This is an optimization exercise on Yosys and OpenROAD, whose aim is small area and a short achievable clock period, not a production implementation. RTL that was checked went through simulation tests only; none was proved equivalent to the original. Not every run is shown, and edits may drop behaviour that the tests do not exercise. Function not checked in runs 2 to 5 and 12: the RTL went through the layout flow alone.

==> design.v <==
`timescale 1ns / 1ps
module hd_calcu_4m(input [33:0] a,
                   output reg [5:0] hd
                  );
  always @(a)
  begin
   hd <= (a[33]+a[32]+a[31]+a[30]+a[29]+a[28]+a[27]+
	a[26]+a[25]+a[24]+a[23]+a[22]+a[21]+a[20]+a[19]+a[18]
	+a[17]+a[16]+a[15]+a[14]+a[13]+a[12]+a[11]+a[10]+a[9]+
	a[8]+a[7]+a[6]+a[5]+a[4]+a[3]+a[2]+a[1]+a[0]);
  end
endmodule
`timescale 1ns / 1ps
module ham(data_in, data_out,clk,resetn);
input [31:0] data_in;
input clk,resetn;
reg [33:0] temp; 
output reg [33:0] data_out;
reg [33:0] invert,swap,i_e_l,i_o_l;
reg [33:0] invert_xor,swap_xor,i_e_l_xor,i_o_l_xor;
wire [5:0] hd_invert,hd_swap,hd_i_e_l,hd_i_o_l;
reg [5:0] hd_sel_i_s,hd_sel_el_ol;
reg [5:0] hd_sel1;
parameter Invert = 2'b00;
parameter Swap = 2'b01;
parameter Invert_even_line = 2'b10;
parameter Invert_odd_line = 2'b11;
always @(posedge clk,negedge resetn)
begin
if(!resetn)
 data_out<=0;
 else 
 data_out<=temp;
end 
always @(*)
 begin
 invert={~(data_in),Invert};
 swap ={data_in[30],data_in[31],data_in[28],data_in[29],data_in[26],data_in[27],data_in[24],data_in[25],data_in[22],
       data_in[23],data_in[20],data_in[21],data_in[18],data_in[19],data_in[16],data_in[17],data_in[14],
       data_in[15],data_in[12],data_in[13],data_in[10],data_in[11],data_in[8],data_in[9],data_in[6],
       data_in[7],data_in[4],data_in[5],data_in[2],data_in[3],data_in[0],data_in[1],Swap};
 i_e_l={data_in[31],~data_in[30],data_in[29],~data_in[28],
       data_in[27],~data_in[26],data_in[25],~data_in[24],data_in[23],~data_in[22],data_in[21],~data_in[20],
       data_in[19],~data_in[18],data_in[17],~data_in[16],data_in[15],~data_in[14],data_in[13],~data_in[12],
       data_in[11],~data_in[10],data_in[9],~data_in[8],data_in[7],~data_in[6],data_in[5],~data_in[4],
       data_in[3],~data_in[2],data_in[1],~data_in[0],Invert_even_line};
 i_o_l={~data_in[31],data_in[30],~data_in[29],data_in[28],
       ~data_in[27],data_in[26],~data_in[25],data_in[24],~data_in[23],data_in[22],~data_in[21],data_in[20],
       ~data_in[19],data_in[18],~data_in[17],data_in[16],~data_in[15],data_in[14],~data_in[13],data_in[12],
       ~data_in[11],data_in[10],~data_in[9],data_in[8],~data_in[7],data_in[6],~data_in[5],data_in[4],
       ~data_in[3],data_in[2],~data_in[1],data_in[0],Invert_odd_line};
invert_xor= invert^data_out;
 swap_xor = swap^data_out;
 i_e_l_xor= i_e_l^data_out;
 i_o_l_xor= i_o_l^data_out;
end
 hd_calcu_4m h1(invert_xor, hd_invert);
 hd_calcu_4m h2(swap_xor, hd_swap);
 hd_calcu_4m h3(i_e_l_xor, hd_i_e_l);
 hd_calcu_4m h4(i_o_l_xor, hd_i_o_l); 
always @(*)
 begin
   if(hd_invert<hd_swap)
      hd_sel_i_s=hd_invert;
   else if(hd_invert>hd_swap)
      hd_sel_i_s=hd_swap;
	else
	hd_sel_i_s=hd_invert;
	if(hd_i_e_l<hd_i_o_l)
      hd_sel_el_ol=hd_i_e_l;
   else if(hd_i_e_l>hd_i_o_l)
      hd_sel_el_ol=hd_i_o_l;
	else
	hd_sel_el_ol=hd_i_e_l;
end
always @(*)
	begin
		if(hd_sel_i_s<hd_sel_el_ol)
		      hd_sel1=hd_sel_i_s;
		else if (hd_sel_i_s>hd_sel_el_ol)
		      hd_sel1=hd_sel_el_ol;
		else
		hd_sel1=hd_sel_el_ol;
		end
	always@(*)		
			begin
			case(hd_sel1)
			 hd_invert:temp<=invert;
			 hd_swap:temp<=swap;
			 hd_i_e_l:temp<=i_e_l;
          hd_i_o_l:temp<=i_o_l;		
          default: temp<=~invert;
			 endcase
		end
		endmodule
==> run.sh <==
#!/bin/bash
# synth_recipe.tcl (not shown) runs the flow's synth.tcl, then flattens the netlist and writes it again
# the make line also repeats each setting of config.mk as NAME=value (left out here)
make -C /OpenROAD-flow-scripts/flow DESIGN_CONFIG=/design/flow/config.mk WORK_HOME=/design/flow/orfs CLKGATE_MAP_FILE= SYNTH_SCRIPT=/design/flow/synth_recipe.tcl finish
==> config.mk <==
export PLATFORM = sky130hd
export DESIGN_NAME = ham
export DESIGN_NICKNAME = ham
export VERILOG_FILES = /design/flow/design.v
export SDC_FILE = /design/flow/constraint.sdc
export NUM_CORES = 4
export LEC_CHECK = 0
export CAP_MARGIN = 20
export CORE_MARGIN = 2
export CORE_UTILIZATION = 40
export SLEW_MARGIN = 20
==> constraint.sdc <==
create_clock -name core_clock -period 12.5 [get_ports {clk}]
set_input_delay 2.5000 -clock core_clock [delete_from_list [all_inputs] [get_ports {clk}]]
set_output_delay 2.5000 -clock core_clock [all_outputs]
set_load 0.01 [all_outputs]
Run 1, metal 4:
Scale: 4 px per micron. Supply wires on this layer in grey. Cells faint in the background.
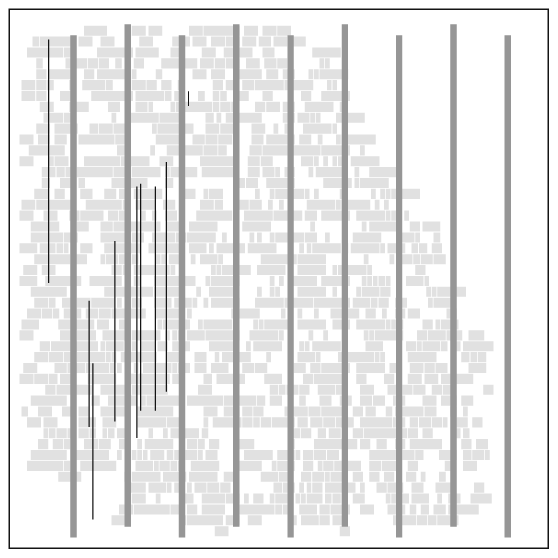
main direction: vertical
share of all routed wire: 2.2%
longest straight run: 62.6 microns
Routed Wire Length: 19,100 microns
total number of vias: 5,303

Run 1, placed cells, one colour a class:
Scale: 4 px per micron.
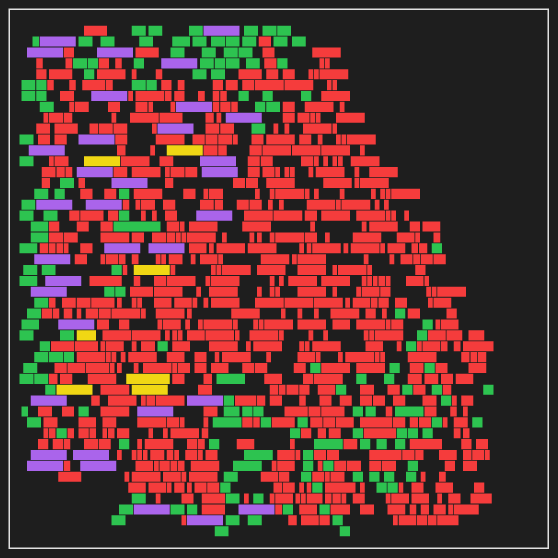
[purple] sequential cells | cells: 34
[yellow] clock drivers and dummy loads | cells: 7
[red] combinational and other logic | cells: 648
[green] remaining buffers and delay cells | cells: 152
number of rows created at floorplan: 47
Final Util: 52.4%
standard cell core area: 16,600 sq um
area of all placed cells without fillers: 8680 sq um
fraction of area in registers: 9.80%

==> impl.org, run 1 <==
** Run status
- Result of the run :: no timing/DRC/antenna violations

** Place
- Routability cong. :: approximately 0.86
- After legalization and detailed placement, the total HPWL measured between 15,000 and 20,000 microns.
- The placed instances occupy a cell area of between 8000 and 9000 sq um.
- Number of port buffers :: between 60 and 70

** Yosys
- Post-synthesis instance area :: around 6800 sq um
- Yosys top cell by area :: sky130_fd_sc_hd__fa_1
- Area fraction in compound gates after synthesis :: 9.96%
- Ranked by instance count, the synthesized netlist is headed by sky130_fd_sc_hd__inv_1, sky130_fd_sc_hd__fa_1, sky130_fd_sc_hd__xnor2_1.
- Main area contributors after synthesis :: sky130_fd_sc_hd__fa_1, sky130_fd_sc_hd__dfrtp_1, sky130_fd_sc_hd__xnor2_1, sky130_fd_sc_hd__inv_1, sky130_fd_sc_hd__ha_1
- Of the post-synthesis cell area, the dominant cell type holds between 20% and 30%.
- Adder-cell share of the synthesized area :: 37.5%
- After synthesis, the largest family of logic cells by area is adder cells.
- Of the total synthesized cell area, the portion taken by XOR and XNOR cells is between 10 and 15%.
- Synthesized area per cell :: ~9.5 sq um
- Post-synth top flop :: sky130_fd_sc_hd__dfrtp_1
- After technology mapping, the gate count stands at between 700 and 800.
- Count of unique library cells instantiated by Yosys :: slightly above 50
- Area fraction in and, or, nand and nor cells after synthesis :: ~8.1%

** Routing
- DRC viols :: 0
- In this run, the number of DRC markers left after iteration 0 of detailed routing was 225.
- Dividing the detail-routed wire length by the instance count gives approximately 18 microns.
- Length of the first detailed-routing pass in iterations :: 5
- Using the TritonRoute via totals, the vias-per-cell ratio works out to around 5.

** Final layout
- At the end of the flow, the number of nets in the layout was ~1.0k.
- Final Non-Filler Cells :: ~1.1k
- The register with the most flip-flops in the final layout is data_out.
- Max reg flops :: 34
- Counting the fill cells in the layout gives 1,550.
- Compared with the post-synthesis result, the final layout area differs by 27.7%.

** Job
- Max-cap violations in this run came to 0.

** GRT
- Initial antenna violation count :: 0
- Remaining global-route overflow :: 0
- The via count of the first global-routing pass was 5,732.
- Pin count of the biggest net entering global routing :: 49
- The first global-routing pass estimated 30,000 microns of wire.
- Global routing used 21.6% of the available tracks.

** Timing
- Number of setup violations in the final report :: 0
- The clock arrives with 0.00438 ns of skew.
- Min Clock Period, post-route :: approximately 12 ns
- The number of hold violations in the final report is 0.
- The total count of max-transition violations in the final report was 0.
- On the final layout, the worst hold slack is ~1.4 ns.
- Fin Setup TNS :: 0 ns

** Setup path
- By startpoint and endpoint, the worst setup path is classified as input port to register.
- The most critical setup path has its endpoint at data_out[10].
- Critical Path Max Stage Delay :: ~0.53 ns
- Worst R2R End :: data_out[10]
- The worst setup path is captured at a register.
- Biggest fanout along the worst timing path :: 24
- Register-to-Register Path Depth :: 39
- R2R Path Start :: data_out[32]

** Clock network
- Resized cells post-CTS :: 1
- Clock-pin slew was measured on the worst setup and hold paths at 0.06 ns.
- CTS tree :: done
- Number of H-tree branching levels :: 2

** Die
- Measured along the x axis, the die boundary spans between 100 and 150 microns.
Run 1, full-chip view from the flow's report step:
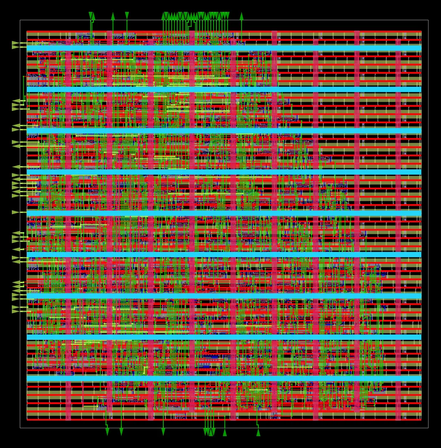
die outline area: 18,100 sq um
# IOs: 68
Die Height: 134 microns

==> run 1: layer usage <==
layer	wire [microns]	vias to the layer above	part of all wire (%)	global-route usage, %
li1	-	2504	-	-
met1	8440	2659	44	28.9
met2	9570	121	50	37.6
met3	664	19	3.5	2.12
met4	410	0	2.1	5.91
met5	0	-	0	0
==> run 1: critical path, delay by kind of cell <==
kind | cells | cell delay (ns)
compound gates | 8 | 1.87
xor+xnor | 3 | 0.62
fa+ha+maj | 10 | 4.11
buf+inv | 10 | 1.62
mux | 2 | 0.57
simple gates | 6 | 0.96
==> run 1: how the worst min path moves through the flow <==
stage	endpoint	start	slack [ns]	cells past startpoint
final	data_out[1]	data_out[1]	1.43	5
after global placement	data_out[1]	data_out[1]	1.45	5
after floorplan	data_out[1]	data_out[1]	1.07	4
after global routing	data_out[1]	data_out[1]	1.51	5
after CTS	data_out[1]	data_out[1]	1.45	5
after detailed placement	data_out[1]	data_out[1]	1.42	5
==> run 1: layout make-up <==
class,instances,area [sq um],share of cell area (%)
clock inverter,1,30.0,0.346
clock buffer,6,139,1.60
timing repair buffer,152,1420,16.3
inverter,173,649,7.48
multi-input combinational,475,5320,61.3
sequential,34,851,9.80
tap,220,275,3.17
Run 1, pin placement:
Scale: 4 px per micron. Pins as bars across the die edge, other pins in grey.
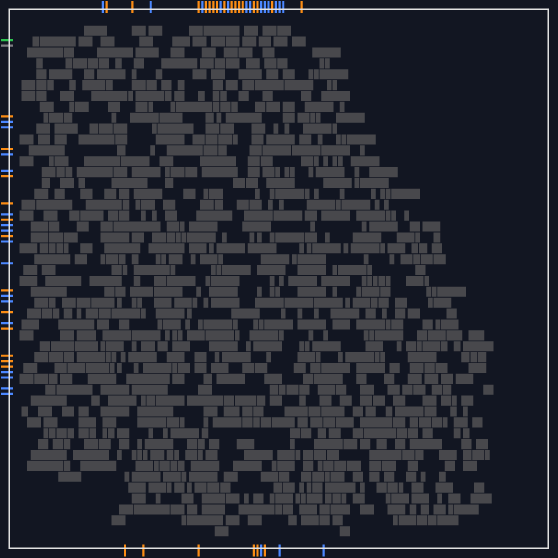

==> run 2: changes to the inputs <==
==> design.v (replaced) <==
module hd_calcu_4m(input [15:0] a,
                   output [4:0] hd
                  );
  assign hd = a[0] + a[1] + a[2] + a[3] + a[4] + a[5] + a[6] + a[7] +
              a[8] + a[9] + a[10] + a[11] + a[12] + a[13] + a[14] + a[15];
endmodule
module ham(data_in, data_out, clk, resetn);
input [31:0] data_in;
input clk, resetn;
output reg [33:0] data_out;
wire p1 = data_out[1];
wire p0 = data_out[0];
wire [15:0] va, vb, vw;
genvar k;
generate
  for (k = 0; k < 16; k = k + 1) begin : pr
    wire d1 = data_in[2*k+1];
    wire d0 = data_in[2*k];
    wire q1 = data_out[2*k+3];
    wire q0 = data_out[2*k+2];
    wire x  = d1 ^ d0;
    assign va[k] = d1 ^ q1;
    assign vb[k] = d0 ^ q0;
    assign vw[k] = x ? ~va[k] : vb[k];
  end
endgenerate
wire [4:0] A, B, W;
hd_calcu_4m ca(va, A);
hd_calcu_4m cb(vb, B);
hd_calcu_4m cw(vw, W);
wire [5:0] M = A + W;
wire ie = A >= 5'd8 + p1;
wire io = B >= 5'd7 + p1 + p0;
wire is = M >= 6'd16 + p0;
wire se = W <= 5'd8 - p1 + p0;
wire so = M <= B + 6'd8 - p1;
wire eo = A + p0 <= B;
wire sel_i = ie & io & is;
wire sel_s = ~is & se & so;
wire sel_e = ~ie & ~se & eo;
wire c1 = ~sel_i & ~sel_s;
wire c0 = ~sel_i & ~sel_e;
wire inv1 = ~(c1 & ~c0);    
wire inv0 = ~(c1 & c0);     
reg [33:0] nxt;
integer i;
always @(*) begin
  nxt[1:0] = {c1, c0};
  for (i = 0; i < 16; i = i + 1) begin
    nxt[2*i+3] = sel_s ? data_in[2*i]   : data_in[2*i+1] ^ inv1;
    nxt[2*i+2] = sel_s ? data_in[2*i+1] : data_in[2*i]   ^ inv0;
  end
end
always @(posedge clk, negedge resetn)
begin
  if (!resetn)
    data_out <= 34'd0;
  else
    data_out <= nxt;
end
endmodule
Run 2, pin placement:
Scale: 4 px per micron. Pins as bars across the die edge, other pins in grey.
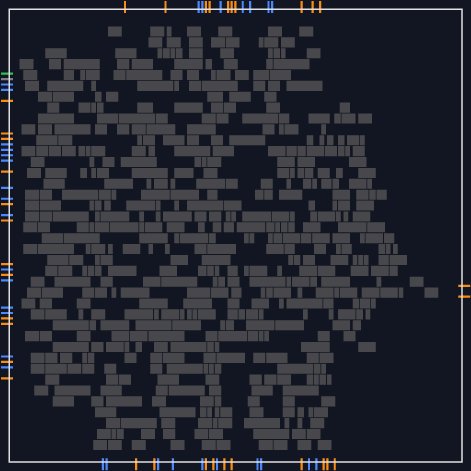
[blue] data_in | pins: 32 | direction: input | edge: 15 left, 10 bottom, 7 top
[green] clk | pins: 1 | direction: input | edge: left
[orange] data_out | pins: 34 | direction: output | edge: 12 left, 10 bottom, 10 top, 2 right
all pins by edge: 29 left, 20 bottom, 17 top, 2 right
Die Wd: 113 microns
number of port buffers: 67
Die Height: 113 microns

Run 2, full-chip view from the flow's report step:
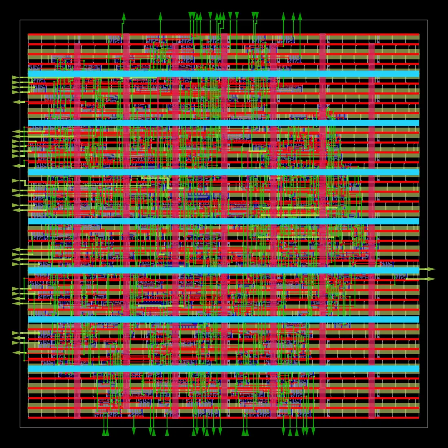
Routed Wire Length: 10000 microns
area of all placed cells without fillers: 5400 sq um
Final Util: 47.1%
die outline area: 12,700 sq um
number of rows created at floorplan: 39

==> run 2 against run 1 <==
Worst setup slack better by 1.8 ns. Non-clock buffer count is 83 lower. Area after synthesis is 30% lower. Clock skew is 0.00083 ns lower. Highest routed layer unchanged. Hold slack worse by 0.17 ns. Final area is 38% lower. Final cell count is 38% lower. Flip-flop and latch count stayed put. Critical path depth is 18 lower.
==> impl.org, run 2 <==
** Place
- The weighted congestion at the end of routability-driven global placement is 0.889 (+3.9%).
- Detailed placer's ending HPWL :: 8160 microns (-47%)
- Placed Instance Area :: 5250 sq um (-36%)

** Routing
- The post-route met1 wirelength is 4300 microns (-49%).
- The first-pass iteration count of the detailed router came to 4 (-1).
- Length of routed met2 wiring :: 5250 microns (-45%)
- The via total after detailed routing is 3,211 (-39%).
- The average via count per standard cell was 4.90 (-1.9%).
- Signal routing reaches up to met4.
- The average detailed-routed wire length per instance was 15.3 microns (-15%).
- DRC viols :: 0 (unchanged)
- The number of DRC markers in iteration 0 is 56 (-75%).

** GRT
- Grt met1 use :: 19.8% (-9.1 points)
- The overflow left after global routing was 0 (unchanged).
- Most Crowded Layer GR :: met2
- The via count of the first global-routing pass came to 3,484 (-39%).
- The total track usage was 16.5% (-5.1 points).
- The global-route wire length before repair is 16,800 microns (-44%).
- Global routing usage on met2 :: 30.9% (-6.7 points)
- The number of antenna violations at the first check in global routing was 0 (unchanged).
- The met3 usage came to 2.30% (+0.19 points).

** Final layout
- The number of clock buffers in the layout came to 7 (+1).
- Top cell category :: multi-input combinational cells
- Layout fillers :: 1,072 (-31%)
- The number of non-clock buffers in the layout is 69 (-55%).
- Fraction of area in multi-input gates :: 61.1% (-0.15 points)
- The number of ordinary inverters in the final layout was 63 (-64%).
- data_out holds more flip-flops than any other register.
- Antenna Cells :: 0
- Multi-input gate area in the final layout :: 3300 sq um (-38%)
- The register area came to 851 sq um (unchanged).
- Area overhead of the layout relative to synthesis :: 14.1%
- The fraction of area in non-clock buffers is 12.7% (-3.6 points).
- The number of multi-input logic gates is 338 (-29%).

** Setup path
- In this design, the largest share of critical-path delay is due to adder cells.
- Setup crit end :: data_out[23]
- Worst R2R End :: data_out[23]
- R2R Path Start :: data_out[3]
- Biggest fanout along the worst timing path :: 33 (+38%)
- In this run the worst setup path begins at data_in[1].
- STA puts the critical path data arrival time at around 10 ns.
- The count of buffering cells on the critical path with inverters included is 2 (-8).
- The worst setup path is captured at a register.
- The logic depth of the worst setup path including buffers is 21 (-46%).
- The worst stage delay on the critical path is 1.07 ns (+0.54 ns).
- Critical setup path kind :: input port to register

** Yosys
- Summed over all instances, the cell type with the most area after synthesis is sky130_fd_sc_hd__dfrtp_1.
- The gate count of the mapped netlist was 476 (-34%).
- Post-synth top flop :: sky130_fd_sc_hd__dfrtp_1
- Main area contributors after synthesis :: sky130_fd_sc_hd__dfrtp_1, sky130_fd_sc_hd__fa_1, sky130_fd_sc_hd__ha_1, sky130_fd_sc_hd__mux2_4, sky130_fd_sc_hd__xnor2_1
- Yosys instantiated no cell more often than sky130_fd_sc_hd__inv_1.
- The post-synthesis instance area came to 4740 sq um (-30%).
- The number of distinct standard cells referenced by the synthesized netlist is 44 (-14%).
- The area share of the largest cell type after synthesis came to 18.0% (-11 points).
- Synthesized area per cell :: 9.95 sq um (+5.2%)
- Leading post-synthesis cells by instance count :: sky130_fd_sc_hd__inv_1, sky130_fd_sc_hd__ha_1, sky130_fd_sc_hd__xnor2_1

** Timing
- Worst hold slack across all endpoints :: 1.26 ns (-0.165 ns)
- The clock skew was 0.00355 ns (-0.000832 ns).
- Number of setup violations in the final report :: 0 (unchanged)
- Min Clock Period, post-route :: 10.28 ns (-1.83 ns)

** Clock network
- Number of H-tree branching levels :: 2 (unchanged)
- Root Buffer Master :: sky130_fd_sc_hd__clkbuf_16
- Post-CTS Hold Fix Bufs :: 0
- TritonCTS sink count :: 34
- The number of gates given a new drive strength after cts was 0 (-1).
- CTS tree :: done

** Worst hold path
- Hold Path Depth :: 6 (+1)
- Hold EP :: data_out[1]
- The worst hold path begins at data_out[1].

** Die
- The number of tap cells added at floorplan was 143 (-35%).
- The I/O pin total was 68 (unchanged).
- Standard cell core area :: 11,500 sq um (-31%)

** Run status
- Result of the run :: no timing/DRC/antenna violations
## run 2: cell types whose count changed in the layout (fill, tap and decap cells not counted), moves of 9 or more
cell,delta
sky130_fd_sc_hd__xor2_2,-9
sky130_fd_sc_hd__mux2_4,+25
sky130_fd_sc_hd__xnor2_1,-28
sky130_fd_sc_hd__buf_4,-75
sky130_fd_sc_hd__nor2_1,-9
sky130_fd_sc_hd__nand2_1,+18
sky130_fd_sc_hd__nand4_1,-20
sky130_fd_sc_hd__inv_1,-110
sky130_fd_sc_hd__a211oi_1,-15
sky130_fd_sc_hd__o211a_1,-16
sky130_fd_sc_hd__fa_1,-67
sky130_fd_sc_hd__nor3_1,-32
sky130_fd_sc_hd__o21ai_0,+19
## run 2: kinds of logic after synthesis
family	count (synthesis)	share of synthesized area (%)
adders and majority gates	80	26.2
xor gates and xnor gates	76	14.2
AOI/OAI and AO/OA	65	8.51
muxes	55	14.3
DFF	34	18.0
and+or+nand+nor	62	6.42
buffers and inverters	104	12.3
## run 2: stage by stage
step,cells,worst slack [ns]
after floorplan,476,3.59
after global placement,647,1.96
after detailed placement,647,1.94
after CTS,655,2.20
after global routing,655,1.89
final,655,2.22
Run 2, gate families picked out:
Scale: 4 px per micron.
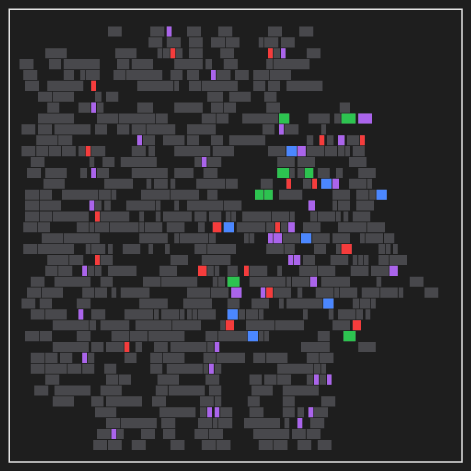

==> run 3: changes to the inputs <==
--- a/config.mk
+++ b/config.mk
@@ -5,6 +5,7 @@
 export SDC_FILE = /design/flow/constraint.sdc
 export NUM_CORES = 4
 export LEC_CHECK = 0
+export ABC_AREA = 1
 export CAP_MARGIN = 20
 export CORE_MARGIN = 2
 export CORE_UTILIZATION = 40
Run 3, gate families picked out:
Scale: 4 px per micron.
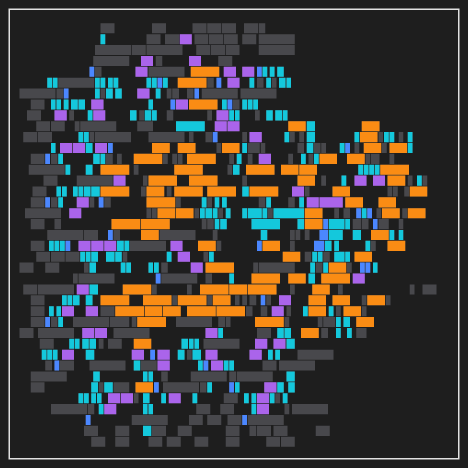
[cyan] nand cells | cells: 196 | where: widely spread
[purple] xor and xnor cells | cells: 59
[blue] nor cells | cells: 35 | where: widely spread
[orange] fa/ha/maj cells | cells: 80

==> run 3 against run 2 <==
Critical endpoint is now data_out[5]. Highest routed layer unchanged. Global-route usage grew 0.84 points. Clock skew rose by 0.0046 ns. Hold slack got worse by 0.17 ns. Fmax decreased by 1.1%. Count of clock-buffer cells in the layout is the same. Final area fell by 1.9%.
==> impl.org, run 3 <==
** Yosys
- Synthesis inferred 34 register bits.
- Yosys top cell by area :: sky130_fd_sc_hd__dfrtp_1
- Summing the sequential cell areas from Yosys gives 18.2% of the chip area.
- Main area contributors after synthesis :: sky130_fd_sc_hd__dfrtp_1, sky130_fd_sc_hd__fa_1, sky130_fd_sc_hd__ha_1, sky130_fd_sc_hd__nand2_1, sky130_fd_sc_hd__xnor2_1
- Number of enable-type register cells in the synthesized netlist :: 0
- For this run, the number of Yosys warnings is 1.
- FFs w/ async S/R, synth :: 100%
- The post-synthesis instance area is 4670 sq um (-1.5%).
- The post-synthesis average cell area was 7.83 sq um (-21%).
- The number of distinct standard cells referenced by the synthesized netlist is 32 (-27%).
- The most common cell in the synthesized netlist is sky130_fd_sc_hd__nand2_1.
- The area share of the largest cell type after synthesis came to 18.2% (+0.26 points).
- Post-synth top flop :: sky130_fd_sc_hd__dfrtp_1
- Synthesized instance count :: 596 (+25%)
- Net count of the mapped netlist :: 710
- Sorting the synthesized cells by how often they occur yields sky130_fd_sc_hd__nand2_1, sky130_fd_sc_hd__inv_1, sky130_fd_sc_hd__ha_1.

** Worst hold path
- Hold Path Depth :: 8 (+2)
- Hold EP :: data_out[1]
- In this run the most critical hold path is launched from data_out[0].
- Hold/Removal Path Class :: register to register

** Routing
- Vias per cell :: 4.69 (-4.3%)
- The average detailed-routed wire length per instance came to 13.7 microns (-10%).
- The detail route stage leaves a number of antenna-violating nets equal to 0.
- Violation count after the first detailed-route iteration :: 149 (+170%)
- Total number of vias :: 3,599 (+12%)
- Length of the first detailed-routing pass in iterations :: 5 (+1)
- The post-route DRC violation count came to 0 (unchanged).
- Routed Wire Length :: 10,500 microns (+5.2%)

** Timing
- The number of hold violations in the final report was 0.
- For the pin with the worst max-slew slack, the measured transition is 0.859 ns.
- Headroom to the max-slew limit :: between 40% and 50%
- Worst hold slack across all endpoints :: 1.09 ns (-0.169 ns)
- The final critical delay including setup and external delays is 10.39 ns (+0.115 ns).
- The final number of setup-violating endpoints is 0 (unchanged).
- Setup repair after global routing left no endpoint under its margin.
- Max Transition Viols Final :: 0
- Setup total negative slack on the finished layout was measured at 0 ns.
- After layout, the worst path uses 83.1% of the clock period.
- The clock skew came to 0.00813 ns (+0.00458 ns).
- Achievable Freq :: between 90 and 100 MHz

** Clock network
- The number of gates given a new drive strength after cts is 0 (unchanged).
- Clk latency of the worst-skew pair :: slightly below 0.3 ns
- The count of clock tree sinks is 34 (unchanged).
- The H-tree depth came to 2 (unchanged).
- The longest clock path from root to sink contains 2 buffers.
- Number of buffers inserted during clock tree synthesis :: 5
- CTS placed an instance of sky130_fd_sc_hd__clkbuf_16 at the clock tree root.
- Clock-pin transition on the worst setup and hold timing paths :: around 0.060 ns
- After clock tree synthesis, the setup repair step added 0 buffers.
- CTS tree :: done
- Post-CTS Hold Fix Bufs :: 0 (unchanged)

** Final layout
- Max reg flops :: 34
- Layout fillers :: 1,141 (+6.4%)
- In the final layout, the registers with the most flip-flops are data_out (34).
- Multi-input gate area in the final layout :: 3110 sq um (-5.8%)
- The net count of the finished layout is around 740.
- Ranked by flip-flop count, first place goes to data_out.
- Most common cell after layout, fill and taps aside :: sky130_fd_sc_hd__nand2_1
- Sequential cell area :: 851 sq um (unchanged)
- Of the cells placed in the final design, the portion with a size suffix greater than 1 is under 10%.
- Final Non-Filler Cells :: 767 (+17%)
- The library cells used most frequently in the layout, excluding fill and tap cells, are sky130_fd_sc_hd__nand2_1, sky130_fd_sc_hd__inv_1, sky130_fd_sc_hd__clkdlybuf4s50_1.
- The number of diodes is 0 (unchanged).
- Final Util :: 46.4% (-0.68 points)

** Setup path
- Setup slack on the worst flop-to-flop path :: 4.56 ns
- Critical setup path kind :: input port to register
- STA classifies the critical path startpoint as an input port.
- Sort of element at the end of the critical path :: register
- Among the stages of the critical path, the cell type that occurs most often is sky130_fd_sc_hd__fa_1.
- CP max-delay cell :: sky130_fd_sc_hd__inv_2
- The signal arrival time at the worst endpoint came to 10.59 ns (+0.15 ns).
- The worst register-to-register path begins at data_out[3].
- Family of cells with the greatest summed delay on the critical path :: adder cells
- Worst path bufs/invs :: 4 (+2)
- At the worst endpoint, the required time is between 10 and 15 ns.
- Biggest fanout along the worst timing path :: 33 (unchanged)
- For the worst flop-to-flop path, the logic depth is 27.
- The worst stage delay on the critical path came to 0.79 ns (-0.28 ns).
- The endpoint identified for the worst register-to-register timing path is data_out[5].

** GRT
- The global-route wire length before repair came to 17,800 microns (+5.8%).
- The overflow left after global routing is 0 (unchanged).
- Total track usage :: 17.4% (+0.84 points)
- The via count of the first global-routing pass came to 3,669 (+5.3%).
- The number of antenna violations at the first check in global routing was 0 (unchanged).
- Pin count of the biggest net entering global routing :: 50

** Job
- The tool flagged a number of max-cap violations equal to 0.

** Die
- The height of the die is 112 microns (-0.70%).
- Starting utilization of the core area :: about two fifths
- Standard cell core area :: 11,400 sq um (-0.42%)
- The die footprint was 12,500 sq um (-1.4%).
- The I/O pin total was 68 (unchanged).
- The horizontal die dimension is 112 microns (-0.70%).
- The placement row count is 39 (unchanged).

** Place
- Cells after DPL :: 759 (+17%)
- Worst setup slack before clock tree synthesis :: 1.80 ns (-0.140 ns)
- Number of port buffers :: 67 (unchanged)
- Routability cong. :: 0.867 (-2.4%)
- Placed Instance Area :: 5150 sq um (-1.9%)
- Detailed placer's ending HPWL :: 8170 microns (about the same)

** Run status
- The run finished with no timing, DRC or antenna violations.
Run 3, cell sizes after repair:
Scale: 4 px per micron.
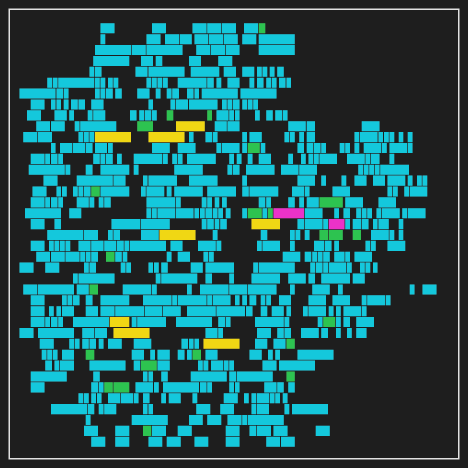
[magenta] _3 and _4 cells | cells: 2 | share: 0.32%
[green] _2 cells | cells: 23 | share: 3.7% | most used: nand2_2
[yellow] _6 and larger | cells: 8 | share: 1.3% | most used: clkbuf_16
[cyan] _0 and _1 cells | cells: 591 | share: 95% | most used: nand2_1
smallest setup slack after layout: 2.11 ns
Non-CTS buffers: 67
area of all placed cells without fillers: 5300 sq um
area overhead of the layout relative to synthesis: 13.6%

-- run 3: worst max path at each step --
stage	from	slack, ns	endpoint	cells past startpoint
4_1_cts	data_in[0]	2.09	data_out[29]	28
2_1_floorplan	data_in[0]	3.93	data_out[3]	28
5_1_grt	data_in[0]	1.63	data_out[5]	28
3_3_place_gp	data_in[0]	2.00	data_out[11]	28
3_5_place_dp	data_in[0]	1.80	data_out[15]	28
6_report	data_in[0]	2.11	data_out[5]	28
-- run 3: logic make-up (layout without fill, tap and decap cells) --
family          Yosys count  in the layout  synth area share (%)
simple gates            231            231                  22.1
buf+inv                 140            168                  15.1
fa+ha+maj                80             80                  26.6
xor+xnor                 59             59                  11.2
compound gates           45             45                  5.15
flops                    34             34                  18.2
mux                       7              7                  1.58
-- run 3: metal layers --
layer  global-route usage (%)  vias up  part of all wire, %
met5                        0        -                    0
met4                     5.37        0                  2.2
met3                     2.43       13                  2.5
met2                     31.4       60                   51
met1                     21.6     1660                   45
li1                         -     1866                    -
-- run 3: final cells by class --
cell class,count,share of cell area [%]
clock buffers,7,2.69
clock inverters,1,0.0944
inverters,93,6.58
multi-input cells,422,58.6
flip-flops and latches,34,16.0
well taps,143,3.38
repair buffers,67,12.6
Run 3, pin placement:
Scale: 4 px per micron. Pins as bars across the die edge, other pins in grey.
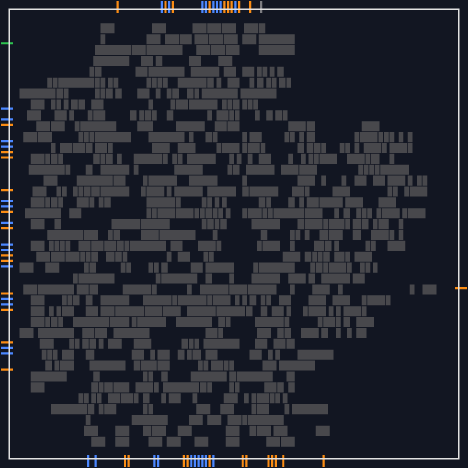

==> run 4: changes to the inputs <==
--- a/config.mk
+++ b/config.mk
@@ -5,8 +5,8 @@
 export SDC_FILE = /design/flow/constraint.sdc
 export NUM_CORES = 4
 export LEC_CHECK = 0
-export ABC_AREA = 1
 export CAP_MARGIN = 20
 export CORE_MARGIN = 2
 export CORE_UTILIZATION = 40
+export SETUP_SLACK_MARGIN = 3
 export SLEW_MARGIN = 20
Run 4, pin placement:
Scale: 4 px per micron. Pins as bars across the die edge, other pins in grey.
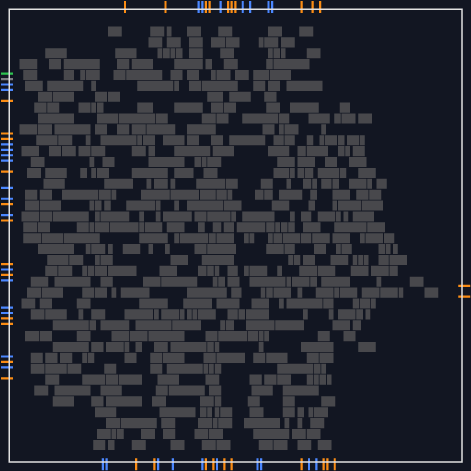
[blue] data_in | pins: 32 | direction: input | edge: 15 left, 10 bottom, 7 top
[green] clk | pins: 1 | direction: input | edge: left
[orange] data_out | pins: 34 | direction: output | edge: 12 left, 10 bottom, 10 top, 2 right
all pins by edge: 29 left, 20 bottom, 17 top, 2 right

Run 4, gate families picked out:
Scale: 4 px per micron.
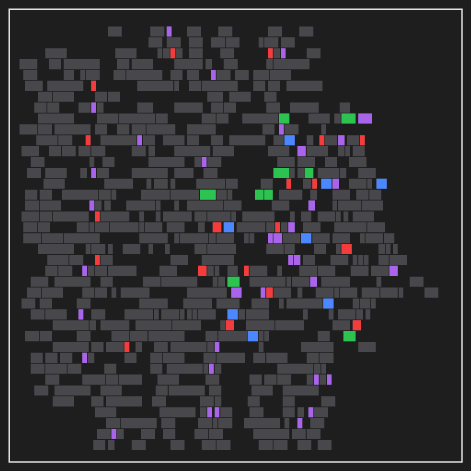
[blue] non-inverting ao/oa cells | cells: 8
[red] nor cells | cells: 19
[green] and/or cells | cells: 9
[purple] nand cells | cells: 35

==> run 4 against run 3 <==
Fmax grew 12%. Utilization is 2.3 points higher. Non-clock buffer count grew 6. Final cell count fell by 14%. Die area grew 1.4%. Register-to-register slack improved by 0.68 ns. Global-route usage fell by 0.41 points. Critical path type unchanged. Largest cell class unchanged. Highest routed layer unchanged.
==> impl.org, run 4 <==
** Place
- The count of input and output buffers is 67 (unchanged).
- Detailed placer's ending HPWL :: 8160 microns (about the same)
- The placed cell area is 5250 sq um (+1.9%).
- Routability cong. :: 0.889 (+2.5%)

** Final layout
- The final layout net count was 630 (-15%).
- data_out holds more flip-flops than any other register.
- The number of ordinary inverters in the final layout was 63 (-32%).
- The register share of the cell area came to 15.2% (-0.82 points).
- Leaving out fill and tap cells, the most frequent cells in the layout are sky130_fd_sc_hd__inv_1, sky130_fd_sc_hd__clkdlybuf4s50_1, sky130_fd_sc_hd__ha_1.
- Fraction of final layout cells sized beyond drive strength 1 :: 14.3% (+9.0 points)
- The number of flip-flops in the largest register was 34 (unchanged).
- The number of multi-input logic gates is 339 (-20%).
- Non-CTS buffers :: 73 (+9.0%)
- Area of all placed cells without fillers :: 5590 sq um (+5.4%)
- Leaving out fill and tap cells, the most frequent cell in the layout is sky130_fd_sc_hd__inv_1.
- The count of sequential standard cells is 34 (unchanged).
- The proportion of cell area spent on the clock network is 2.64% (-0.14 points).
- Sequential cell area :: 851 sq um (unchanged)
- Largest registers ranked by flip-flop count :: data_out (34)
- The area occupied by multi-input gates was 3420 sq um (+9.9%).
- From synthesis to final layout, the design area changed by 17.9%.

** GRT
- The global-route wire length before repair came to 17,100 microns (-3.5%).
- met2 is the most crowded layer.
- Total track usage :: 17.0% (-0.41 points)
- The via count of the first global-routing pass came to 3,503 (-4.5%).
- Remaining global-route overflow :: 0 (unchanged)
- Initial antenna violation count :: 0 (unchanged)

** Yosys
- The xor/xnor cell area share of the yosys netlist came to 14.2% (+3.0 points).
- The commonest cells after synthesis are sky130_fd_sc_hd__inv_1, sky130_fd_sc_hd__ha_1, sky130_fd_sc_hd__xnor2_1.
- The simple-gate share of the synthesized area was 6.42% (-16 points).
- The compound-gate portion of the synthesized area was 8.51% (+3.4 points).
- The number of synthesized register bits is 34 (unchanged).
- The number of distinct standard cells referenced by the synthesized netlist came to 44 (+38%).
- The area share of the largest cell type after synthesis is 18.0% (-0.26 points).
- Adder-cell share of the synthesized area :: 26.2% (-0.39 points)
- The biggest area contributor in the post-synthesis netlist is sky130_fd_sc_hd__dfrtp_1.
- The post-synthesis average cell area is 9.95 sq um (+27%).
- Number of enable-type register cells in the synthesized netlist :: 0 (unchanged)

** Timing
- The clock skew is 0.00487 ns (-0.00326 ns).
- Max Transition Viols Final :: 0 (unchanged)
- The highest attainable clock frequency was 108 MHz (+12%).
- Post-route clock period utilization :: 74.4% (-8.8 points)
- Number of setup violations in the final report :: 0 (unchanged)
- Final hold vios :: 0 (unchanged)
- The minimum setup slack in the final design came to 3.20 ns (+1.09 ns).
- The final total negative setup slack was 0 ns (unchanged).

** Routing
- Violation count after the first detailed-route iteration :: 70 (-53%)
- Top layer reached by signal wires :: met4
- Total number of vias :: 3,298 (-8.4%)
- Length of routed met2 wiring :: 5490 microns (+3.2%)
- Routed Wire Length :: 10,500 microns (-0.11%)
- The first-pass iteration count of the detailed router is 4 (-1).
- Antenna-violating nets left :: 0 (unchanged)

** Die
- Standard cell core area :: 11,500 sq um (+0.43%)
- The starting utilization of the core area was 41.3% (+0.43 points).
- The number of tap cells added at floorplan came to 143 (unchanged).
- Die outline area :: 12,700 sq um (+1.4%)
- The placement row count came to 39 (unchanged).
- Die Height :: 113 microns (+0.71%)
- # IOs :: 68 (unchanged)

** Worst hold path
- The number of instances on the worst hold path was 6 (-2).
- The path with the worst hold slack has its endpoint at data_out[1].
- Hold/Removal Path Class :: register to register

** Setup path
- Critical Path Start Type :: input port
- The worst setup path is captured at a register.
- The critical path starts at data_in[3].
- Crit path depth :: 22 (-21%)
- Register-to-Register Path Depth :: 23 (-15%)
- Family of cells with the greatest summed delay on the critical path :: adder cells
- Critical setup path kind :: input port to register
- Critical path arrival :: 9.46 ns (-1.13 ns)
- CP max-delay cell :: sky130_fd_sc_hd__or4_4
- Most repeated library cell on the critical path :: sky130_fd_sc_hd__fa_1
- The worst stage delay on the critical path came to 0.61 ns (-0.18 ns).

** Clock network
- Clk latency of the worst-skew pair :: 0.28 ns (about the same)
- CTS tree :: done
- TritonCTS sink count :: 34 (unchanged)
- The maximum buffer depth of the clock tree is 2 (unchanged).

** Run status
- Result of the run :: no timing/DRC/antenna violations
run 4: changes by cell type after synthesis, moves of 4 or more:
cell,change
sky130_fd_sc_hd__a21o_1,+7
sky130_fd_sc_hd__buf_2,-4
sky130_fd_sc_hd__buf_4,-4
sky130_fd_sc_hd__inv_1,-28
sky130_fd_sc_hd__mux2_4,+25
sky130_fd_sc_hd__mux2i_1,+23
sky130_fd_sc_hd__nand2_1,-111
sky130_fd_sc_hd__nand2_2,-10
sky130_fd_sc_hd__nand3_1,-36
sky130_fd_sc_hd__nor2_1,-20
sky130_fd_sc_hd__nor2b_1,+4
sky130_fd_sc_hd__o21ai_0,+18
sky130_fd_sc_hd__o21ai_1,-17
sky130_fd_sc_hd__xor2_1,+20
run 4: repair_timing:
action | CTS | global route
cloned | 1 | 1
setup endpoints to repair | 33 | 33
buffers inserted | 1 | 2
gates resized for setup | 15 | 30
pin swaps | 2 | 4
run 4: per-stage QoR:
stage	hold WS [ns]	std cells
after floorplan	1.08	476
after global placement	1.24	647
after detailed placement	1.24	647
after CTS	1.27	657
after global routing	1.39	660
final	1.27	660
Run 4, full-chip view from the flow's report step:
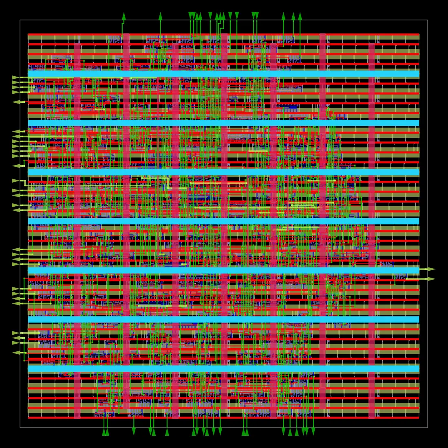

==> run 5: changes to the inputs <==
--- a/config.mk
+++ b/config.mk
@@ -8,5 +8,5 @@
 export CAP_MARGIN = 20
 export CORE_MARGIN = 2
 export CORE_UTILIZATION = 40
-export SETUP_SLACK_MARGIN = 3
+export SETUP_SLACK_MARGIN = 5
 export SLEW_MARGIN = 20
Run 5, full-chip view from the flow's report step:
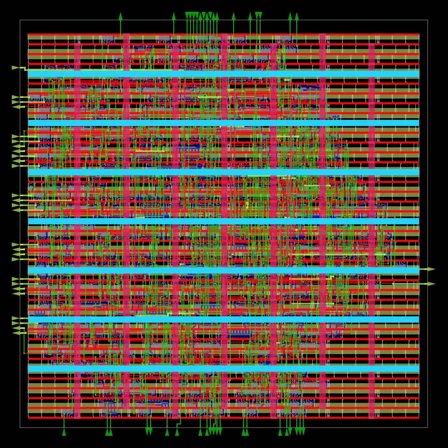
Final Util: 52.8%
area of all placed cells without fillers: 6060 sq um
Final Non-Filler Cells: 689
Routed Wire Length: 11,300 microns

Run 5, placed cells, one colour a class:
Scale: 4 px per micron.
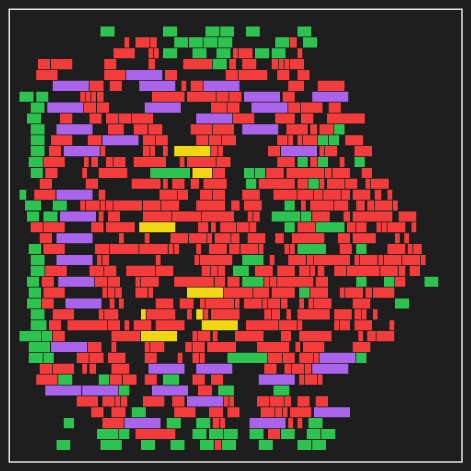
[red] combinational and other logic | cells: 402
[purple] sequential cells | cells: 34
[yellow] clock drivers and dummy loads | cells: 8
[green] remaining buffers and delay cells | cells: 102
standard cell core area: 11,500 sq um
fraction of area in registers: 14.0%

==> run 5 against run 4 <==
Worst setup slack gained 0.57 ns. Flip-flop and latch count stayed put. Highest routed layer unchanged. Hold slack gained 0.15 ns. Fmax increased by 6.5%. Register-to-register slack gained 0.28 ns. Via count grew 3.9%. First-iteration DRC count increased by 23%. Area after synthesis did not move.
==> impl.org, run 5 <==
** Run status
- Result of the run :: no timing/DRC/antenna violations

** Setup path
- Most repeated library cell on the critical path :: sky130_fd_sc_hd__fa_1
- Data required, critical path :: ~13 ns
- The critical path contains buffers and inverters numbering 9 combined.
- The kind of cell with the highest combined delay along the critical path is adder cells.
- Setup slack on the worst reg-to-reg path comes out at about 5.5 ns.
- Critical Path Max Stage Delay :: 0.54 ns (-0.07 ns)
- The critical path starts at data_in[0].
- Worst R2R End :: data_out[4]
- Biggest fanout along the worst timing path :: 6
- The logic depth of the worst setup path including buffers is 27 (+23%).
- Critical path arrival :: 8.89 ns (-0.57 ns)
- R2R Path Start :: data_out[3]
- The worst setup path is captured at a register.
- The worst setup path is launched from an input port.
- For this design, the slowest cell found on the critical path is sky130_fd_sc_hd__or4_4.
- The most critical setup path has its endpoint at data_out[4].
- The setup path with the least slack is of type input port to register.
- Register-to-Register Path Depth :: 25 (+8.7%)

** Yosys
- After synthesis, the share of flip-flops with an asynchronous set or reset is 100%.
- Post-synthesis instance area :: ~4700 sq um
- Dominant combinational cell family by area after synthesis :: adder cells
- Adder-cell share of the synthesized area :: 26.2% (unchanged)
- Synthesized instance count :: approximately 480
- sky130_fd_sc_hd__dfrtp_1 takes more of the synthesized area than any other cell.
- By instance count, the leading cell after synthesis is sky130_fd_sc_hd__inv_1.
- Number of enable-type register cells in the synthesized netlist :: 0 (unchanged)
- Xor/xnor cell area share of the yosys netlist :: 14.2% (unchanged)
- The share of the Yosys chip area taken by registers is 18.0%.
- The post-synthesis average cell area was 9.95 sq um (unchanged).
- Sorting the synthesized cells by area gives the leading types as sky130_fd_sc_hd__dfrtp_1, sky130_fd_sc_hd__fa_1, sky130_fd_sc_hd__ha_1, sky130_fd_sc_hd__mux2_4, sky130_fd_sc_hd__xnor2_1.
- When the netlist entered floorplanning its net count stood at ~600.
- The number of synthesized register bits was 34 (unchanged).
- The compound-gate portion of the synthesized area is 8.51% (unchanged).
- Sorting the synthesized cells by how often they occur yields sky130_fd_sc_hd__inv_1, sky130_fd_sc_hd__ha_1, sky130_fd_sc_hd__xnor2_1.
- In the synthesized netlist, mux cells make up 14.3% of the area.
- The simple-gate share of the synthesized area is 6.42% (unchanged).
- Top cell type's share of synthesized area :: 18.0% (unchanged)
- Post-synth top flop :: sky130_fd_sc_hd__dfrtp_1
- Warnings, synthesis :: 1
- Count of unique library cells instantiated by Yosys :: 44 (unchanged)

** Routing
- Total number of vias :: 3,427 (+3.9%)
- Vias per cell :: between 4 and 5
- Length of the first detailed-routing pass in iterations :: 4 (unchanged)
- Top layer reached by signal wires :: met4
- The sum of met2 wire segment lengths after detailed routing came to 5770 microns (+5.0%).
- In the final routing, the length of wire on met1 measures a little under 5000 microns.
- After detailed routing, the number of remaining DRC violations is 0.
- Violation count after the first detailed-route iteration :: 86 (+23%)
- Antenna-violating nets left :: 0 (unchanged)
- In the final routed layout, each cell accounts on average for between 15 and 20 microns.
- Metal3 WL :: around 280 microns

** Worst hold path
- Hold/Removal Path Class :: register to register
- Hold EP :: data_out[1]
- The number of instances on the worst hold path was 7 (+1).
- The worst hold path begins at data_out[1].

** Timing
- RSZ-0062 raised after global routing :: yes
- The minimum setup slack in the final design was 3.77 ns (+0.570 ns).
- The number of hold violations in the final report was 0 (unchanged).
- Worst hold slack across all endpoints :: 1.42 ns (+0.145 ns)
- The highest attainable clock frequency came to 115 MHz (+6.5%).
- The clock skew is 0.00584 ns (+0.000970 ns).
- Min Clock Period, post-route :: slightly below 9 ns
- The total count of max-transition violations in the final report is 0 (unchanged).
- The worst pin sits at a relative slew slack of approximately 56%.
- Fin Setup TNS :: 0 ns (unchanged)
- Measured slew at the worst slew-check pin :: between 0.6 and 0.7 ns
- The post-route fraction of the period consumed by the critical path came to 69.8% (-4.6 points).
- The final number of setup-violating endpoints was 0 (unchanged).

** Die
- Die Height :: 113 microns (unchanged)
- From left edge to right edge, the die measures roughly 110 microns.
- Die outline area :: 12,700 sq um (unchanged)
- The placement row count was 39 (unchanged).
- Starting utilization of the core area :: 41.3% (unchanged)
- # IOs :: 68 (unchanged)

** Job
- Across the run, the number of max-cap violations was 0.

** Clock network
- TritonCTS built the clock tree.
- Buffers inserted during clock tree synthesis total 5.
- The count of clock tree sinks came to 34 (unchanged).
- The H-tree was split into 2 levels.
- The tree is rooted in a sky130_fd_sc_hd__clkbuf_16.
- Max Buffers Root-to-Sink :: 2 (unchanged)
- Clock-pin transition on the worst setup and hold timing paths :: ~0.060 ns
- Clk latency of the worst-skew pair :: 0.28 ns (about the same)

** GRT
- The via count of the first global-routing pass was 3,627 (+3.5%).
- The global-route wire length before repair was 18,100 microns (+5.5%).
- Total track usage :: 18.1% (+1.1 points)
- The overflow left after global routing came to 0 (unchanged).
- Initial antenna violation count :: 0 (unchanged)
- Entering global routing, the biggest net connects 35 pins.

** Place
- Routability cong. :: 0.851 (-4.2%)
- Cells after DPL :: 646 (-0.15%)
- At the placement stage, the worst setup path has a slack of about 2.2 ns.
- The count of input and output buffers came to 67 (unchanged).
- Detailed placer's ending HPWL :: 8030 microns (-1.6%)
- Placed Instance Area :: 5340 sq um (+1.7%)

** Final layout
- Fraction of final layout cells sized beyond drive strength 1 :: 24.2% (+9.9 points)
- Area overhead of the layout relative to synthesis :: 27.9%
- Most common cell after layout, fill and taps aside :: sky130_fd_sc_hd__inv_1
- Largest registers ranked by flip-flop count :: data_out (34)
- The number of antenna diodes in the final layout is 0.
- Most used cells in the layout excluding fill and tap cells :: sky130_fd_sc_hd__inv_1, sky130_fd_sc_hd__clkdlybuf4s50_1, sky130_fd_sc_hd__ha_1
- The number of flip-flops in the largest register came to 34 (unchanged).
- data_out holds more flip-flops than any other register.
- The final layout net count came to 659 (+4.6%).
## run 5: cell counts after synthesis
Identical to the previous run, type by type.
## run 5: metal layers
metal,track usage [%],vias up
met3,2.41,17
li1,-,1679
met1,22.4,1669
met4,7.15,0
met2,32.0,62
met5,0,-
## run 5: area by class of cell
class                           instances  area, sq um
Fill cell                            1022         5410
Multi-Input combinational cell        339         3590
Timing Repair Buffer                  102         1050
Sequential cell                        34          851
Inverter                               63          239
Tap cell                              143          179
Clock buffer                            7          143
Clock inverter                          1         5.00
## run 5: cell families after synthesis
group	Yosys count
buffers and inverters	104
and+or+nand+nor	62
DFF	34
AOI/OAI and AO/OA	65
muxes	55
xor gates and xnor gates	76
adders and majority gates	80
## run 5: repair_timing
item                                    CTS  global route
hold endpoints to repair                  0             0
hold buffers                              0             0
pin swaps                                25            21
resized for setup                        66            32
endpoints found under the setup margin   34            34
cloned                                    3             0
setup buffers                            19            13
Run 5, pin placement:
Scale: 4 px per micron. Pins as bars across the die edge, other pins in grey.
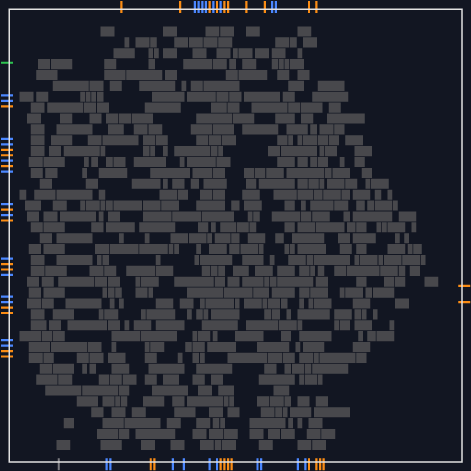

==> run 6: changes to the inputs <==
--- a/design.v
+++ b/design.v
@@ -1,8 +1,32 @@
 module hd_calcu_4m(input [15:0] a,
                    output [4:0] hd
                   );
-  assign hd = a[0] + a[1] + a[2] + a[3] + a[4] + a[5] + a[6] + a[7] +
-              a[8] + a[9] + a[10] + a[11] + a[12] + a[13] + a[14] + a[15];
+  wire [4:0] s1, c1;
+  wire [1:0] s2, c2;
+  wire t, u, t2, u2, t3, u3, u4, h, v, y, y2;
+  ham_fa f0 (a[0],  a[1],  a[2],  c1[0], s1[0]);
+  ham_fa f1 (a[3],  a[4],  a[5],  c1[1], s1[1]);
+  ham_fa f2 (a[6],  a[7],  a[8],  c1[2], s1[2]);
+  ham_fa f3 (a[9],  a[10], a[11], c1[3], s1[3]);
+  ham_fa f4 (a[12], a[13], a[14], c1[4], s1[4]);
+  ham_fa f5 (s1[0], s1[1], s1[2], c2[0], s2[0]);
+  ham_fa f6 (s1[3], s1[4], a[15], c2[1], s2[1]);
+  ham_ha h0 (s2[0], s2[1], h, hd[0]);
+  ham_fa f7 (c1[0], c1[1], c1[2], u,  t);
+  ham_fa f8 (t,     c1[3], c1[4], u2, t2);
+  ham_fa f9 (t2,    c2[0], c2[1], u3, t3);
+  ham_ha h1 (t3,    h,            u4, hd[1]);
+  ham_fa f10 (u, u2, u3, y, v);
+  ham_ha h2 (v, u4, y2, hd[2]);
+  ham_ha h3 (y, y2, hd[4], hd[3]);
+endmodule
+module ham_fa(input a, input b, input c, output co, output s);
+  assign s  = a ^ b ^ c;
+  assign co = (a & b) | (a & c) | (b & c);
+endmodule
+module ham_ha(input a, input b, output co, output s);
+  assign s  = a ^ b;
+  assign co = a & b;
 endmodule
 module ham(data_in, data_out, clk, resetn);
 input [31:0] data_in;
@@ -10,7 +34,7 @@
 output reg [33:0] data_out;
 wire p1 = data_out[1];
 wire p0 = data_out[0];
-wire [15:0] va, vb, vw;
+wire [15:0] va, vb, vn, vz;
 genvar k;
 generate
   for (k = 0; k < 16; k = k + 1) begin : pr
@@ -21,20 +45,35 @@
     wire x  = d1 ^ d0;
     assign va[k] = d1 ^ q1;
     assign vb[k] = d0 ^ q0;
-    assign vw[k] = x ? ~va[k] : vb[k];
+    assign vn[k] = x ? va[k] : ~vb[k];
+    assign vz[k] = x ? ~vb[k] : va[k];
   end
 endgenerate
-wire [4:0] A, B, W;
+wire [4:0] A, B, N, Z;
 hd_calcu_4m ca(va, A);
 hd_calcu_4m cb(vb, B);
-hd_calcu_4m cw(vw, W);
-wire [5:0] M = A + W;
-wire ie = A >= 5'd8 + p1;
-wire io = B >= 5'd7 + p1 + p0;
-wire is = M >= 6'd16 + p0;
-wire se = W <= 5'd8 - p1 + p0;
-wire so = M <= B + 6'd8 - p1;
-wire eo = A + p0 <= B;
+hd_calcu_4m cn(vn, N);
+hd_calcu_4m cz(vz, Z);
+function geq;
+  input [4:0] u, v;
+  input c;
+  reg cy;
+  integer j;
+  begin
+    cy = ~c;
+    for (j = 0; j < 5; j = j + 1)
+      cy = (u[j] & ~v[j]) | (u[j] & cy) | (~v[j] & cy);
+    geq = cy;
+  end
+endfunction
+wire ie = A[4] | (A[3] & (~p1 | A[2] | A[1] | A[0]));
+wire io = B[4] | (B[3] & (~(p1 & p0) | B[2] | B[1] | B[0])) |
+          (~p1 & ~p0 & B[2] & B[1] & B[0]);
+wire se = N[4] | (N[3] & (p0 | ~p1 | N[2] | N[1] | N[0])) |
+          (p0 & ~p1 & N[2] & N[1] & N[0]);
+wire so = ~Z[4] & (~Z[3] | (~p1 & ~Z[2] & ~Z[1] & ~Z[0]));
+wire is = geq(A, N, p0);
+wire eo = geq(B, A, p0);
 wire sel_i = ie & io & is;
 wire sel_s = ~is & se & so;
 wire sel_e = ~ie & ~se & eo;
--- a/config.mk
+++ b/config.mk
@@ -8,5 +8,5 @@
 export CAP_MARGIN = 20
 export CORE_MARGIN = 2
 export CORE_UTILIZATION = 40
-export SETUP_SLACK_MARGIN = 5
+export SETUP_SLACK_MARGIN = 3
 export SLEW_MARGIN = 20
Run 6, pin placement:
Scale: 4 px per micron. Pins as bars across the die edge, other pins in grey.
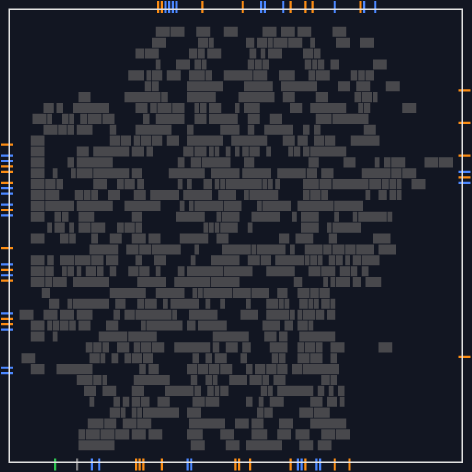
[green] clk | pins: 1 | direction: input | edge: bottom
[orange] data_out | pins: 34 | direction: output | edge: 11 bottom, 10 left, 8 top, 5 right
[blue] data_in | pins: 32 | direction: input | edge: 12 left, 10 top, 8 bottom, 2 right
Die Wd: 113 microns
Die Height: 113 microns

==> run 6 against run 5 <==
Still clean on timing, DRC and antenna. Worst setup slack better by 0.10 ns. Via count rose by 7.8%. Critical path depth is 9 lower. Non-clock buffer count fell by 34. Register-to-register slack gained 0.80 ns. Area after synthesis up 0.16%.
==> impl.org, run 6 <==
** Run status
- Result of the run :: no timing/DRC/antenna violations

** Clock network
- The tree is rooted in a sky130_fd_sc_hd__clkbuf_16.
- The clock input transition at the sequential cells of the worst setup and hold paths came to 0.06 ns (about the same).
- The H-tree depth came to 2 (unchanged).
- The source-to-sink clock delay at the later pin of the worst-skew pair came to 0.28 ns (about the same).
- TritonCTS sink count :: 34 (unchanged)
- The maximum buffer depth of the clock tree came to 2 (unchanged).
- The total CTS buffers came to 5 (unchanged).
- The number of gates given a new drive strength after cts was 0 (-100%).
- CTS tree :: done
- The hold buffer count at cts is 0 (unchanged).
- Setup Fix Bufs, Post-CTS :: 0 (-19)

** Worst hold path
- Hold Path Depth :: 3 (-4)
- Hold_sp :: data_out[1]
- In this run the worst hold path is classified as register to register.
- For hold timing, the worst endpoint is data_out[1].

** Setup path
- Worst path bufs/invs :: 3 (-6)
- The worst register-to-register path begins at data_out[9].
- CP max-delay cell :: sky130_fd_sc_hd__and3b_1
- The worst stage delay on the critical path was 0.77 ns (+0.23 ns).
- Source of the critical timing path :: data_in[0]
- STA classifies the critical path endpoint as a register.
- By startpoint and endpoint, the worst setup path is classified as input port to register.
- Biggest fanout along the worst timing path :: 18 (+12)
- Critical Path Start Type :: input port
- Setup slack on the worst flop-to-flop path :: 6.32 ns (+0.80 ns)
- Cells along the critical path :: clkdlybuf4s50_1 > nor2_1 > a211oi_1 > a21oi_1 > fa_1 > fa_1 > inv_1 > fa_1 > fa_1 > inv_1 > fa_1 > ha_1 > ha_1 > a41oi_1 > o211ai_1 > and3b_1 > nand2_2 > mux2_2
- Register-to-Register Path Depth :: 17 (-32%)
- Data required, critical path :: 12.66 ns (about the same)
- The endpoint identified for the worst register-to-register timing path is data_out[33].
- The logic depth of the worst setup path including buffers was 18 (-33%).
- Family of cells with the greatest summed delay on the critical path :: adder cells
- The most numerous cell type found on the critical path is sky130_fd_sc_hd__fa_1.
- The critical path ends at data_out[33].
- Critical path arrival :: 8.79 ns (-0.10 ns)

** GRT
- Number of global-route vias before repair :: 3,727 (+2.8%)
- The met2 track demand over resource was 30.0% (-1.9 points).
- The met1 routing resource usage after global routing came to 25.4% (+3.0 points).
- The maximum number of pins on one net before global-route repair came to 35 (unchanged).
- The met3 usage was 2.46% (+0.054 points).
- The global-route wire length before repair came to 18,800 microns (+3.8%).
- Initial antenna violation count :: 0 (unchanged)
- Total track usage :: 18.2% (+0.12 points)
- Remaining global-route overflow :: 0 (unchanged)
- Most Crowded Layer GR :: met2

** Routing
- Length of routed met2 wiring :: 5280 microns (-8.3%)
- The first-pass iteration count of the detailed router came to 15 (+11).
- Vias per cell :: 5.39 (+8.3%)
- Detailed-route wire length per cell :: 16.1 microns (-1.7%)
- Metal3 WL :: 395 microns (+41%)
- Top layer reached by signal wires :: met4
- The post-route DRC violation count is 0 (unchanged).
- Total number of vias :: 3,695 (+7.8%)
- Violation count after the first detailed-route iteration :: 201 (+130%)
- Antenna-violating nets left :: 0 (unchanged)
- Routed Wire Length :: 11,100 microns (-2.1%)
- Wire length on met1 :: 5170 microns (+4.1%)

** Die
- The I/O pin total is 68 (unchanged).
- Standard cell core area :: 11,500 sq um (+0.43%)
- The starting utilization of the core area came to 41.2% (-0.11 points).
- The placement row count was 39 (unchanged).
- Die outline area :: 12,700 sq um (+0.15%)

** Yosys
- The portion of netlist area occupied by mux cells is 7.17% (-7.2 points).
- Seq/Total Area, Yosys :: 17.9% (-0.028 points)
- The adder and majority gate portion of the synthesized area came to 22.5% (-3.7 points).
- Synthesized area per cell :: 8.62 sq um (-13%)
- The compound-gate portion of the synthesized area is 18.0% (+9.5 points).
- Library cell with the highest instance count after synthesis :: sky130_fd_sc_hd__a21oi_1
- Count of unique library cells instantiated by Yosys :: 49 (+11%)
- FFs w/ async S/R, synth :: 100% (unchanged)
- For this run, the leading register cell type out of synthesis is sky130_fd_sc_hd__dfrtp_1.
- The net count of the mapped netlist is 643 (+9.0%).
- Top cell type's share of synthesized area :: 17.9% (-0.028 points)
- The xor/xnor cell area share of the yosys netlist was 9.60% (-4.6 points).
- Leading post-synthesis cells by instance count :: sky130_fd_sc_hd__a21oi_1, sky130_fd_sc_hd__inv_1, sky130_fd_sc_hd__clkbuf_1
- The count of flip-flops with a built-in enable after synthesis is 0 (unchanged).
- The simple-gate share of the synthesized area is 10.9% (+4.5 points).
- By area, the combinational part of the netlist is dominated by adder cells.
- The gate count of the mapped netlist is 550 (+16%).
- Warnings, synthesis :: 1 (unchanged)
- Of all cell types, the one taking the most synthesized area is sky130_fd_sc_hd__dfrtp_1.
- The number of synthesized register bits came to 34 (unchanged).
- The post-synthesis instance area is 4740 sq um (+0.16%).
- Main area contributors after synthesis :: sky130_fd_sc_hd__dfrtp_1, sky130_fd_sc_hd__fa_1, sky130_fd_sc_hd__a21oi_1, sky130_fd_sc_hd__buf_4, sky130_fd_sc_hd__xnor2_1

** Job
- The number of max-capacitance violations reported is 0 (unchanged).

** Place
- The minimum setup slack after placement came to 3.59 ns (+1.37 ns).
- Detailed placer's ending HPWL :: 8430 microns (+5.0%)
- The post-placement cell count is 678 (+5.0%).
- The placed cell area came to 5130 sq um (-3.9%).
- The count of input and output buffers came to 67 (unchanged).
- Routability cong. :: 0.834 (-2.0%)

** Timing
- Max Transition Viols Final :: 0 (unchanged)
- The minimum setup slack in the final design was 3.88 ns (+0.104 ns).
- The number of hold violations in the final report was 0 (unchanged).
- The highest attainable clock frequency came to 116 MHz (+1.2%).
- Fin Setup TNS :: 0 ns (unchanged)
- The clock skew is 0.00374 ns (-0.00210 ns).
- Post-route clock period utilization :: 69.0% (-0.83 points)
- Headroom to the max-slew limit :: 44.0% (-12 points)
- The slew at the pin closest to its max-slew limit came to 0.839 ns (+0.182 ns).
- Setup repair after global routing left no endpoint under its margin.
- Min Clock Period, post-route :: 8.62 ns (-0.104 ns)
- Worst hold slack across all endpoints :: 1.44 ns (+0.0237 ns)
- The final number of setup-violating endpoints came to 0 (unchanged).

** Final layout
- Most used cells in the layout excluding fill and tap cells :: sky130_fd_sc_hd__clkdlybuf4s50_1, sky130_fd_sc_hd__a21oi_1, sky130_fd_sc_hd__inv_1
- In the final layout, the registers with the most flip-flops are data_out (34).
- The final layout net count came to 635 (-3.6%).
- Register name with the most flops :: data_out
- Fraction of final layout cells sized beyond drive strength 1 :: 5.52% (-19 points)
- The library cell used most frequently in the layout, excluding fill and tap cells, is sky130_fd_sc_hd__clkdlybuf4s50_1.
- The post-layout utilization of the core is 45.9% (-6.9 points).
- Area overhead of the layout relative to synthesis :: 11.3%
- The number of flip-flops in the largest register was 34 (unchanged).
- The number of diodes is 0 (unchanged).
Run 6, full-chip view from the flow's report step:
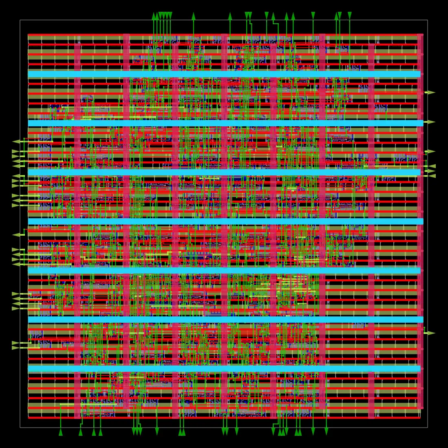
Final Non-Filler Cells: 686
area of all placed cells without fillers: 5280 sq um

## run 6: cell count changes in the layout (fill, tap and decap cells not counted), moves of 19 or more
| cell | previous run | this run |
|---|---|---|
| sky130_fd_sc_hd__mux2_4 | 25 | 0 |
| sky130_fd_sc_hd__nor2_1 | 11 | 30 |
| sky130_fd_sc_hd__buf_4 | 24 | 1 |
| sky130_fd_sc_hd__a211oi_1 | 1 | 28 |
| sky130_fd_sc_hd__a21oi_1 | 13 | 55 |
| sky130_fd_sc_hd__ha_1 | 44 | 18 |
| sky130_fd_sc_hd__fa_1 | 22 | 41 |
| sky130_fd_sc_hd__nor3_1 | 1 | 28 |
## run 6: layout make-up
class                   instances  area [sq um]
clock buffers                   7           143
fillers                      1130          6230
repair buffers                 68           673
clock inverters                 1          5.00
flip-flops and latches         34           851
multi-input cells             381          3240
well taps                     143           179
inverters                      52           195
## run 6: kinds of logic (layout without fill, tap and decap cells)
family,Yosys count,in the layout
fa+ha+maj,61,61
buf+inv,135,128
flops,34,34
simple gates,102,102
compound gates,134,134
xor+xnor,52,52
mux,32,32
==> run 7: changes to the inputs <==
--- a/config.mk
+++ b/config.mk
@@ -8,5 +8,5 @@
 export CAP_MARGIN = 20
 export CORE_MARGIN = 2
 export CORE_UTILIZATION = 40
-export SETUP_SLACK_MARGIN = 3
+export SETUP_SLACK_MARGIN = 0
 export SLEW_MARGIN = 20
Run 7, cell sizes after repair:
Scale: 4 px per micron.
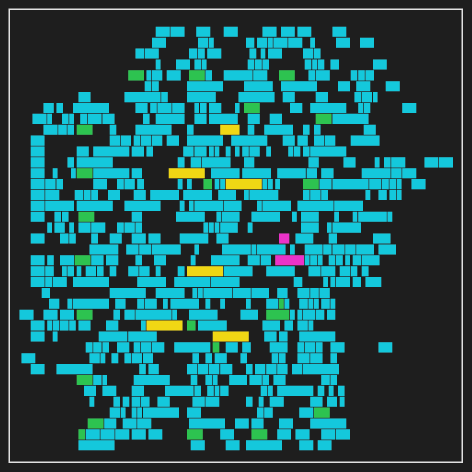
[yellow] _6 and larger | cells: 6 | share: 1.1% | most used: clkbuf_16
[green] _2 cells | cells: 22 | share: 4.1% | most used: mux2_2
[magenta] _3 and _4 cells | cells: 2 | share: 0.37%
[cyan] _0 and _1 cells | cells: 513 | share: 94% | most used: clkdlybuf4s50_1
Non-CTS buffers: 68
area overhead of the layout relative to synthesis: 11.3%
smallest setup slack after layout: 3.88 ns

==> run 7 against run 6 <==
Wire length is the same. Clock skew unchanged. Highest routed layer unchanged. Final area unchanged. Largest cell class unchanged. Via count did not move.
==> impl.org, run 7 <==
** Yosys
- Number of enable-type register cells in the synthesized netlist :: 0 (unchanged)
- Warnings, synthesis :: 1 (unchanged)
- Seq/Total Area, Yosys :: 17.9% (unchanged)
- The number of synthesized register bits came to 34 (unchanged).
- The net count of the mapped netlist is 643 (unchanged).
- The biggest area contributor in the post-synthesis netlist is sky130_fd_sc_hd__dfrtp_1.
- Count of unique library cells instantiated by Yosys :: 49 (unchanged)
- The most common cell in the synthesized netlist is sky130_fd_sc_hd__a21oi_1.
- Post-synth top flop :: sky130_fd_sc_hd__dfrtp_1
- The area share of the largest cell type after synthesis is 17.9% (unchanged).
- Yosys attributes the largest share of cell area to sky130_fd_sc_hd__dfrtp_1, sky130_fd_sc_hd__fa_1, sky130_fd_sc_hd__a21oi_1, sky130_fd_sc_hd__buf_4, sky130_fd_sc_hd__xnor2_1.
- The post-synthesis instance area is 4740 sq um (unchanged).
- The post-synthesis average cell area was 8.62 sq um (unchanged).
- The share of flip-flops with an asynchronous set or reset was 100% (unchanged).
- Synthesized instance count :: 550 (unchanged)
- Counting instances in the post-synthesis netlist gives the leading cell types as sky130_fd_sc_hd__a21oi_1, sky130_fd_sc_hd__inv_1, sky130_fd_sc_hd__clkbuf_1.

** Setup path
- The endpoint identified for the worst register-to-register timing path is data_out[33].
- Critical setup path kind :: input port to register
- The setup slack of the worst register-to-register path came to 6.32 ns (about the same).
- Family of cells with the greatest summed delay on the critical path :: adder cells
- Critical Path Max Stage Delay :: 0.77 ns (about the same)
- In this run the critical register-to-register path is launched from data_out[9].
- The worst setup path is launched from an input port.
- Register-to-Register Path Depth :: 17 (unchanged)
- The largest individual stage delay along the critical path comes from the cell sky130_fd_sc_hd__and3b_1.
- The count of buffering cells on the critical path with inverters included is 3 (unchanged).
- The signal arrival time at the worst endpoint is 8.79 ns (about the same).
- Cells along the critical path :: clkdlybuf4s50_1 > nor2_1 > a211oi_1 > a21oi_1 > fa_1 > fa_1 > inv_1 > fa_1 > fa_1 > inv_1 > fa_1 > ha_1 > ha_1 > a41oi_1 > o211ai_1 > and3b_1 > nand2_2 > mux2_2
- Most repeated library cell on the critical path :: sky130_fd_sc_hd__fa_1
- Crit path depth :: 18 (unchanged)
- Following the worst setup path forward leads to its endpoint at data_out[33].
- Biggest fanout along the worst timing path :: 18 (unchanged)
- Source of the critical timing path :: data_in[0]
- The data required time of the worst path is 12.66 ns (about the same).
- STA classifies the critical path endpoint as a register.

** Timing
- Measured slew at the worst slew-check pin :: 0.839 ns (unchanged)
- Post-route clock skew :: 0.00374 ns (unchanged)
- Headroom to the max-slew limit :: 44.0% (unchanged)
- The total count of max-transition violations in the final report came to 0 (unchanged).
- The final number of setup-violating endpoints is 0 (unchanged).
- Final hold vios :: 0 (unchanged)
- The final total negative setup slack came to 0 ns (unchanged).
- RSZ-0062 raised after global routing :: no
- The post-route fraction of the period consumed by the critical path was 69.0% (unchanged).
- The final critical delay including setup and external delays is 8.62 ns (unchanged).
- The minimum hold slack came to 1.44 ns (unchanged).
- The highest attainable clock frequency was 116 MHz (unchanged).

** Routing
- The post-route met1 wirelength is 5170 microns (unchanged).
- Metal3 WL :: 395 microns (unchanged)
- Length of the first detailed-routing pass in iterations :: 15 (unchanged)
- The average via count per standard cell is 5.39 (unchanged).
- The post-route DRC violation count came to 0 (unchanged).
- The number of DRC markers in iteration 0 came to 201 (unchanged).
- The post-route antenna net violation count is 0 (unchanged).
- Top layer reached by signal wires :: met4
- Detailed-route wire length per cell :: 16.1 microns (unchanged)
- The sum of met2 wire segment lengths after detailed routing was 5280 microns (unchanged).

** GRT
- Met3 layer usage reported by global route :: 2.46% (unchanged)
- Global routing usage on met2 :: 30.0% (unchanged)
- The overflow left after global routing is 0 (unchanged).
- Pin count of the biggest net entering global routing :: 35 (unchanged)
- The global-route wire length before repair was 18,800 microns (unchanged).
- Most Crowded Layer GR :: met2
- Initial antenna violation count :: 0 (unchanged)
- The via count of the first global-routing pass is 3,727 (unchanged).
- Total track usage :: 18.2% (unchanged)
- Grt met1 use :: 25.4% (unchanged)

** Job
- Number of max-cap violations :: 0 (unchanged)

** Final layout
- In the final layout, the registers with the most flip-flops are data_out (34).
- Max reg flops :: 34 (unchanged)
- data_out holds more flip-flops than any other register.
- The library cell used most frequently in the layout, excluding fill and tap cells, is sky130_fd_sc_hd__clkdlybuf4s50_1.
- Antenna Cells :: 0 (unchanged)
- Fin nets :: 635 (unchanged)
- Leaving out fill and tap cells, the most frequent cells in the layout are sky130_fd_sc_hd__clkdlybuf4s50_1, sky130_fd_sc_hd__a21oi_1, sky130_fd_sc_hd__inv_1.
- The share of final-layout standard cells stronger than drive strength 1 came to 5.52% (unchanged).
- The post-layout utilization of the core came to 45.9% (unchanged).

** Clock network
- The total CTS buffers came to 5 (unchanged).
- Clock-pin transition on the worst setup and hold timing paths :: 0.06 ns (about the same)
- TritonCTS built the clock tree.
- The H-tree depth is 2 (unchanged).
- The count of clock tree sinks is 34 (unchanged).
- The hold buffer count at cts is 0 (unchanged).
- Root Buffer Master :: sky130_fd_sc_hd__clkbuf_16
- The number of gates given a new drive strength after cts was 0 (unchanged).
- The source-to-sink clock delay at the later pin of the worst-skew pair came to 0.28 ns (about the same).
- The number of setup buffers added after CTS came to 0 (unchanged).
- Max Buffers Root-to-Sink :: 2 (unchanged)

** Place
- The minimum setup slack after placement is 3.59 ns (unchanged).
- The detailed placement HPWL is 8430 microns (unchanged).
- Routability cong. :: 0.834 (unchanged)
- The count of input and output buffers was 67 (unchanged).

** Worst hold path
- The path class of the tightest hold or removal check is register to register.
- Hold_sp :: data_out[1]
- The number of instances on the worst hold path was 3 (unchanged).
- Hold EP :: data_out[1]

** Die
- The placement row count is 39 (unchanged).
- Starting utilization of the core area :: 41.2% (unchanged)
- Standard cell core area :: 11,500 sq um (unchanged)
- # IOs :: 68 (unchanged)
- The die footprint was 12,700 sq um (unchanged).
- The horizontal die dimension came to 113 microns (unchanged).
- Die Height :: 113 microns (unchanged)

** Run status
- The flow ran to the end and the layout has no timing, DRC or antenna violations.
Run 7, metal 4:
Scale: 4 px per micron. Supply wires on this layer in grey. Cells faint in the background.
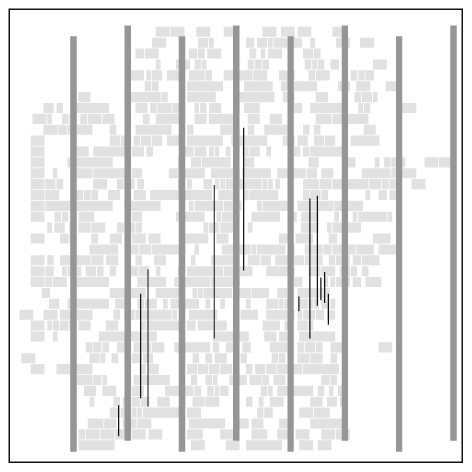
main direction: vertical
longest straight run: 38.1 microns
nets with wire on the layer: 10
wire length on this layer: 226 microns
total number of vias: 3,695
Routed Wire Length: 11,100 microns

## run 7: cell counts after synthesis
Identical to the previous run, type by type.
## run 7: final cells by class
cell class	count	area [sq um]
clock inverters	1	5.00
multi-input cells	381	3240
fillers	1130	6230
repair buffers	68	673
well taps	143	179
clock buffers	7	143
inverters	52	195
flip-flops and latches	34	851
## run 7: logic make-up (layout without fill, tap and decap cells)
logic type | Yosys count | after routing | synth area share, %
AO/OA/AOI/OAI | 134 | 134 | 18.0
AND/OR/NAND/NOR | 102 | 102 | 10.9
buffers and inverters | 135 | 128 | 13.8
XOR/XNOR | 52 | 52 | 9.60
flip-flops | 34 | 34 | 17.9
multiplexers | 32 | 32 | 7.17
adder cells (fa/ha/maj) | 61 | 61 | 22.5
## run 7: metrics by stage
stage               area (sq um)  std cells
floorplan                   4740        550
global placement            5130        678
detailed placement          5130        678
CTS                         5280        686
global route                5280        686
finish                      5280        686
Run 7, placed cells, one colour a class:
Scale: 4 px per micron.
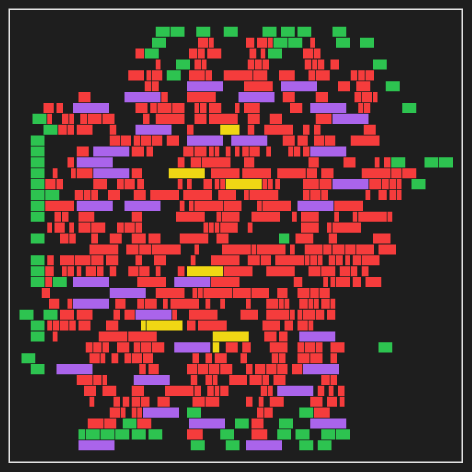

==> run 8: changes to the inputs <==
==> flow/run.sh (new file) <==
#!/bin/bash
set -euo pipefail
export BUFFER_PORTS_ARGS="-buffer_cell sky130_fd_sc_hd__buf_1"
bash standard.sh > standard.log 2>&1
==> standard.sh (new file) <==
#!/bin/bash
# synth_recipe.tcl (not shown) runs the flow's synth.tcl, then flattens the netlist and writes it again
# the make line also repeats each setting of config.mk as NAME=value (left out here)
make -C /OpenROAD-flow-scripts/flow DESIGN_CONFIG=/design/flow/config.mk WORK_HOME=/design/flow/orfs CLKGATE_MAP_FILE= SYNTH_SCRIPT=/design/flow/synth_recipe.tcl "${@:-finish}"
removed: run.sh
Run 8, placed cells, one colour a class:
Scale: 4 px per micron.
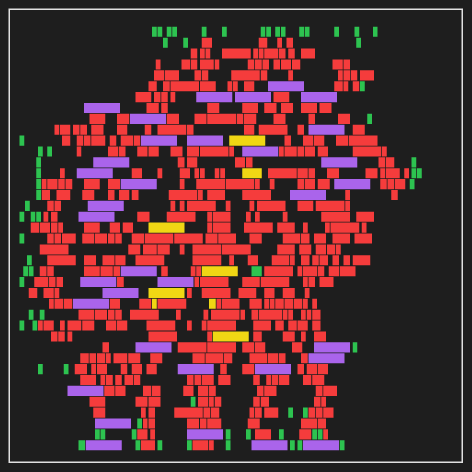
[red] combinational and other logic | cells: 433
[yellow] clock drivers and dummy loads | cells: 8
[purple] sequential cells | cells: 34
[green] remaining buffers and delay cells | cells: 68
standard cell core area: 11,500 sq um
area of all placed cells without fillers: 4870 sq um
fraction of area in registers: 17.5%

==> run 8 against run 7 <==
Flip-flop and latch count is the same. Count of clock-buffer cells in the layout unchanged. Still clean on timing, DRC and antenna. Largest cell class unchanged. Wire length increased by 1.3%.
==> impl.org, run 8 <==
** Run status
- The flow ran to the end and the layout has no timing, DRC or antenna violations.

** Final layout
- Final Non-Filler Cells :: 686 (unchanged)
- The post-layout utilization of the core was 42.3% (-3.6 points).
- Most used cells in the layout excluding fill and tap cells :: sky130_fd_sc_hd__buf_1, sky130_fd_sc_hd__a21oi_1, sky130_fd_sc_hd__inv_1
- The register area is 851 sq um (unchanged).
- The largest registers in the layout are data_out (34).
- Fin nets :: 635 (unchanged)
- Multi-input gate area in the final layout :: 3240 sq um (unchanged)
- Relative to the synthesized area, the layout overhead comes to 2.64%.
- Max reg flops :: 34 (unchanged)
- The library cell used most frequently in the layout, excluding fill and tap cells, is sky130_fd_sc_hd__buf_1.
- The share of final-layout standard cells stronger than drive strength 1 is 5.52% (unchanged).
- Layout fillers :: 1,161 (+2.7%)
- Counting flops per register, the top entry is data_out.
- The number of diodes was 0 (unchanged).

** GRT
- Grt met1 use :: 25.1% (-0.29 points)
- Met3 layer usage reported by global route :: 2.41% (-0.054 points)
- First-pass GRT wire length :: 18,400 microns (-2.1%)
- Remaining global-route overflow :: 0 (unchanged)
- Total track usage :: 18.0% (-0.18 points)
- Pin count of the biggest net entering global routing :: 35 (unchanged)
- The number of antenna violations at the first check in global routing was 0 (unchanged).
- The via count of the first global-routing pass was 3,623 (-2.8%).
- The met2 track demand over resource was 29.1% (-0.92 points).
- Most Crowded Layer GR :: met2

** Routing
- Signal routing reaches up to met4.
- The sum of met2 wire segment lengths after detailed routing is 5180 microns (-2.0%).
- Metal3 WL :: 489 microns (+24%)
- The post-route antenna net violation count was 0 (unchanged).
- Routed Wire Length :: 11,200 microns (+1.3%)
- DRC viols :: 0 (unchanged)
- Wire length on met1 :: 5240 microns (+1.3%)
- The number of DRC markers in iteration 0 is 179 (-11%).
- The average via count per standard cell is 5.42 (+0.57%).
- Length of the first detailed-routing pass in iterations :: 15 (unchanged)
- Detailed-route wire length per cell :: 16.4 microns (+1.3%)
- Total number of vias :: 3,716 (+0.57%)

** Timing
- The slew at the pin closest to its max-slew limit came to 0.939 ns (+0.0998 ns).
- Final hold vios :: 0 (unchanged)
- The clock skew is 0.00448 ns (+0.000740 ns).
- The highest attainable clock frequency came to 121 MHz (+4.2%).
- Min Clock Period, post-route :: 8.28 ns (-0.344 ns)
- Setup repair after global routing left no endpoint under its margin.
- Number of setup violations in the final report :: 0 (unchanged)
- Smallest setup slack after layout :: 4.22 ns (+0.344 ns)
- The worst-case headroom to the max-slew limit is 37.4% (-6.6 points).
- The total count of max-transition violations in the final report was 0 (unchanged).
- The post-route fraction of the period consumed by the critical path was 66.2% (-2.8 points).
- The final total negative setup slack was 0 ns (unchanged).
- The minimum hold slack came to 1.43 ns (-0.0118 ns).

** Setup path
- Critical Path Start Type :: input port
- The worst stage delay on the critical path is 0.76 ns (about the same).
- Counting stages on the worst path, the most repeated cell is sky130_fd_sc_hd__fa_1.
- Setup slack on the worst flop-to-flop path :: 6.32 ns (about the same)
- The largest individual stage delay along the critical path comes from the cell sky130_fd_sc_hd__and3b_1.
- The critical path is of the input port to register type.
- The count of buffering cells on the critical path with inverters included was 3 (unchanged).
- Worst R2R End :: data_out[19]
- Traced cell by cell, the critical path runs through buf_1 > nor2_1 > a211oi_1 > a21oi_1 > fa_1 > fa_1 > inv_1 > fa_1 > fa_1 > inv_1 > fa_1 > ha_1 > ha_1 > a41oi_1 > o211ai_1 > and3b_1 > nand2_2 > mux2_2.
- Data required, critical path :: 12.66 ns (about the same)
- Sort of element at the end of the critical path :: register
- Critical path arrival :: 8.44 ns (-0.35 ns)
- The cell family contributing the most delay on the critical path is adder cells.
- The worst register-to-register path begins at data_out[9].
- The largest driver fanout on the critical path was 18 (unchanged).

** Yosys
- The share of flip-flops with an asynchronous set or reset came to 100% (unchanged).
- The post-synthesis instance area is 4740 sq um (unchanged).
- The gate count of the mapped netlist was 550 (unchanged).
- The xor/xnor cell area share of the yosys netlist is 9.60% (unchanged).
- Post-synth top flop :: sky130_fd_sc_hd__dfrtp_1
- The area share of the largest cell type after synthesis came to 17.9% (unchanged).
- The adder and majority gate portion of the synthesized area was 22.5% (unchanged).
- Dominant combinational cell family by area after synthesis :: adder cells
- The net count of the mapped netlist is 643 (unchanged).
- The post-synthesis average cell area came to 8.62 sq um (unchanged).
- Number of enable-type register cells in the synthesized netlist :: 0 (unchanged)
- Yosys reg bits :: 34 (unchanged)
- The portion of netlist area occupied by mux cells was 7.17% (unchanged).
- The sequential element share of the synthesized area is 17.9% (unchanged).
- Count of unique library cells instantiated by Yosys :: 49 (unchanged)
- By count the netlist is led by sky130_fd_sc_hd__a21oi_1, sky130_fd_sc_hd__inv_1, sky130_fd_sc_hd__clkbuf_1.
- The simple-gate share of the synthesized area is 10.9% (unchanged).
- Main area contributors after synthesis :: sky130_fd_sc_hd__dfrtp_1, sky130_fd_sc_hd__fa_1, sky130_fd_sc_hd__a21oi_1, sky130_fd_sc_hd__buf_4, sky130_fd_sc_hd__xnor2_1
- Yosys top cell by area :: sky130_fd_sc_hd__dfrtp_1
- The compound-gate portion of the synthesized area is 18.0% (unchanged).
- Library cell with the highest instance count after synthesis :: sky130_fd_sc_hd__a21oi_1

** Clock network
- TritonCTS sink count :: 34 (unchanged)
- Resized cells post-CTS :: 0 (unchanged)
- The source-to-sink clock delay at the later pin of the worst-skew pair is 0.28 ns (about the same).
- CTS tree :: done
- Setup Fix Bufs, Post-CTS :: 0 (unchanged)
- The clock input transition at the sequential cells of the worst setup and hold paths came to 0.05 ns (about the same).
- Max Buffers Root-to-Sink :: 2 (unchanged)
- Number of buffers inserted during clock tree synthesis :: 5 (unchanged)
- Post-CTS Hold Fix Bufs :: 0 (unchanged)
- Root Buffer Master :: sky130_fd_sc_hd__clkbuf_16

** Die
- Starting utilization of the core area :: 41.2% (unchanged)
- Die Height :: 113 microns (unchanged)
- The horizontal die dimension was 113 microns (unchanged).
- The placement row count was 39 (unchanged).

** Worst hold path
- In this run the worst hold path is classified as register to register.
- Hold Path Depth :: 3 (unchanged)
- For hold timing, the worst endpoint is data_out[1].
- The startpoint identified for the worst hold timing path is data_out[1].

** Place
- Detailed placer's ending HPWL :: 8520 microns (+1.0%)
- Routability cong. :: 0.824 (-1.2%)
- Worst setup slack before clock tree synthesis :: 3.95 ns (+0.357 ns)
- The placed cell area is 4720 sq um (-8.0%).

** Job
- The number of max-capacitance violations reported is 0 (unchanged).
Run 8, pin placement:
Scale: 4 px per micron. Pins as bars across the die edge, other pins in grey.
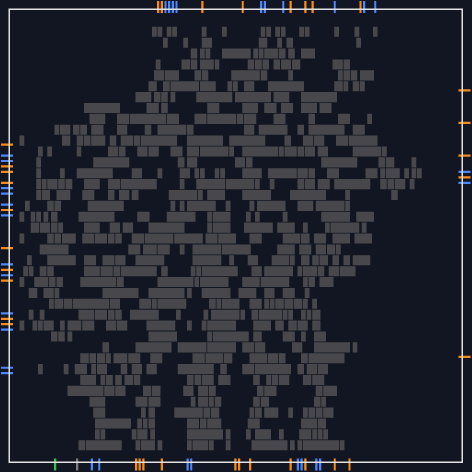
[blue] data_in | pins: 32 | direction: input | edge: 12 left, 10 top, 8 bottom, 2 right
[orange] data_out | pins: 34 | direction: output | edge: 11 bottom, 10 left, 8 top, 5 right
[green] clk | pins: 1 | direction: input | edge: bottom

## run 8: changes by cell type in the layout (fill, tap and decap cells not counted)
cell	before	now
sky130_fd_sc_hd__buf_1	0	66
sky130_fd_sc_hd__clkdlybuf4s50_1	66	0
sky130_fd_sc_hd__buf_2	1	0
sky130_fd_sc_hd__clkbuf_2	0	1
## run 8: final cells by class
type / instances / area share [%]
Clock inverter: 1 / 0.103
Clock buffer: 7 / 2.93
Multi-Input combinational cell: 381 / 66.5
Tap cell: 143 / 3.68
Sequential cell: 34 / 17.5
Timing Repair Buffer: 68 / 5.35
Inverter: 52 / 4.01
## run 8: how the worst max path moves through the flow
| stage | cells past startpoint | end | slack [ns] | startpoint |
|---|---|---|---|---|
| after floorplan | 21 | data_out[10] | 4.97 | data_in[0] |
| after global placement | 18 | data_out[31] | 4.10 | data_in[0] |
| after detailed placement | 18 | data_out[19] | 3.95 | data_in[2] |
| after CTS | 18 | data_out[19] | 4.22 | data_in[2] |
| after global routing | 18 | data_out[31] | 3.76 | data_in[2] |
| final | 18 | data_out[19] | 4.22 | data_in[2] |
Run 8, metal 4:
Scale: 4 px per micron. Supply wires on this layer in grey. Cells faint in the background.
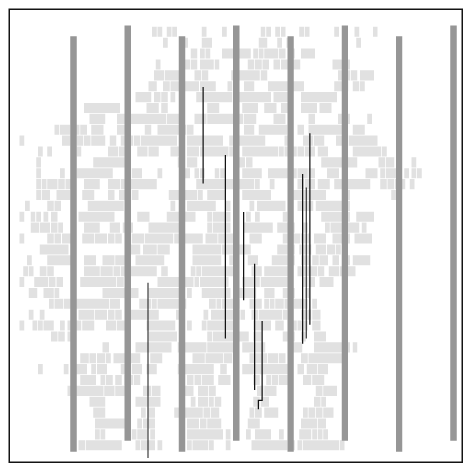

==> run 9: changes to the inputs <==
==> flow/run.sh (replaced) <==
#!/bin/bash
set -euo pipefail
export BUFFER_PORTS_ARGS="-buffer_cell sky130_fd_sc_hd__buf_1"
bash standard.sh SETUP_SLACK_MARGIN=6 finish > standard.log 2>&1
--- a/config.mk
+++ b/config.mk
@@ -8,5 +8,4 @@
 export CAP_MARGIN = 20
 export CORE_MARGIN = 2
 export CORE_UTILIZATION = 40
-export SETUP_SLACK_MARGIN = 0
 export SLEW_MARGIN = 20
Run 9, metal 4:
Scale: 4 px per micron. Supply wires on this layer in grey. Cells faint in the background.
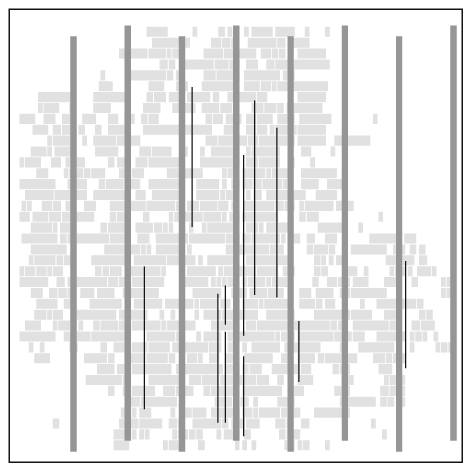
nets with wire on the layer: 10
longest straight run: 48.3 microns
wire length on this layer: 331 microns
total number of vias: 4,005
Routed Wire Length: 13,800 microns

Run 9, pin placement:
Scale: 4 px per micron. Pins as bars across the die edge, other pins in grey.
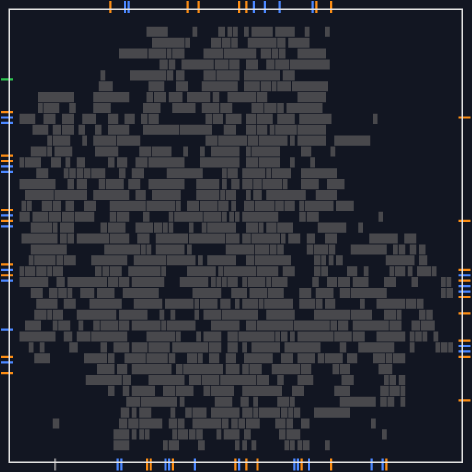
[orange] data_out | pins: 34 | direction: output | edge: 9 right, 9 left, 9 bottom, 7 top
[green] clk | pins: 1 | direction: input | edge: left
[blue] data_in | pins: 32 | direction: input | edge: 11 bottom, 10 left, 6 top, 5 right

==> run 9 against run 8 <==
Critical path type unchanged. Sequential share of layout area decreased by 3.7 points. Clock skew decreased by 0.00059 ns. First-iteration DRC count decreased by 11%. Utilization increased by 11 points.
==> impl.org, run 9 <==
** Routing
- The average detailed-routed wire length per instance came to 19.0 microns (+16%).
- The post-route met1 wirelength is 5870 microns (+12%).
- Length of routed met2 wiring :: 6790 microns (+31%)
- Violation count after the first detailed-route iteration :: 159 (-11%)
- The highest metal layer carrying signal wires in the routed design is met4.
- The post-route DRC violation count is 0 (unchanged).
- Vias per cell :: 5.53 (+2.1%)
- Length of the first detailed-routing pass in iterations :: 15 (unchanged)

** Yosys
- The count of flip-flops with a built-in enable after synthesis came to 0 (unchanged).
- The post-synthesis instance area was 4740 sq um (unchanged).
- Leading post-synthesis cells by instance count :: sky130_fd_sc_hd__a21oi_1, sky130_fd_sc_hd__inv_1, sky130_fd_sc_hd__clkbuf_1
- Count of unique library cells instantiated by Yosys :: 49 (unchanged)
- Synthesized instance count :: 550 (unchanged)
- Library cell with the highest instance count after synthesis :: sky130_fd_sc_hd__a21oi_1
- The number of synthesized register bits came to 34 (unchanged).
- FFs w/ async S/R, synth :: 100% (unchanged)
- Synthesized area per cell :: 8.62 sq um (unchanged)
- The net count of the mapped netlist came to 643 (unchanged).
- For this run, the leading register cell type out of synthesis is sky130_fd_sc_hd__dfrtp_1.
- The area share of the largest cell type after synthesis came to 17.9% (unchanged).
- Main area contributors after synthesis :: sky130_fd_sc_hd__dfrtp_1, sky130_fd_sc_hd__fa_1, sky130_fd_sc_hd__a21oi_1, sky130_fd_sc_hd__buf_4, sky130_fd_sc_hd__xnor2_1

** Clock network
- Number of buffers inserted during clock tree synthesis :: 5 (unchanged)
- TritonCTS sink count :: 34 (unchanged)
- Clock-pin transition on the worst setup and hold timing paths :: 0.06 ns (about the same)
- CTS placed an instance of sky130_fd_sc_hd__clkbuf_16 at the clock tree root.
- The source-to-sink clock delay at the later pin of the worst-skew pair was 0.29 ns (about the same).
- TritonCTS built the clock tree.

** Place
- Routability cong. :: 0.810 (-1.7%)
- The placed cell area came to 4940 sq um (+4.6%).
- Detailed placer's ending HPWL :: 8720 microns (+2.4%)
- Worst setup slack before clock tree synthesis :: 4.23 ns (+0.276 ns)

** Final layout
- The number of flip-flops in the largest register was 34 (unchanged).
- Most used cells in the layout excluding fill and tap cells :: sky130_fd_sc_hd__a21oi_1, sky130_fd_sc_hd__inv_1, sky130_fd_sc_hd__buf_1
- The post-layout utilization of the core is 53.5% (+11 points).
- Compared with the post-synthesis result, the final layout area differs by 29.9%.
- Fraction of final layout cells sized beyond drive strength 1 :: 33.7% (+28 points)
- Largest registers ranked by flip-flop count :: data_out (34)
- Most common cell after layout, fill and taps aside :: sky130_fd_sc_hd__a21oi_1
- Fin nets :: 673 (+6.0%)
- Final Non-Filler Cells :: 724 (+5.5%)
- Multi-input gate area in the final layout :: 3880 sq um (+20%)
- Antenna Cells :: 0 (unchanged)

** Setup path
- The most critical setup path has its startpoint at data_in[9].
- Worst path bufs/invs :: 8 (+5)
- Critical Path Max Stage Delay :: 0.53 ns (-0.23 ns)
- Among all stages on the critical path, the largest delay is contributed by sky130_fd_sc_hd__fa_1.
- The signal on the critical path passes through buf_12 > nor2b_4 > nor3_2 > a21oi_2 > fa_2 > fa_1 > inv_2 > fa_1 > fa_2 > inv_2 > fa_1 > ha_4 > ha_4 > a41oi_2 > o211ai_1 > buf_4 > a211oi_4 > buf_6 > buf_6 > buf_16 > buf_6 > o21a_1 > a211oi_2.
- Broken down by cell family, the worst path's largest delay share belongs to adder cells.
- STA classifies the critical path startpoint as an input port.
- Worst R2R End :: data_out[22]
- Sort of element at the end of the critical path :: register
- The logic depth of the worst setup path including buffers came to 23 (+5).
- Setup crit end :: data_out[22]
- Setup slack on the worst flop-to-flop path :: 7.26 ns (+0.94 ns)
- Critical path arrival :: 7.02 ns (-1.42 ns)
- The startpoint identified for the worst register-to-register timing path is data_out[11].
- Data required, critical path :: 12.68 ns (+0.02 ns)

** GRT
- Pin count of the biggest net entering global routing :: 35 (unchanged)
- The total track usage was 21.3% (+3.2 points).
- Global routing usage on met2 :: 36.1% (+6.9 points)
- Number of global-route vias before repair :: 3,962 (+9.4%)
- The global-route wire length before repair came to 21,000 microns (+14%).
- The met3 usage was 3.11% (+0.70 points).
- The overflow left after global routing was 0 (unchanged).
- The number of antenna violations at the first check in global routing was 0 (unchanged).

** Timing
- The total count of max-transition violations in the final report was 0 (unchanged).
- The final number of setup-violating endpoints was 0 (unchanged).
- RSZ-0062 raised after global routing :: yes
- The final total negative setup slack is 0 ns (unchanged).
- The final critical delay including setup and external delays was 6.84 ns (-1.44 ns).
- The clock skew was 0.00389 ns (-0.000592 ns).
- The minimum setup slack in the final design is 5.66 ns (+1.44 ns).
- The slew at the pin closest to its max-slew limit was 0.964 ns (+0.0255 ns).
- Achievable Freq :: 146 MHz (+21%)

** Die
- Number of rows created at floorplan :: 39 (unchanged)
- Standard cell core area :: 11,500 sq um (unchanged)
- Starting utilization of the core area :: 41.2% (unchanged)

** Worst hold path
- Hold Path Depth :: 5 (+2)
- The min-delay analysis places its worst path in the category register to register.
- Hold_sp :: data_out[1]

** Run status
- Result of the run :: no timing/DRC/antenna violations

** Job
- The number of max-capacitance violations reported came to 0 (unchanged).
run 9: cell types whose count changed in the layout (fill, tap and decap cells not counted), sizes merged:
cell,before,now
and2,1,2
buf,67,100
clkbuf,8,10
clkinvlp,0,1
nand2,10,11
run 9: what timing repair did:
action,CTS,global route
cloned,3,2
pin swaps,29,16
endpoints found under the setup margin,34,34
resized for setup,141,42
setup buffers,25,6
run 9: final cells by class:
| cell class | count | area share [%] |
|---|---|---|
| multi-input combinational | 383 | 63.0 |
| timing repair buffer | 104 | 14.6 |
| sequential | 34 | 13.8 |
| inverter | 52 | 3.17 |
| tap | 143 | 2.90 |
| clock buffer | 6 | 2.25 |
| clock inverter | 2 | 0.203 |
run 9: logic make-up (layout without fill, tap and decap cells):
kind of cell / after synthesis / in the layout / share of synthesized area (%)
buf+inv: 135 / 164 / 13.8
compound gates: 134 / 134 / 18.0
simple gates: 102 / 104 / 10.9
fa+ha+maj: 61 / 61 / 22.5
xor+xnor: 52 / 52 / 9.60
flops: 34 / 34 / 17.9
mux: 32 / 32 / 7.17
Run 9, full-chip view from the flow's report step:
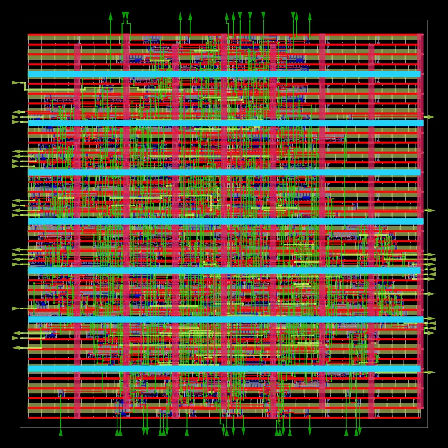

==> run 10: changes to the inputs <==
==> flow/run.sh (replaced) <==
#!/bin/bash
set -euo pipefail
export BUFFER_PORTS_ARGS="-buffer_cell sky130_fd_sc_hd__buf_1"
bash standard.sh SETUP_SLACK_MARGIN=7 finish > standard.log 2>&1
Run 10, full-chip view from the flow's report step:
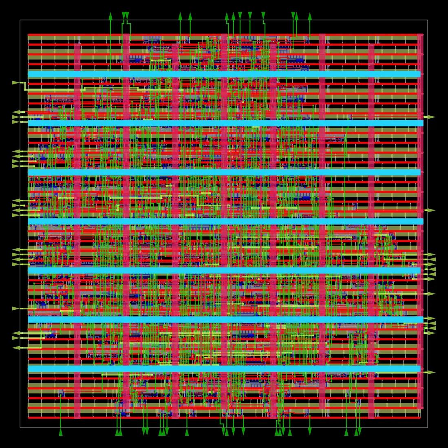
area of all placed cells without fillers: 6160 sq um
Final Util: 53.5%

Run 10, cell sizes after repair:
Scale: 4 px per micron.
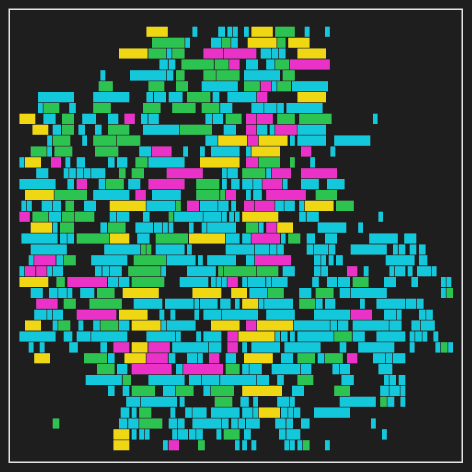
[magenta] _3 and _4 cells | cells: 52 | share: 9.0% | most used: buf_4
[cyan] _0 and _1 cells | cells: 385 | share: 66% | most used: a21oi_1
[yellow] _6 and larger | cells: 41 | share: 7.1% | most used: buf_12
[green] _2 cells | cells: 103 | share: 18% | most used: a211oi_2

==> run 10 against run 9 <==
Global-route usage unchanged. Flip-flop and latch count unchanged. Sequential share of layout area unchanged.
==> impl.org, run 10 <==
** Run status
- The run finished with no timing, DRC or antenna violations.

** Routing
- DRC viols :: 0 (unchanged)
- Length of the first detailed-routing pass in iterations :: 17 (+2)
- Wire length on met1 :: 5960 microns (+1.6%)
- Vias per cell :: 5.49 (-0.70%)
- Routed Wire Length :: 13,800 microns (+0.25%)
- The average detailed-routed wire length per instance is 19.0 microns (+0.25%).
- The sum of met2 wire segment lengths after detailed routing came to 6840 microns (+0.84%).
- The highest layer touched by signal routing is met4.
- The via total after detailed routing is 3,977 (-0.70%).
- Violation count after the first detailed-route iteration :: 176 (+11%)

** Final layout
- Clock buf count :: 6 (unchanged)
- Inverters :: 52 (unchanged)
- The area occupied by multi-input gates was 3880 sq um (unchanged).
- Number of multi-input combinational cells in the layout :: 383 (unchanged)
- Antenna Cells :: 0 (unchanged)
- Fraction of final layout cells sized beyond drive strength 1 :: 33.7% (unchanged)
- Ranked by total area, the top cell class in this layout is multi-input combinational cells.
- Non-CTS buffers :: 104 (unchanged)
- The number of flip-flops in the largest register was 34 (unchanged).
- Leaving out fill and tap cells, the most frequent cells in the layout are sky130_fd_sc_hd__a21oi_1, sky130_fd_sc_hd__inv_1, sky130_fd_sc_hd__buf_1.
- The layout-stage area growth over the synthesis result came to 29.9% (unchanged).
- Number of flip-flops and latches :: 34 (unchanged)
- The multi-input combinational area share is 63.0% (unchanged).
- Leaving out fill and tap cells, the most frequent cell in the layout is sky130_fd_sc_hd__a21oi_1.
- The post-route non-filler standard cell count was 724 (unchanged).
- The fraction of area in non-clock buffers is 14.6% (unchanged).
- The register share of the cell area came to 13.8% (unchanged).
- The proportion of cell area spent on the clock network came to 2.46% (unchanged).

** Die
- Die Height :: 113 microns
- Starting utilization of the core area :: 41.2% (unchanged)
- Standard cell core area :: 11,500 sq um (unchanged)
- Number of rows created at floorplan :: 39 (unchanged)
- The number of tap cells added at floorplan was 143 (unchanged).

** Clock network
- CTS placed an instance of sky130_fd_sc_hd__clkbuf_16 at the clock tree root.
- The clock input transition at the sequential cells of the worst setup and hold paths came to 0.06 ns (about the same).
- The total CTS buffers came to 5 (unchanged).
- The number of gates given a new drive strength after cts came to 141 (unchanged).
- TritonCTS sink count :: 34 (unchanged)
- CTS tree :: done
- Setup Fix Bufs, Post-CTS :: 25 (unchanged)
- Clk latency of the worst-skew pair :: 0.29 ns (about the same)

** Yosys
- The compound-gate portion of the synthesized area is 18.0% (unchanged).
- The adder and majority gate portion of the synthesized area was 22.5% (unchanged).
- Area fraction in and, or, nand and nor cells after synthesis :: 10.9% (unchanged)
- Library cell with the highest instance count after synthesis :: sky130_fd_sc_hd__a21oi_1
- The share of flip-flops with an asynchronous set or reset came to 100% (unchanged).
- The number of synthesized register bits came to 34 (unchanged).
- Post-synth top flop :: sky130_fd_sc_hd__dfrtp_1
- The post-synthesis average cell area was 8.62 sq um (unchanged).
- The post-synthesis instance area came to 4740 sq um (unchanged).
- Leading post-synthesis cells by instance count :: sky130_fd_sc_hd__a21oi_1, sky130_fd_sc_hd__inv_1, sky130_fd_sc_hd__clkbuf_1
- The number of distinct standard cells referenced by the synthesized netlist came to 49 (unchanged).
- The portion of netlist area occupied by mux cells is 7.17% (unchanged).
- The gate count of the mapped netlist came to 550 (unchanged).
- The xor/xnor cell area share of the yosys netlist is 9.60% (unchanged).
- The area share of the largest cell type after synthesis is 17.9% (unchanged).
- By area the synthesized netlist is led by sky130_fd_sc_hd__dfrtp_1, sky130_fd_sc_hd__fa_1, sky130_fd_sc_hd__a21oi_1, sky130_fd_sc_hd__buf_4, sky130_fd_sc_hd__xnor2_1.
- Net count of the mapped netlist :: 643 (unchanged)

** GRT
- The number of antenna violations at the first check in global routing is 0 (unchanged).
- Remaining global-route overflow :: 0 (unchanged)
- The global-route wire length before repair is 21,000 microns (unchanged).
- Met3 layer usage reported by global route :: 3.11% (unchanged)
- The maximum number of pins on one net before global-route repair was 35 (unchanged).
- Number of global-route vias before repair :: 3,964 (+0.050%)
- Total track usage :: 21.3% (unchanged)
- Global routing usage on met2 :: 36.1% (unchanged)

** Timing
- The highest attainable clock frequency is 146 MHz (about the same).
- The slew at the pin closest to its max-slew limit came to 0.980 ns (+0.0156 ns).
- The minimum setup slack in the final design came to 5.67 ns (+0.00609 ns).
- Max Transition Viols Final :: 0 (unchanged)
- The final total negative setup slack came to 0 ns (unchanged).
- The final critical delay including setup and external delays is 6.83 ns (-0.00609 ns).
- The final number of setup-violating endpoints was 0 (unchanged).
- Post-route clock skew :: 0.00336 ns (-0.000536 ns)
- Setup repair after global routing could not meet its margin everywhere.

** Worst hold path
- The min-delay analysis places its worst path in the category register to register.
- Hold Path Depth :: 5 (unchanged)
- The startpoint identified for the worst hold timing path is data_out[1].
- The worst hold path terminates at data_out[8].

** Setup path
- Sort of element at the end of the critical path :: register
- R2R Path Start :: data_out[11]
- Worst path bufs/invs :: 8 (unchanged)
- The setup slack of the worst register-to-register path was 7.26 ns (about the same).
- On the critical path, the stage with the largest delay is an instance of sky130_fd_sc_hd__fa_1.
- The critical path starts at data_in[9].
- Worst R2R End :: data_out[22]
- The logic depth of the worst setup path including buffers was 23 (unchanged).
- Grouping stages by cell kind, the critical path spends the most delay in adder cells.
- Critical path arrival :: 7.02 ns (about the same)
- The signal on the critical path passes through buf_12 > nor2b_4 > nor3_2 > a21oi_2 > fa_2 > fa_1 > inv_2 > fa_1 > fa_2 > inv_2 > fa_1 > ha_4 > ha_4 > a41oi_2 > o211ai_1 > buf_4 > a211oi_4 > buf_6 > buf_6 > buf_16 > buf_6 > o21a_1 > a211oi_2.
- STA classifies the critical path startpoint as an input port.
- The critical path ends at data_out[22].
- The worst stage delay on the critical path is 0.53 ns (about the same).
- The data required time of the worst path is 12.68 ns (about the same).

** Place
- Worst setup slack before clock tree synthesis :: 4.23 ns (unchanged)
- The detailed placement HPWL is 8720 microns (unchanged).
- The weighted congestion at the end of routability-driven global placement was 0.810 (unchanged).
- Placed Instance Area :: 4940 sq um (unchanged)

** Job
- The number of max-capacitance violations reported is 0 (unchanged).
[run 10: cell counts after synthesis]
Identical to the previous run, type by type.
[run 10: worst reg2reg max path, cell delays in order (launching register included)]
cell,delay [ns]
sky130_fd_sc_hd__dfrtp_1,0.59
sky130_fd_sc_hd__mux2i_4,0.30
sky130_fd_sc_hd__a21oi_2,0.09
sky130_fd_sc_hd__fa_2,0.42
sky130_fd_sc_hd__fa_1,0.53
sky130_fd_sc_hd__inv_2,0.04
sky130_fd_sc_hd__fa_1,0.45
sky130_fd_sc_hd__fa_2,0.35
sky130_fd_sc_hd__inv_2,0.06
sky130_fd_sc_hd__fa_1,0.44
sky130_fd_sc_hd__ha_4,0.18
sky130_fd_sc_hd__ha_4,0.31
sky130_fd_sc_hd__a41oi_2,0.05
sky130_fd_sc_hd__o211ai_1,0.17
sky130_fd_sc_hd__buf_4,0.17
sky130_fd_sc_hd__a211oi_4,0.04
sky130_fd_sc_hd__buf_6,0.14
sky130_fd_sc_hd__buf_6,0.12
sky130_fd_sc_hd__buf_16,0.13
sky130_fd_sc_hd__buf_6,0.11
sky130_fd_sc_hd__o21a_1,0.17
sky130_fd_sc_hd__a211oi_2,0.25
Run 10, placed cells, one colour a class:
Scale: 4 px per micron.
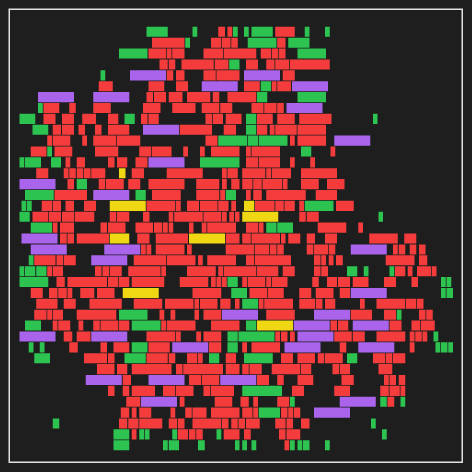

==> run 11: changes to the inputs <==
==> flow/run.sh (replaced) <==
#!/bin/bash
set -euo pipefail
export BUFFER_PORTS_ARGS="-buffer_cell sky130_fd_sc_hd__buf_1"
bash standard.sh > standard.log 2>&1
--- a/config.mk
+++ b/config.mk
@@ -8,4 +8,5 @@
 export CAP_MARGIN = 20
 export CORE_MARGIN = 2
 export CORE_UTILIZATION = 40
+export SETUP_SLACK_MARGIN = 5
 export SLEW_MARGIN = 20
Run 11, placed cells, one colour a class:
Scale: 4 px per micron.
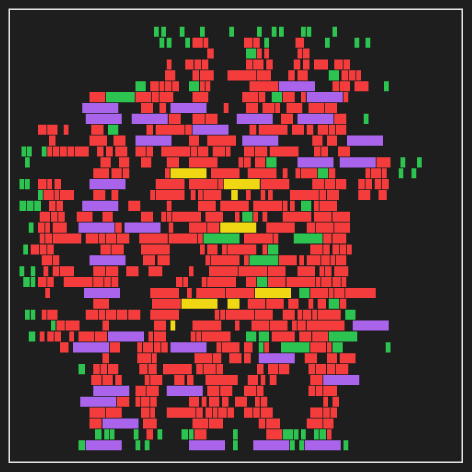
[green] remaining buffers and delay cells | cells: 91
[yellow] clock drivers and dummy loads | cells: 8
[red] combinational and other logic | cells: 434
[purple] sequential cells | cells: 34

==> run 11 against run 10 <==
Final cell count fell by 1.9%. Critical path depth fell by 4. Worst setup slack got worse by 0.50 ns. First-iteration DRC count rose by 4.5%. Fmax fell by 6.9%. Wire length fell by 12%. Highest routed layer unchanged.
==> impl.org, run 11 <==
** Worst hold path
- Hold_sp :: data_out[1]
- The worst hold path belongs to the class register to register.
- The number of instances on the worst hold path is 4 (-1).
- Hold EP :: data_out[28]

** Clock network
- TritonCTS sink count :: 34 (unchanged)
- CTS tree :: done
- Clock-pin transition on the worst setup and hold timing paths :: 0.06 ns (about the same)
- Clock tree synthesis selected as its root buffer the cell sky130_fd_sc_hd__clkbuf_16.
- Clk latency of the worst-skew pair :: 0.29 ns (about the same)
- The total CTS buffers was 5 (unchanged).

** Yosys
- Among all flip-flop cells after synthesis, the most frequent one is sky130_fd_sc_hd__dfrtp_1.
- FFs w/ async S/R, synth :: 100% (unchanged)
- Net count of the mapped netlist :: 643 (unchanged)
- Synthesized area per cell :: 8.62 sq um (unchanged)
- Post-synthesis instance area :: 4740 sq um (unchanged)
- The gate count of the mapped netlist was 550 (unchanged).
- Ranked by instance count, the synthesized netlist is headed by sky130_fd_sc_hd__a21oi_1, sky130_fd_sc_hd__inv_1, sky130_fd_sc_hd__clkbuf_1.
- The number of distinct standard cells referenced by the synthesized netlist was 49 (unchanged).
- sky130_fd_sc_hd__a21oi_1 is the most common cell in the netlist.
- Yosys reg bits :: 34 (unchanged)
- Main area contributors after synthesis :: sky130_fd_sc_hd__dfrtp_1, sky130_fd_sc_hd__fa_1, sky130_fd_sc_hd__a21oi_1, sky130_fd_sc_hd__buf_4, sky130_fd_sc_hd__xnor2_1
- Top cell type's share of synthesized area :: 17.9% (unchanged)

** Final layout
- Leaving out fill and tap cells, the most frequent cell in the layout is sky130_fd_sc_hd__buf_1.
- The number of diodes was 0 (unchanged).
- Most used cells in the layout excluding fill and tap cells :: sky130_fd_sc_hd__buf_1, sky130_fd_sc_hd__a21oi_1, sky130_fd_sc_hd__inv_1
- Multi-input gate area in the final layout :: 3340 sq um (-14%)
- Fraction of final layout cells sized beyond drive strength 1 :: 13.2% (-21 points)
- Area overhead of the layout relative to synthesis :: 10.3%
- The number of flip-flops in the largest register came to 34 (unchanged).

** Die
- The placement row count came to 39 (unchanged).
- Die Wd :: 113 microns
- The placeable core area was 11,500 sq um (unchanged).
- The starting utilization of the core area was 41.2% (unchanged).
- The height of the die was 113 microns (unchanged).

** Timing
- The final critical delay including setup and external delays was 7.34 ns (+0.505 ns).
- Setup repair after global routing could not meet its margin everywhere.
- The total count of max-transition violations in the final report was 0 (unchanged).
- The final number of setup-violating endpoints was 0 (unchanged).
- Achievable Freq :: 136 MHz (-6.9%)
- Smallest setup slack after layout :: 5.16 ns (-0.505 ns)
- Fin Setup TNS :: 0 ns (unchanged)
- The clock skew is 0.00641 ns (+0.00306 ns).
- Measured slew at the worst slew-check pin :: 0.943 ns (-0.0368 ns)

** Place
- Worst setup slack before clock tree synthesis :: 3.88 ns (-0.346 ns)
- The detailed placement HPWL was 8470 microns (-2.9%).
- The weighted congestion at the end of routability-driven global placement was 0.828 (+2.2%).

** Setup path
- CP max-delay cell :: sky130_fd_sc_hd__fa_1
- The most critical setup path has its startpoint at data_in[9].
- The count of buffering cells on the critical path with inverters included came to 5 (-3).
- In this run the critical register-to-register path is captured at data_out[13].
- Walking the worst path, the cells encountered are buf_1 > nor2b_1 > nor3_1 > a21oi_1 > fa_1 > fa_1 > inv_1 > fa_1 > fa_1 > inv_1 > fa_1 > ha_1 > o41ai_2 > o211ai_1 > a211oi_4 > buf_12 > buf_12 > xnor2_1 > mux2_2.
- Most repeated library cell on the critical path :: sky130_fd_sc_hd__fa_1
- The setup slack of the worst register-to-register path was 7.03 ns (-0.23 ns).
- In this run the critical register-to-register path is launched from data_out[9].
- Setup crit end :: data_out[13]
- The worst setup path is captured at a register.
- The data required time of the worst path is 12.67 ns (about the same).
- The worst stage delay on the critical path was 0.53 ns (about the same).
- Critical path arrival :: 7.51 ns (+0.49 ns)
- The logic depth of the worst setup path including buffers is 19 (-17%).
- The worst setup path is launched from an input port.
- Broken down by cell family, the worst path's largest delay share belongs to adder cells.

** GRT
- First-pass GRT wire length :: 18,900 microns (-10%)
- The maximum number of pins on one net before global-route repair was 35 (unchanged).
- The total track usage came to 18.5% (-2.8 points).
- Number of global-route vias before repair :: 3,735 (-5.8%)
- Initial antenna violation count :: 0 (unchanged)
- The overflow left after global routing was 0 (unchanged).

** Run status
- Result of the run :: no timing/DRC/antenna violations

** Routing
- The via total after detailed routing came to 3,857 (-3.0%).
- Antenna-violating nets left :: 0
- The post-route DRC violation count came to 0 (unchanged).
- Length of the first detailed-routing pass in iterations :: 15 (-2)
- Detailed-route wire length per cell :: 17.1 microns (-10%)
- The number of DRC markers in iteration 0 came to 184 (+4.5%).
- The average via count per standard cell was 5.43 (-1.1%).

** Job
- Number of max-cap violations :: 0 (unchanged)
Run 11, full-chip view from the flow's report step:
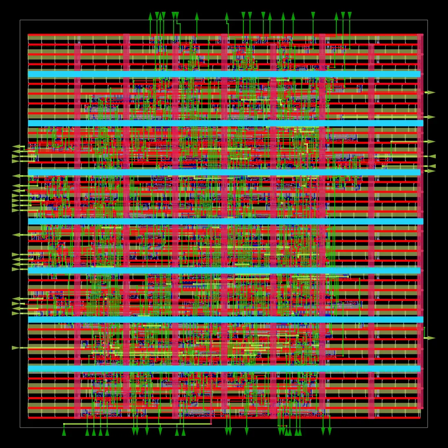
Final Util: 45.4%
Final Non-Filler Cells: 710
area of all placed cells without fillers: 5230 sq um
Routed Wire Length: 12,100 microns

## run 11: cell counts after synthesis
No cell type changed its count.
## run 11: cell families after synthesis
group,share of synthesized area (%)
buffers and inverters,13.8
AOI/OAI and AO/OA,18.0
and+or+nand+nor,10.9
adders and majority gates,22.5
xor gates and xnor gates,9.60
DFF,17.9
muxes,7.17
## run 11: per-stage QoR
stage,instance area [sq um],hold slack [ns],std cells
floorplan,4750,0.972,550
global placement,4720,1.42,678
detailed placement,4720,1.49,678
CTS,5000,1.21,696
global route,5230,1.25,710
finish,5230,1.22,710
## run 11: layout make-up
class                           count  area share, %
Multi-Input combinational cell    382           63.8
Clock buffer                        6           2.46
Timing Repair Buffer               91           10.1
Clock inverter                      2          0.263
Sequential cell                    34           16.3
Tap cell                          143           3.42
Inverter                           52           3.73
## run 11: repair_timing
action,4_1_cts,5_1_grt
pin swaps,3,4
endpoints found under the setup margin,34,34
buffers inserted,10,12
gates resized for setup,17,18
cloned,0,2
## run 11: per-layer routing
metal  part of all wire [%]  up-vias  global-route usage (%)
met1                     46     1871                    25.4
met2                     47      114                    30.4
met4                    2.4        0                    5.61
met3                    4.6       29                    2.84
met5                      0        -                       0
li1                       -     1843                       -
Run 11, cell sizes after repair:
Scale: 4 px per micron.
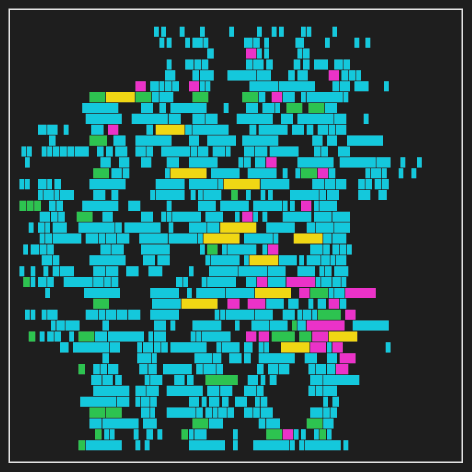

==> run 12: changes to the inputs <==
--- a/design.v
+++ b/design.v
@@ -1,24 +1,27 @@
 module hd_calcu_4m(input [15:0] a,
                    output [4:0] hd
                   );
-  wire [4:0] s1, c1;
-  wire [1:0] s2, c2;
-  wire t, u, t2, u2, t3, u3, u4, h, v, y, y2;
-  ham_fa f0 (a[0],  a[1],  a[2],  c1[0], s1[0]);
-  ham_fa f1 (a[3],  a[4],  a[5],  c1[1], s1[1]);
-  ham_fa f2 (a[6],  a[7],  a[8],  c1[2], s1[2]);
-  ham_fa f3 (a[9],  a[10], a[11], c1[3], s1[3]);
-  ham_fa f4 (a[12], a[13], a[14], c1[4], s1[4]);
-  ham_fa f5 (s1[0], s1[1], s1[2], c2[0], s2[0]);
-  ham_fa f6 (s1[3], s1[4], a[15], c2[1], s2[1]);
-  ham_ha h0 (s2[0], s2[1], h, hd[0]);
-  ham_fa f7 (c1[0], c1[1], c1[2], u,  t);
-  ham_fa f8 (t,     c1[3], c1[4], u2, t2);
-  ham_fa f9 (t2,    c2[0], c2[1], u3, t3);
-  ham_ha h1 (t3,    h,            u4, hd[1]);
-  ham_fa f10 (u, u2, u3, y, v);
-  ham_ha h2 (v, u4, y2, hd[2]);
-  ham_ha h3 (y, y2, hd[4], hd[3]);
+  wire c0, s0, c1, s1, c2, s2, c3, s3, c4, s4, c5, s5, c6, s6, c7, s7, c8, s8, c9, s9, c10, s10, c11, s11, c12, s12, c13, s13, c14, s14;
+  ham_fa f0 (a[0], a[10], a[11], c0, s0);
+  ham_fa f1 (a[12], a[13], a[14], c1, s1);
+  ham_fa f2 (a[15], a[1], a[2], c2, s2);
+  ham_fa f3 (a[3], a[4], a[5], c3, s3);
+  ham_fa f4 (a[6], a[7], a[8], c4, s4);
+  ham_fa f5 (a[9], s0, s1, c5, s5);
+  ham_fa f6 (s2, s3, s4, c6, s6);
+  ham_ha h7 (s5, s6, c7, s7);
+  ham_fa f8 (c0, c1, c2, c8, s8);
+  ham_fa f9 (c3, c4, c5, c9, s9);
+  ham_fa f10 (c6, s8, c7, c10, s10);
+  ham_ha h11 (s9, s10, c11, s11);
+  ham_fa f12 (c8, c9, c10, c12, s12);
+  ham_ha h13 (c11, s12, c13, s13);
+  ham_ha h14 (c12, c13, c14, s14);
+  assign hd[0] = s7;
+  assign hd[1] = s11;
+  assign hd[2] = s13;
+  assign hd[3] = s14;
+  assign hd[4] = c14;
 endmodule
 module ham_fa(input a, input b, input c, output co, output s);
   assign s  = a ^ b ^ c;
--- a/config.mk
+++ b/config.mk
@@ -8,5 +8,5 @@
 export CAP_MARGIN = 20
 export CORE_MARGIN = 2
 export CORE_UTILIZATION = 40
-export SETUP_SLACK_MARGIN = 5
+export SETUP_SLACK_MARGIN = 4
 export SLEW_MARGIN = 20
Run 12, cell sizes after repair:
Scale: 4 px per micron.
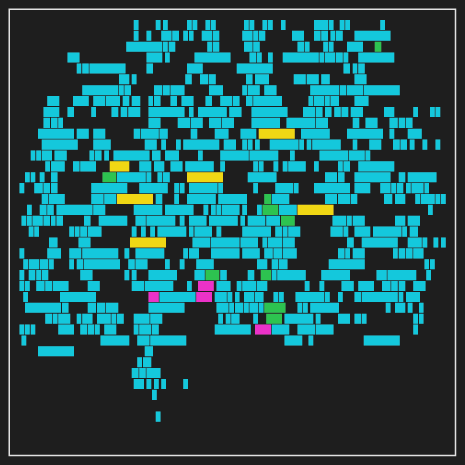
[yellow] _6 and larger | cells: 6 | share: 1.1% | most used: clkbuf_16
[magenta] _3 and _4 cells | cells: 4 | share: 0.75%
[green] _2 cells | cells: 9 | share: 1.7%
[cyan] _0 and _1 cells | cells: 515 | share: 96% | most used: buf_1

==> run 12 against run 11 <==
Still clean. Area after synthesis down 3.1%. Synthesized cell count down 1.8%. Fmax down 7.0%. Final area down 9.6%. Worst setup slack worse by 0.56 ns. Utilization down 3.7 points. Die area down 3.0%. Wire length down 12%.
==> impl.org, run 12 <==
** Setup path
- The signal on the critical path passes through buf_1 > nor2_1 > a211oi_1 > a21oi_1 > fa_1 > fa_1 > ha_1 > inv_1 > fa_1 > inv_1 > fa_1 > ha_1 > or4_4 > a221oi_2 > and2_2 > nand2_1 > xnor2_1 > a21oi_1.
- The kind of cell with the highest combined delay along the critical path is adder cells.
- Sort of element at the end of the critical path :: register
- Worst path bufs/invs :: 3 (-2)
- The slowest stage of the critical path is the sky130_fd_sc_hd__nand2_1 cell.
- R2R Path Start :: data_out[3]
- The data required time of the worst path was 12.62 ns (-0.05 ns).
- Most repeated library cell on the critical path :: sky130_fd_sc_hd__fa_1
- Critical path arrival :: 8.02 ns (+0.51 ns)
- The most critical setup path has its startpoint at data_in[6].

** GRT
- Total track usage :: 17.3% (-1.2 points)
- The via count of the first global-routing pass was 3,384 (-9.4%).
- Remaining global-route overflow :: 0 (unchanged)
- The maximum number of pins on one net before global-route repair is 49 (+40%).

** Clock network
- The total CTS buffers is 5 (unchanged).
- The number of setup buffers added after CTS is 0 (-10).
- The clock input transition at the sequential cells of the worst setup and hold paths came to 0.06 ns (about the same).
- The count of clock tree sinks was 34 (unchanged).
- TritonCTS built the clock tree.
- The source-to-sink clock delay at the later pin of the worst-skew pair came to 0.28 ns (about the same).

** Timing
- Achievable Freq :: 127 MHz (-7.0%)
- The total count of max-transition violations in the final report is 0 (unchanged).
- The minimum setup slack in the final design came to 4.60 ns (-0.556 ns).
- The final number of setup-violating endpoints came to 0 (unchanged).
- RSZ-0062 raised after global routing :: no
- Measured slew at the worst slew-check pin :: 1.12 ns (+0.177 ns)
- Min Clock Period, post-route :: 7.90 ns (+0.556 ns)

** Final layout
- Fraction of area in multi-input gates :: 65.3% (+1.5 points)
- The area growth from synthesis to layout is 2.91%.
- The post-route non-filler standard cell count was 677 (-4.6%).
- Fraction of final layout cells sized beyond drive strength 1 :: 3.56% (-9.7 points)
- Multi-input gate area in the final layout :: 3090 sq um (-7.5%)
- The post-route standard cell area excluding fillers was 4730 sq um (-9.6%).
- The number of multi-input logic gates came to 370 (-3.1%).
- Ranked by total area, the top cell class in this layout is multi-input combinational cells.
- Non-CTS buffers :: 68 (-25%)
- The proportion of cell area spent on the clock network was 3.12% (+0.40 points).
- The number of ordinary inverters in the final layout came to 54 (+3.8%).
- Antenna Cells :: 0 (unchanged)
- Layout buffering overhead excluding clock cells :: 5.50% (-4.6 points)
- Max reg flops :: 34 (unchanged)
- Most used cells in the layout excluding fill and tap cells :: sky130_fd_sc_hd__buf_1, sky130_fd_sc_hd__a21oi_1, sky130_fd_sc_hd__inv_1
- The count of sequential standard cells is 34 (unchanged).
- Clock buf count :: 7 (+1)

** Job
- Number of max-cap violations :: 0 (unchanged)

** Routing
- DRC viols :: 0 (unchanged)
- The average detailed-routed wire length per instance came to 15.8 microns (-7.9%).
- Antenna-violating nets left :: 0 (unchanged)
- Violation count after the first detailed-route iteration :: 174 (-5.4%)

** Yosys
- The number of synthesized register bits was 34 (unchanged).
- Net count of the mapped netlist :: 631 (-1.9%)
- The post-synthesis instance area was 4590 sq um (-3.1%).
- The area share of the largest cell type after synthesis is 18.5% (+0.58 points).
- Leading post-synthesis cells by instance count :: sky130_fd_sc_hd__a21oi_1, sky130_fd_sc_hd__inv_1, sky130_fd_sc_hd__nor2_1
- The number of distinct standard cells referenced by the synthesized netlist is 48 (-2.0%).
- By instance count, the leading cell after synthesis is sky130_fd_sc_hd__a21oi_1.
- The gate count of the mapped netlist was 540 (-1.8%).
- The post-synthesis average cell area was 8.51 sq um (-1.3%).
- The share of flip-flops with an asynchronous set or reset was 100% (unchanged).

** Place
- Cells after DPL :: 669 (-1.3%)
- Detailed placer's ending HPWL :: 8160 microns (-3.6%)
- Worst setup slack before clock tree synthesis :: 4.31 ns (+0.426 ns)
- The placed cell area was 4580 sq um (-3.0%).

** Die
- The placeable core area came to 11,300 sq um (-1.7%).
- The horizontal die dimension is 111 microns (-1.5%).
- The height of the die came to 111 microns (-1.5%).
- Starting utilization of the core area :: 40.6% (-0.61 points)
- Number of rows created at floorplan :: 39 (unchanged)

** Run status
- Result of the run :: no timing/DRC/antenna violations

** Worst hold path
- The startpoint identified for the worst hold timing path is data_out[1].
Run 12, metal 4:
Scale: 4 px per micron. Supply wires on this layer in grey. Cells faint in the background.
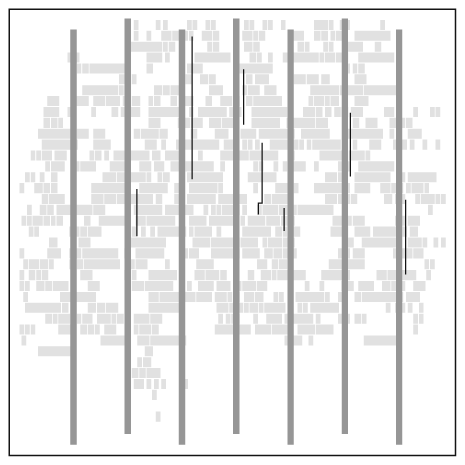
wire length on this layer: 119 microns
main direction: vertical
Routed Wire Length: 10,700 microns
total number of vias: 3,593

run 12: worst paths after layout:
path / cells after the start / end / slack (ns)
setup reg to reg: 19 / data_out[17] / 6.60
setup / recovery: 18 / data_out[17] / 4.60
min in group asynchronous: 1 / data_out[13] / 2.34
max in group asynchronous: 1 / data_out[31] / 9.57
hold / removal: 4 / data_out[1] / 1.01
hold reg to reg: 4 / data_out[1] / 1.01
run 12: cells by family (layout without fill, tap and decap cells):
group | count (synthesis) | count (layout) | synth area share (%)
AOI/OAI and AO/OA | 133 | 133 | 19.2
xor gates and xnor gates | 56 | 56 | 10.7
adders and majority gates | 60 | 60 | 22.5
buffers and inverters | 136 | 130 | 14.4
DFF | 34 | 34 | 18.5
muxes | 16 | 16 | 3.49
and+or+nand+nor | 105 | 105 | 11.2
run 12: layer usage:
metal	part of all wire (%)	vias up	global-route usage [%]
li1	-	1752	-
met1	48	1740	24.0
met2	47	85	28.8
met3	3.8	16	2.79
met4	1.1	0	3.62
met5	0	-	0

port drivers added, routing unchanged:
How much do the figures lean on ideal ports? The routed layouts below were timed once more, with nothing changed but the port constraints.
Step 1: set_driving_cell puts a clkbuf_16 on clk and a buf_2 on each other input, an assumption about the parent block.
Step 2 also shifts input and output timing later by t, the mid clock arrival at the registers, as if the neighbouring blocks saw the same clock.
Three values: no drivers, after step 1, after step 2; two values: the first two.
run | t, ns | slack for setup (ns) | worst setup path after step 2
run 1 | 0.322 | 0.391 / 0.402 / 0.080 | input to register
run 2 | 0.315 | 2.222 / 2.238 / 1.923 | input to register
run 3 | 0.318 | 2.107 / 2.121 / 1.803 | input to register
run 4 | 0.316 | 3.202 / 3.219 / 2.904 | input to register
run 5 | 0.321 | 3.772 / 3.774 / 3.453 | input to register
run 6 | 0.314 | 3.876 / 3.891 / 3.578 | input to register
run 7 | 0.314 | 3.876 / 3.891 / 3.578 | input to register
run 8 | 0.317 | 4.220 / 4.231 / 3.914 | input to register
run 9 | 0.321 | 5.659 / 5.633 / 5.312 | input to register
run 10 | 0.321 | 5.665 / 5.636 / 5.315 | input to register
run 11 | 0.321 | 5.161 / 5.175 / 4.855 | input to register
run 12 | 0.316 | 4.604 / 4.615 / 4.299 | input to register
After both steps setup and hold are still met in every run listed. For run 10, which loses most, drivers alone change the setup slack by -0.029 ns; drivers and shift together by -0.350 ns.
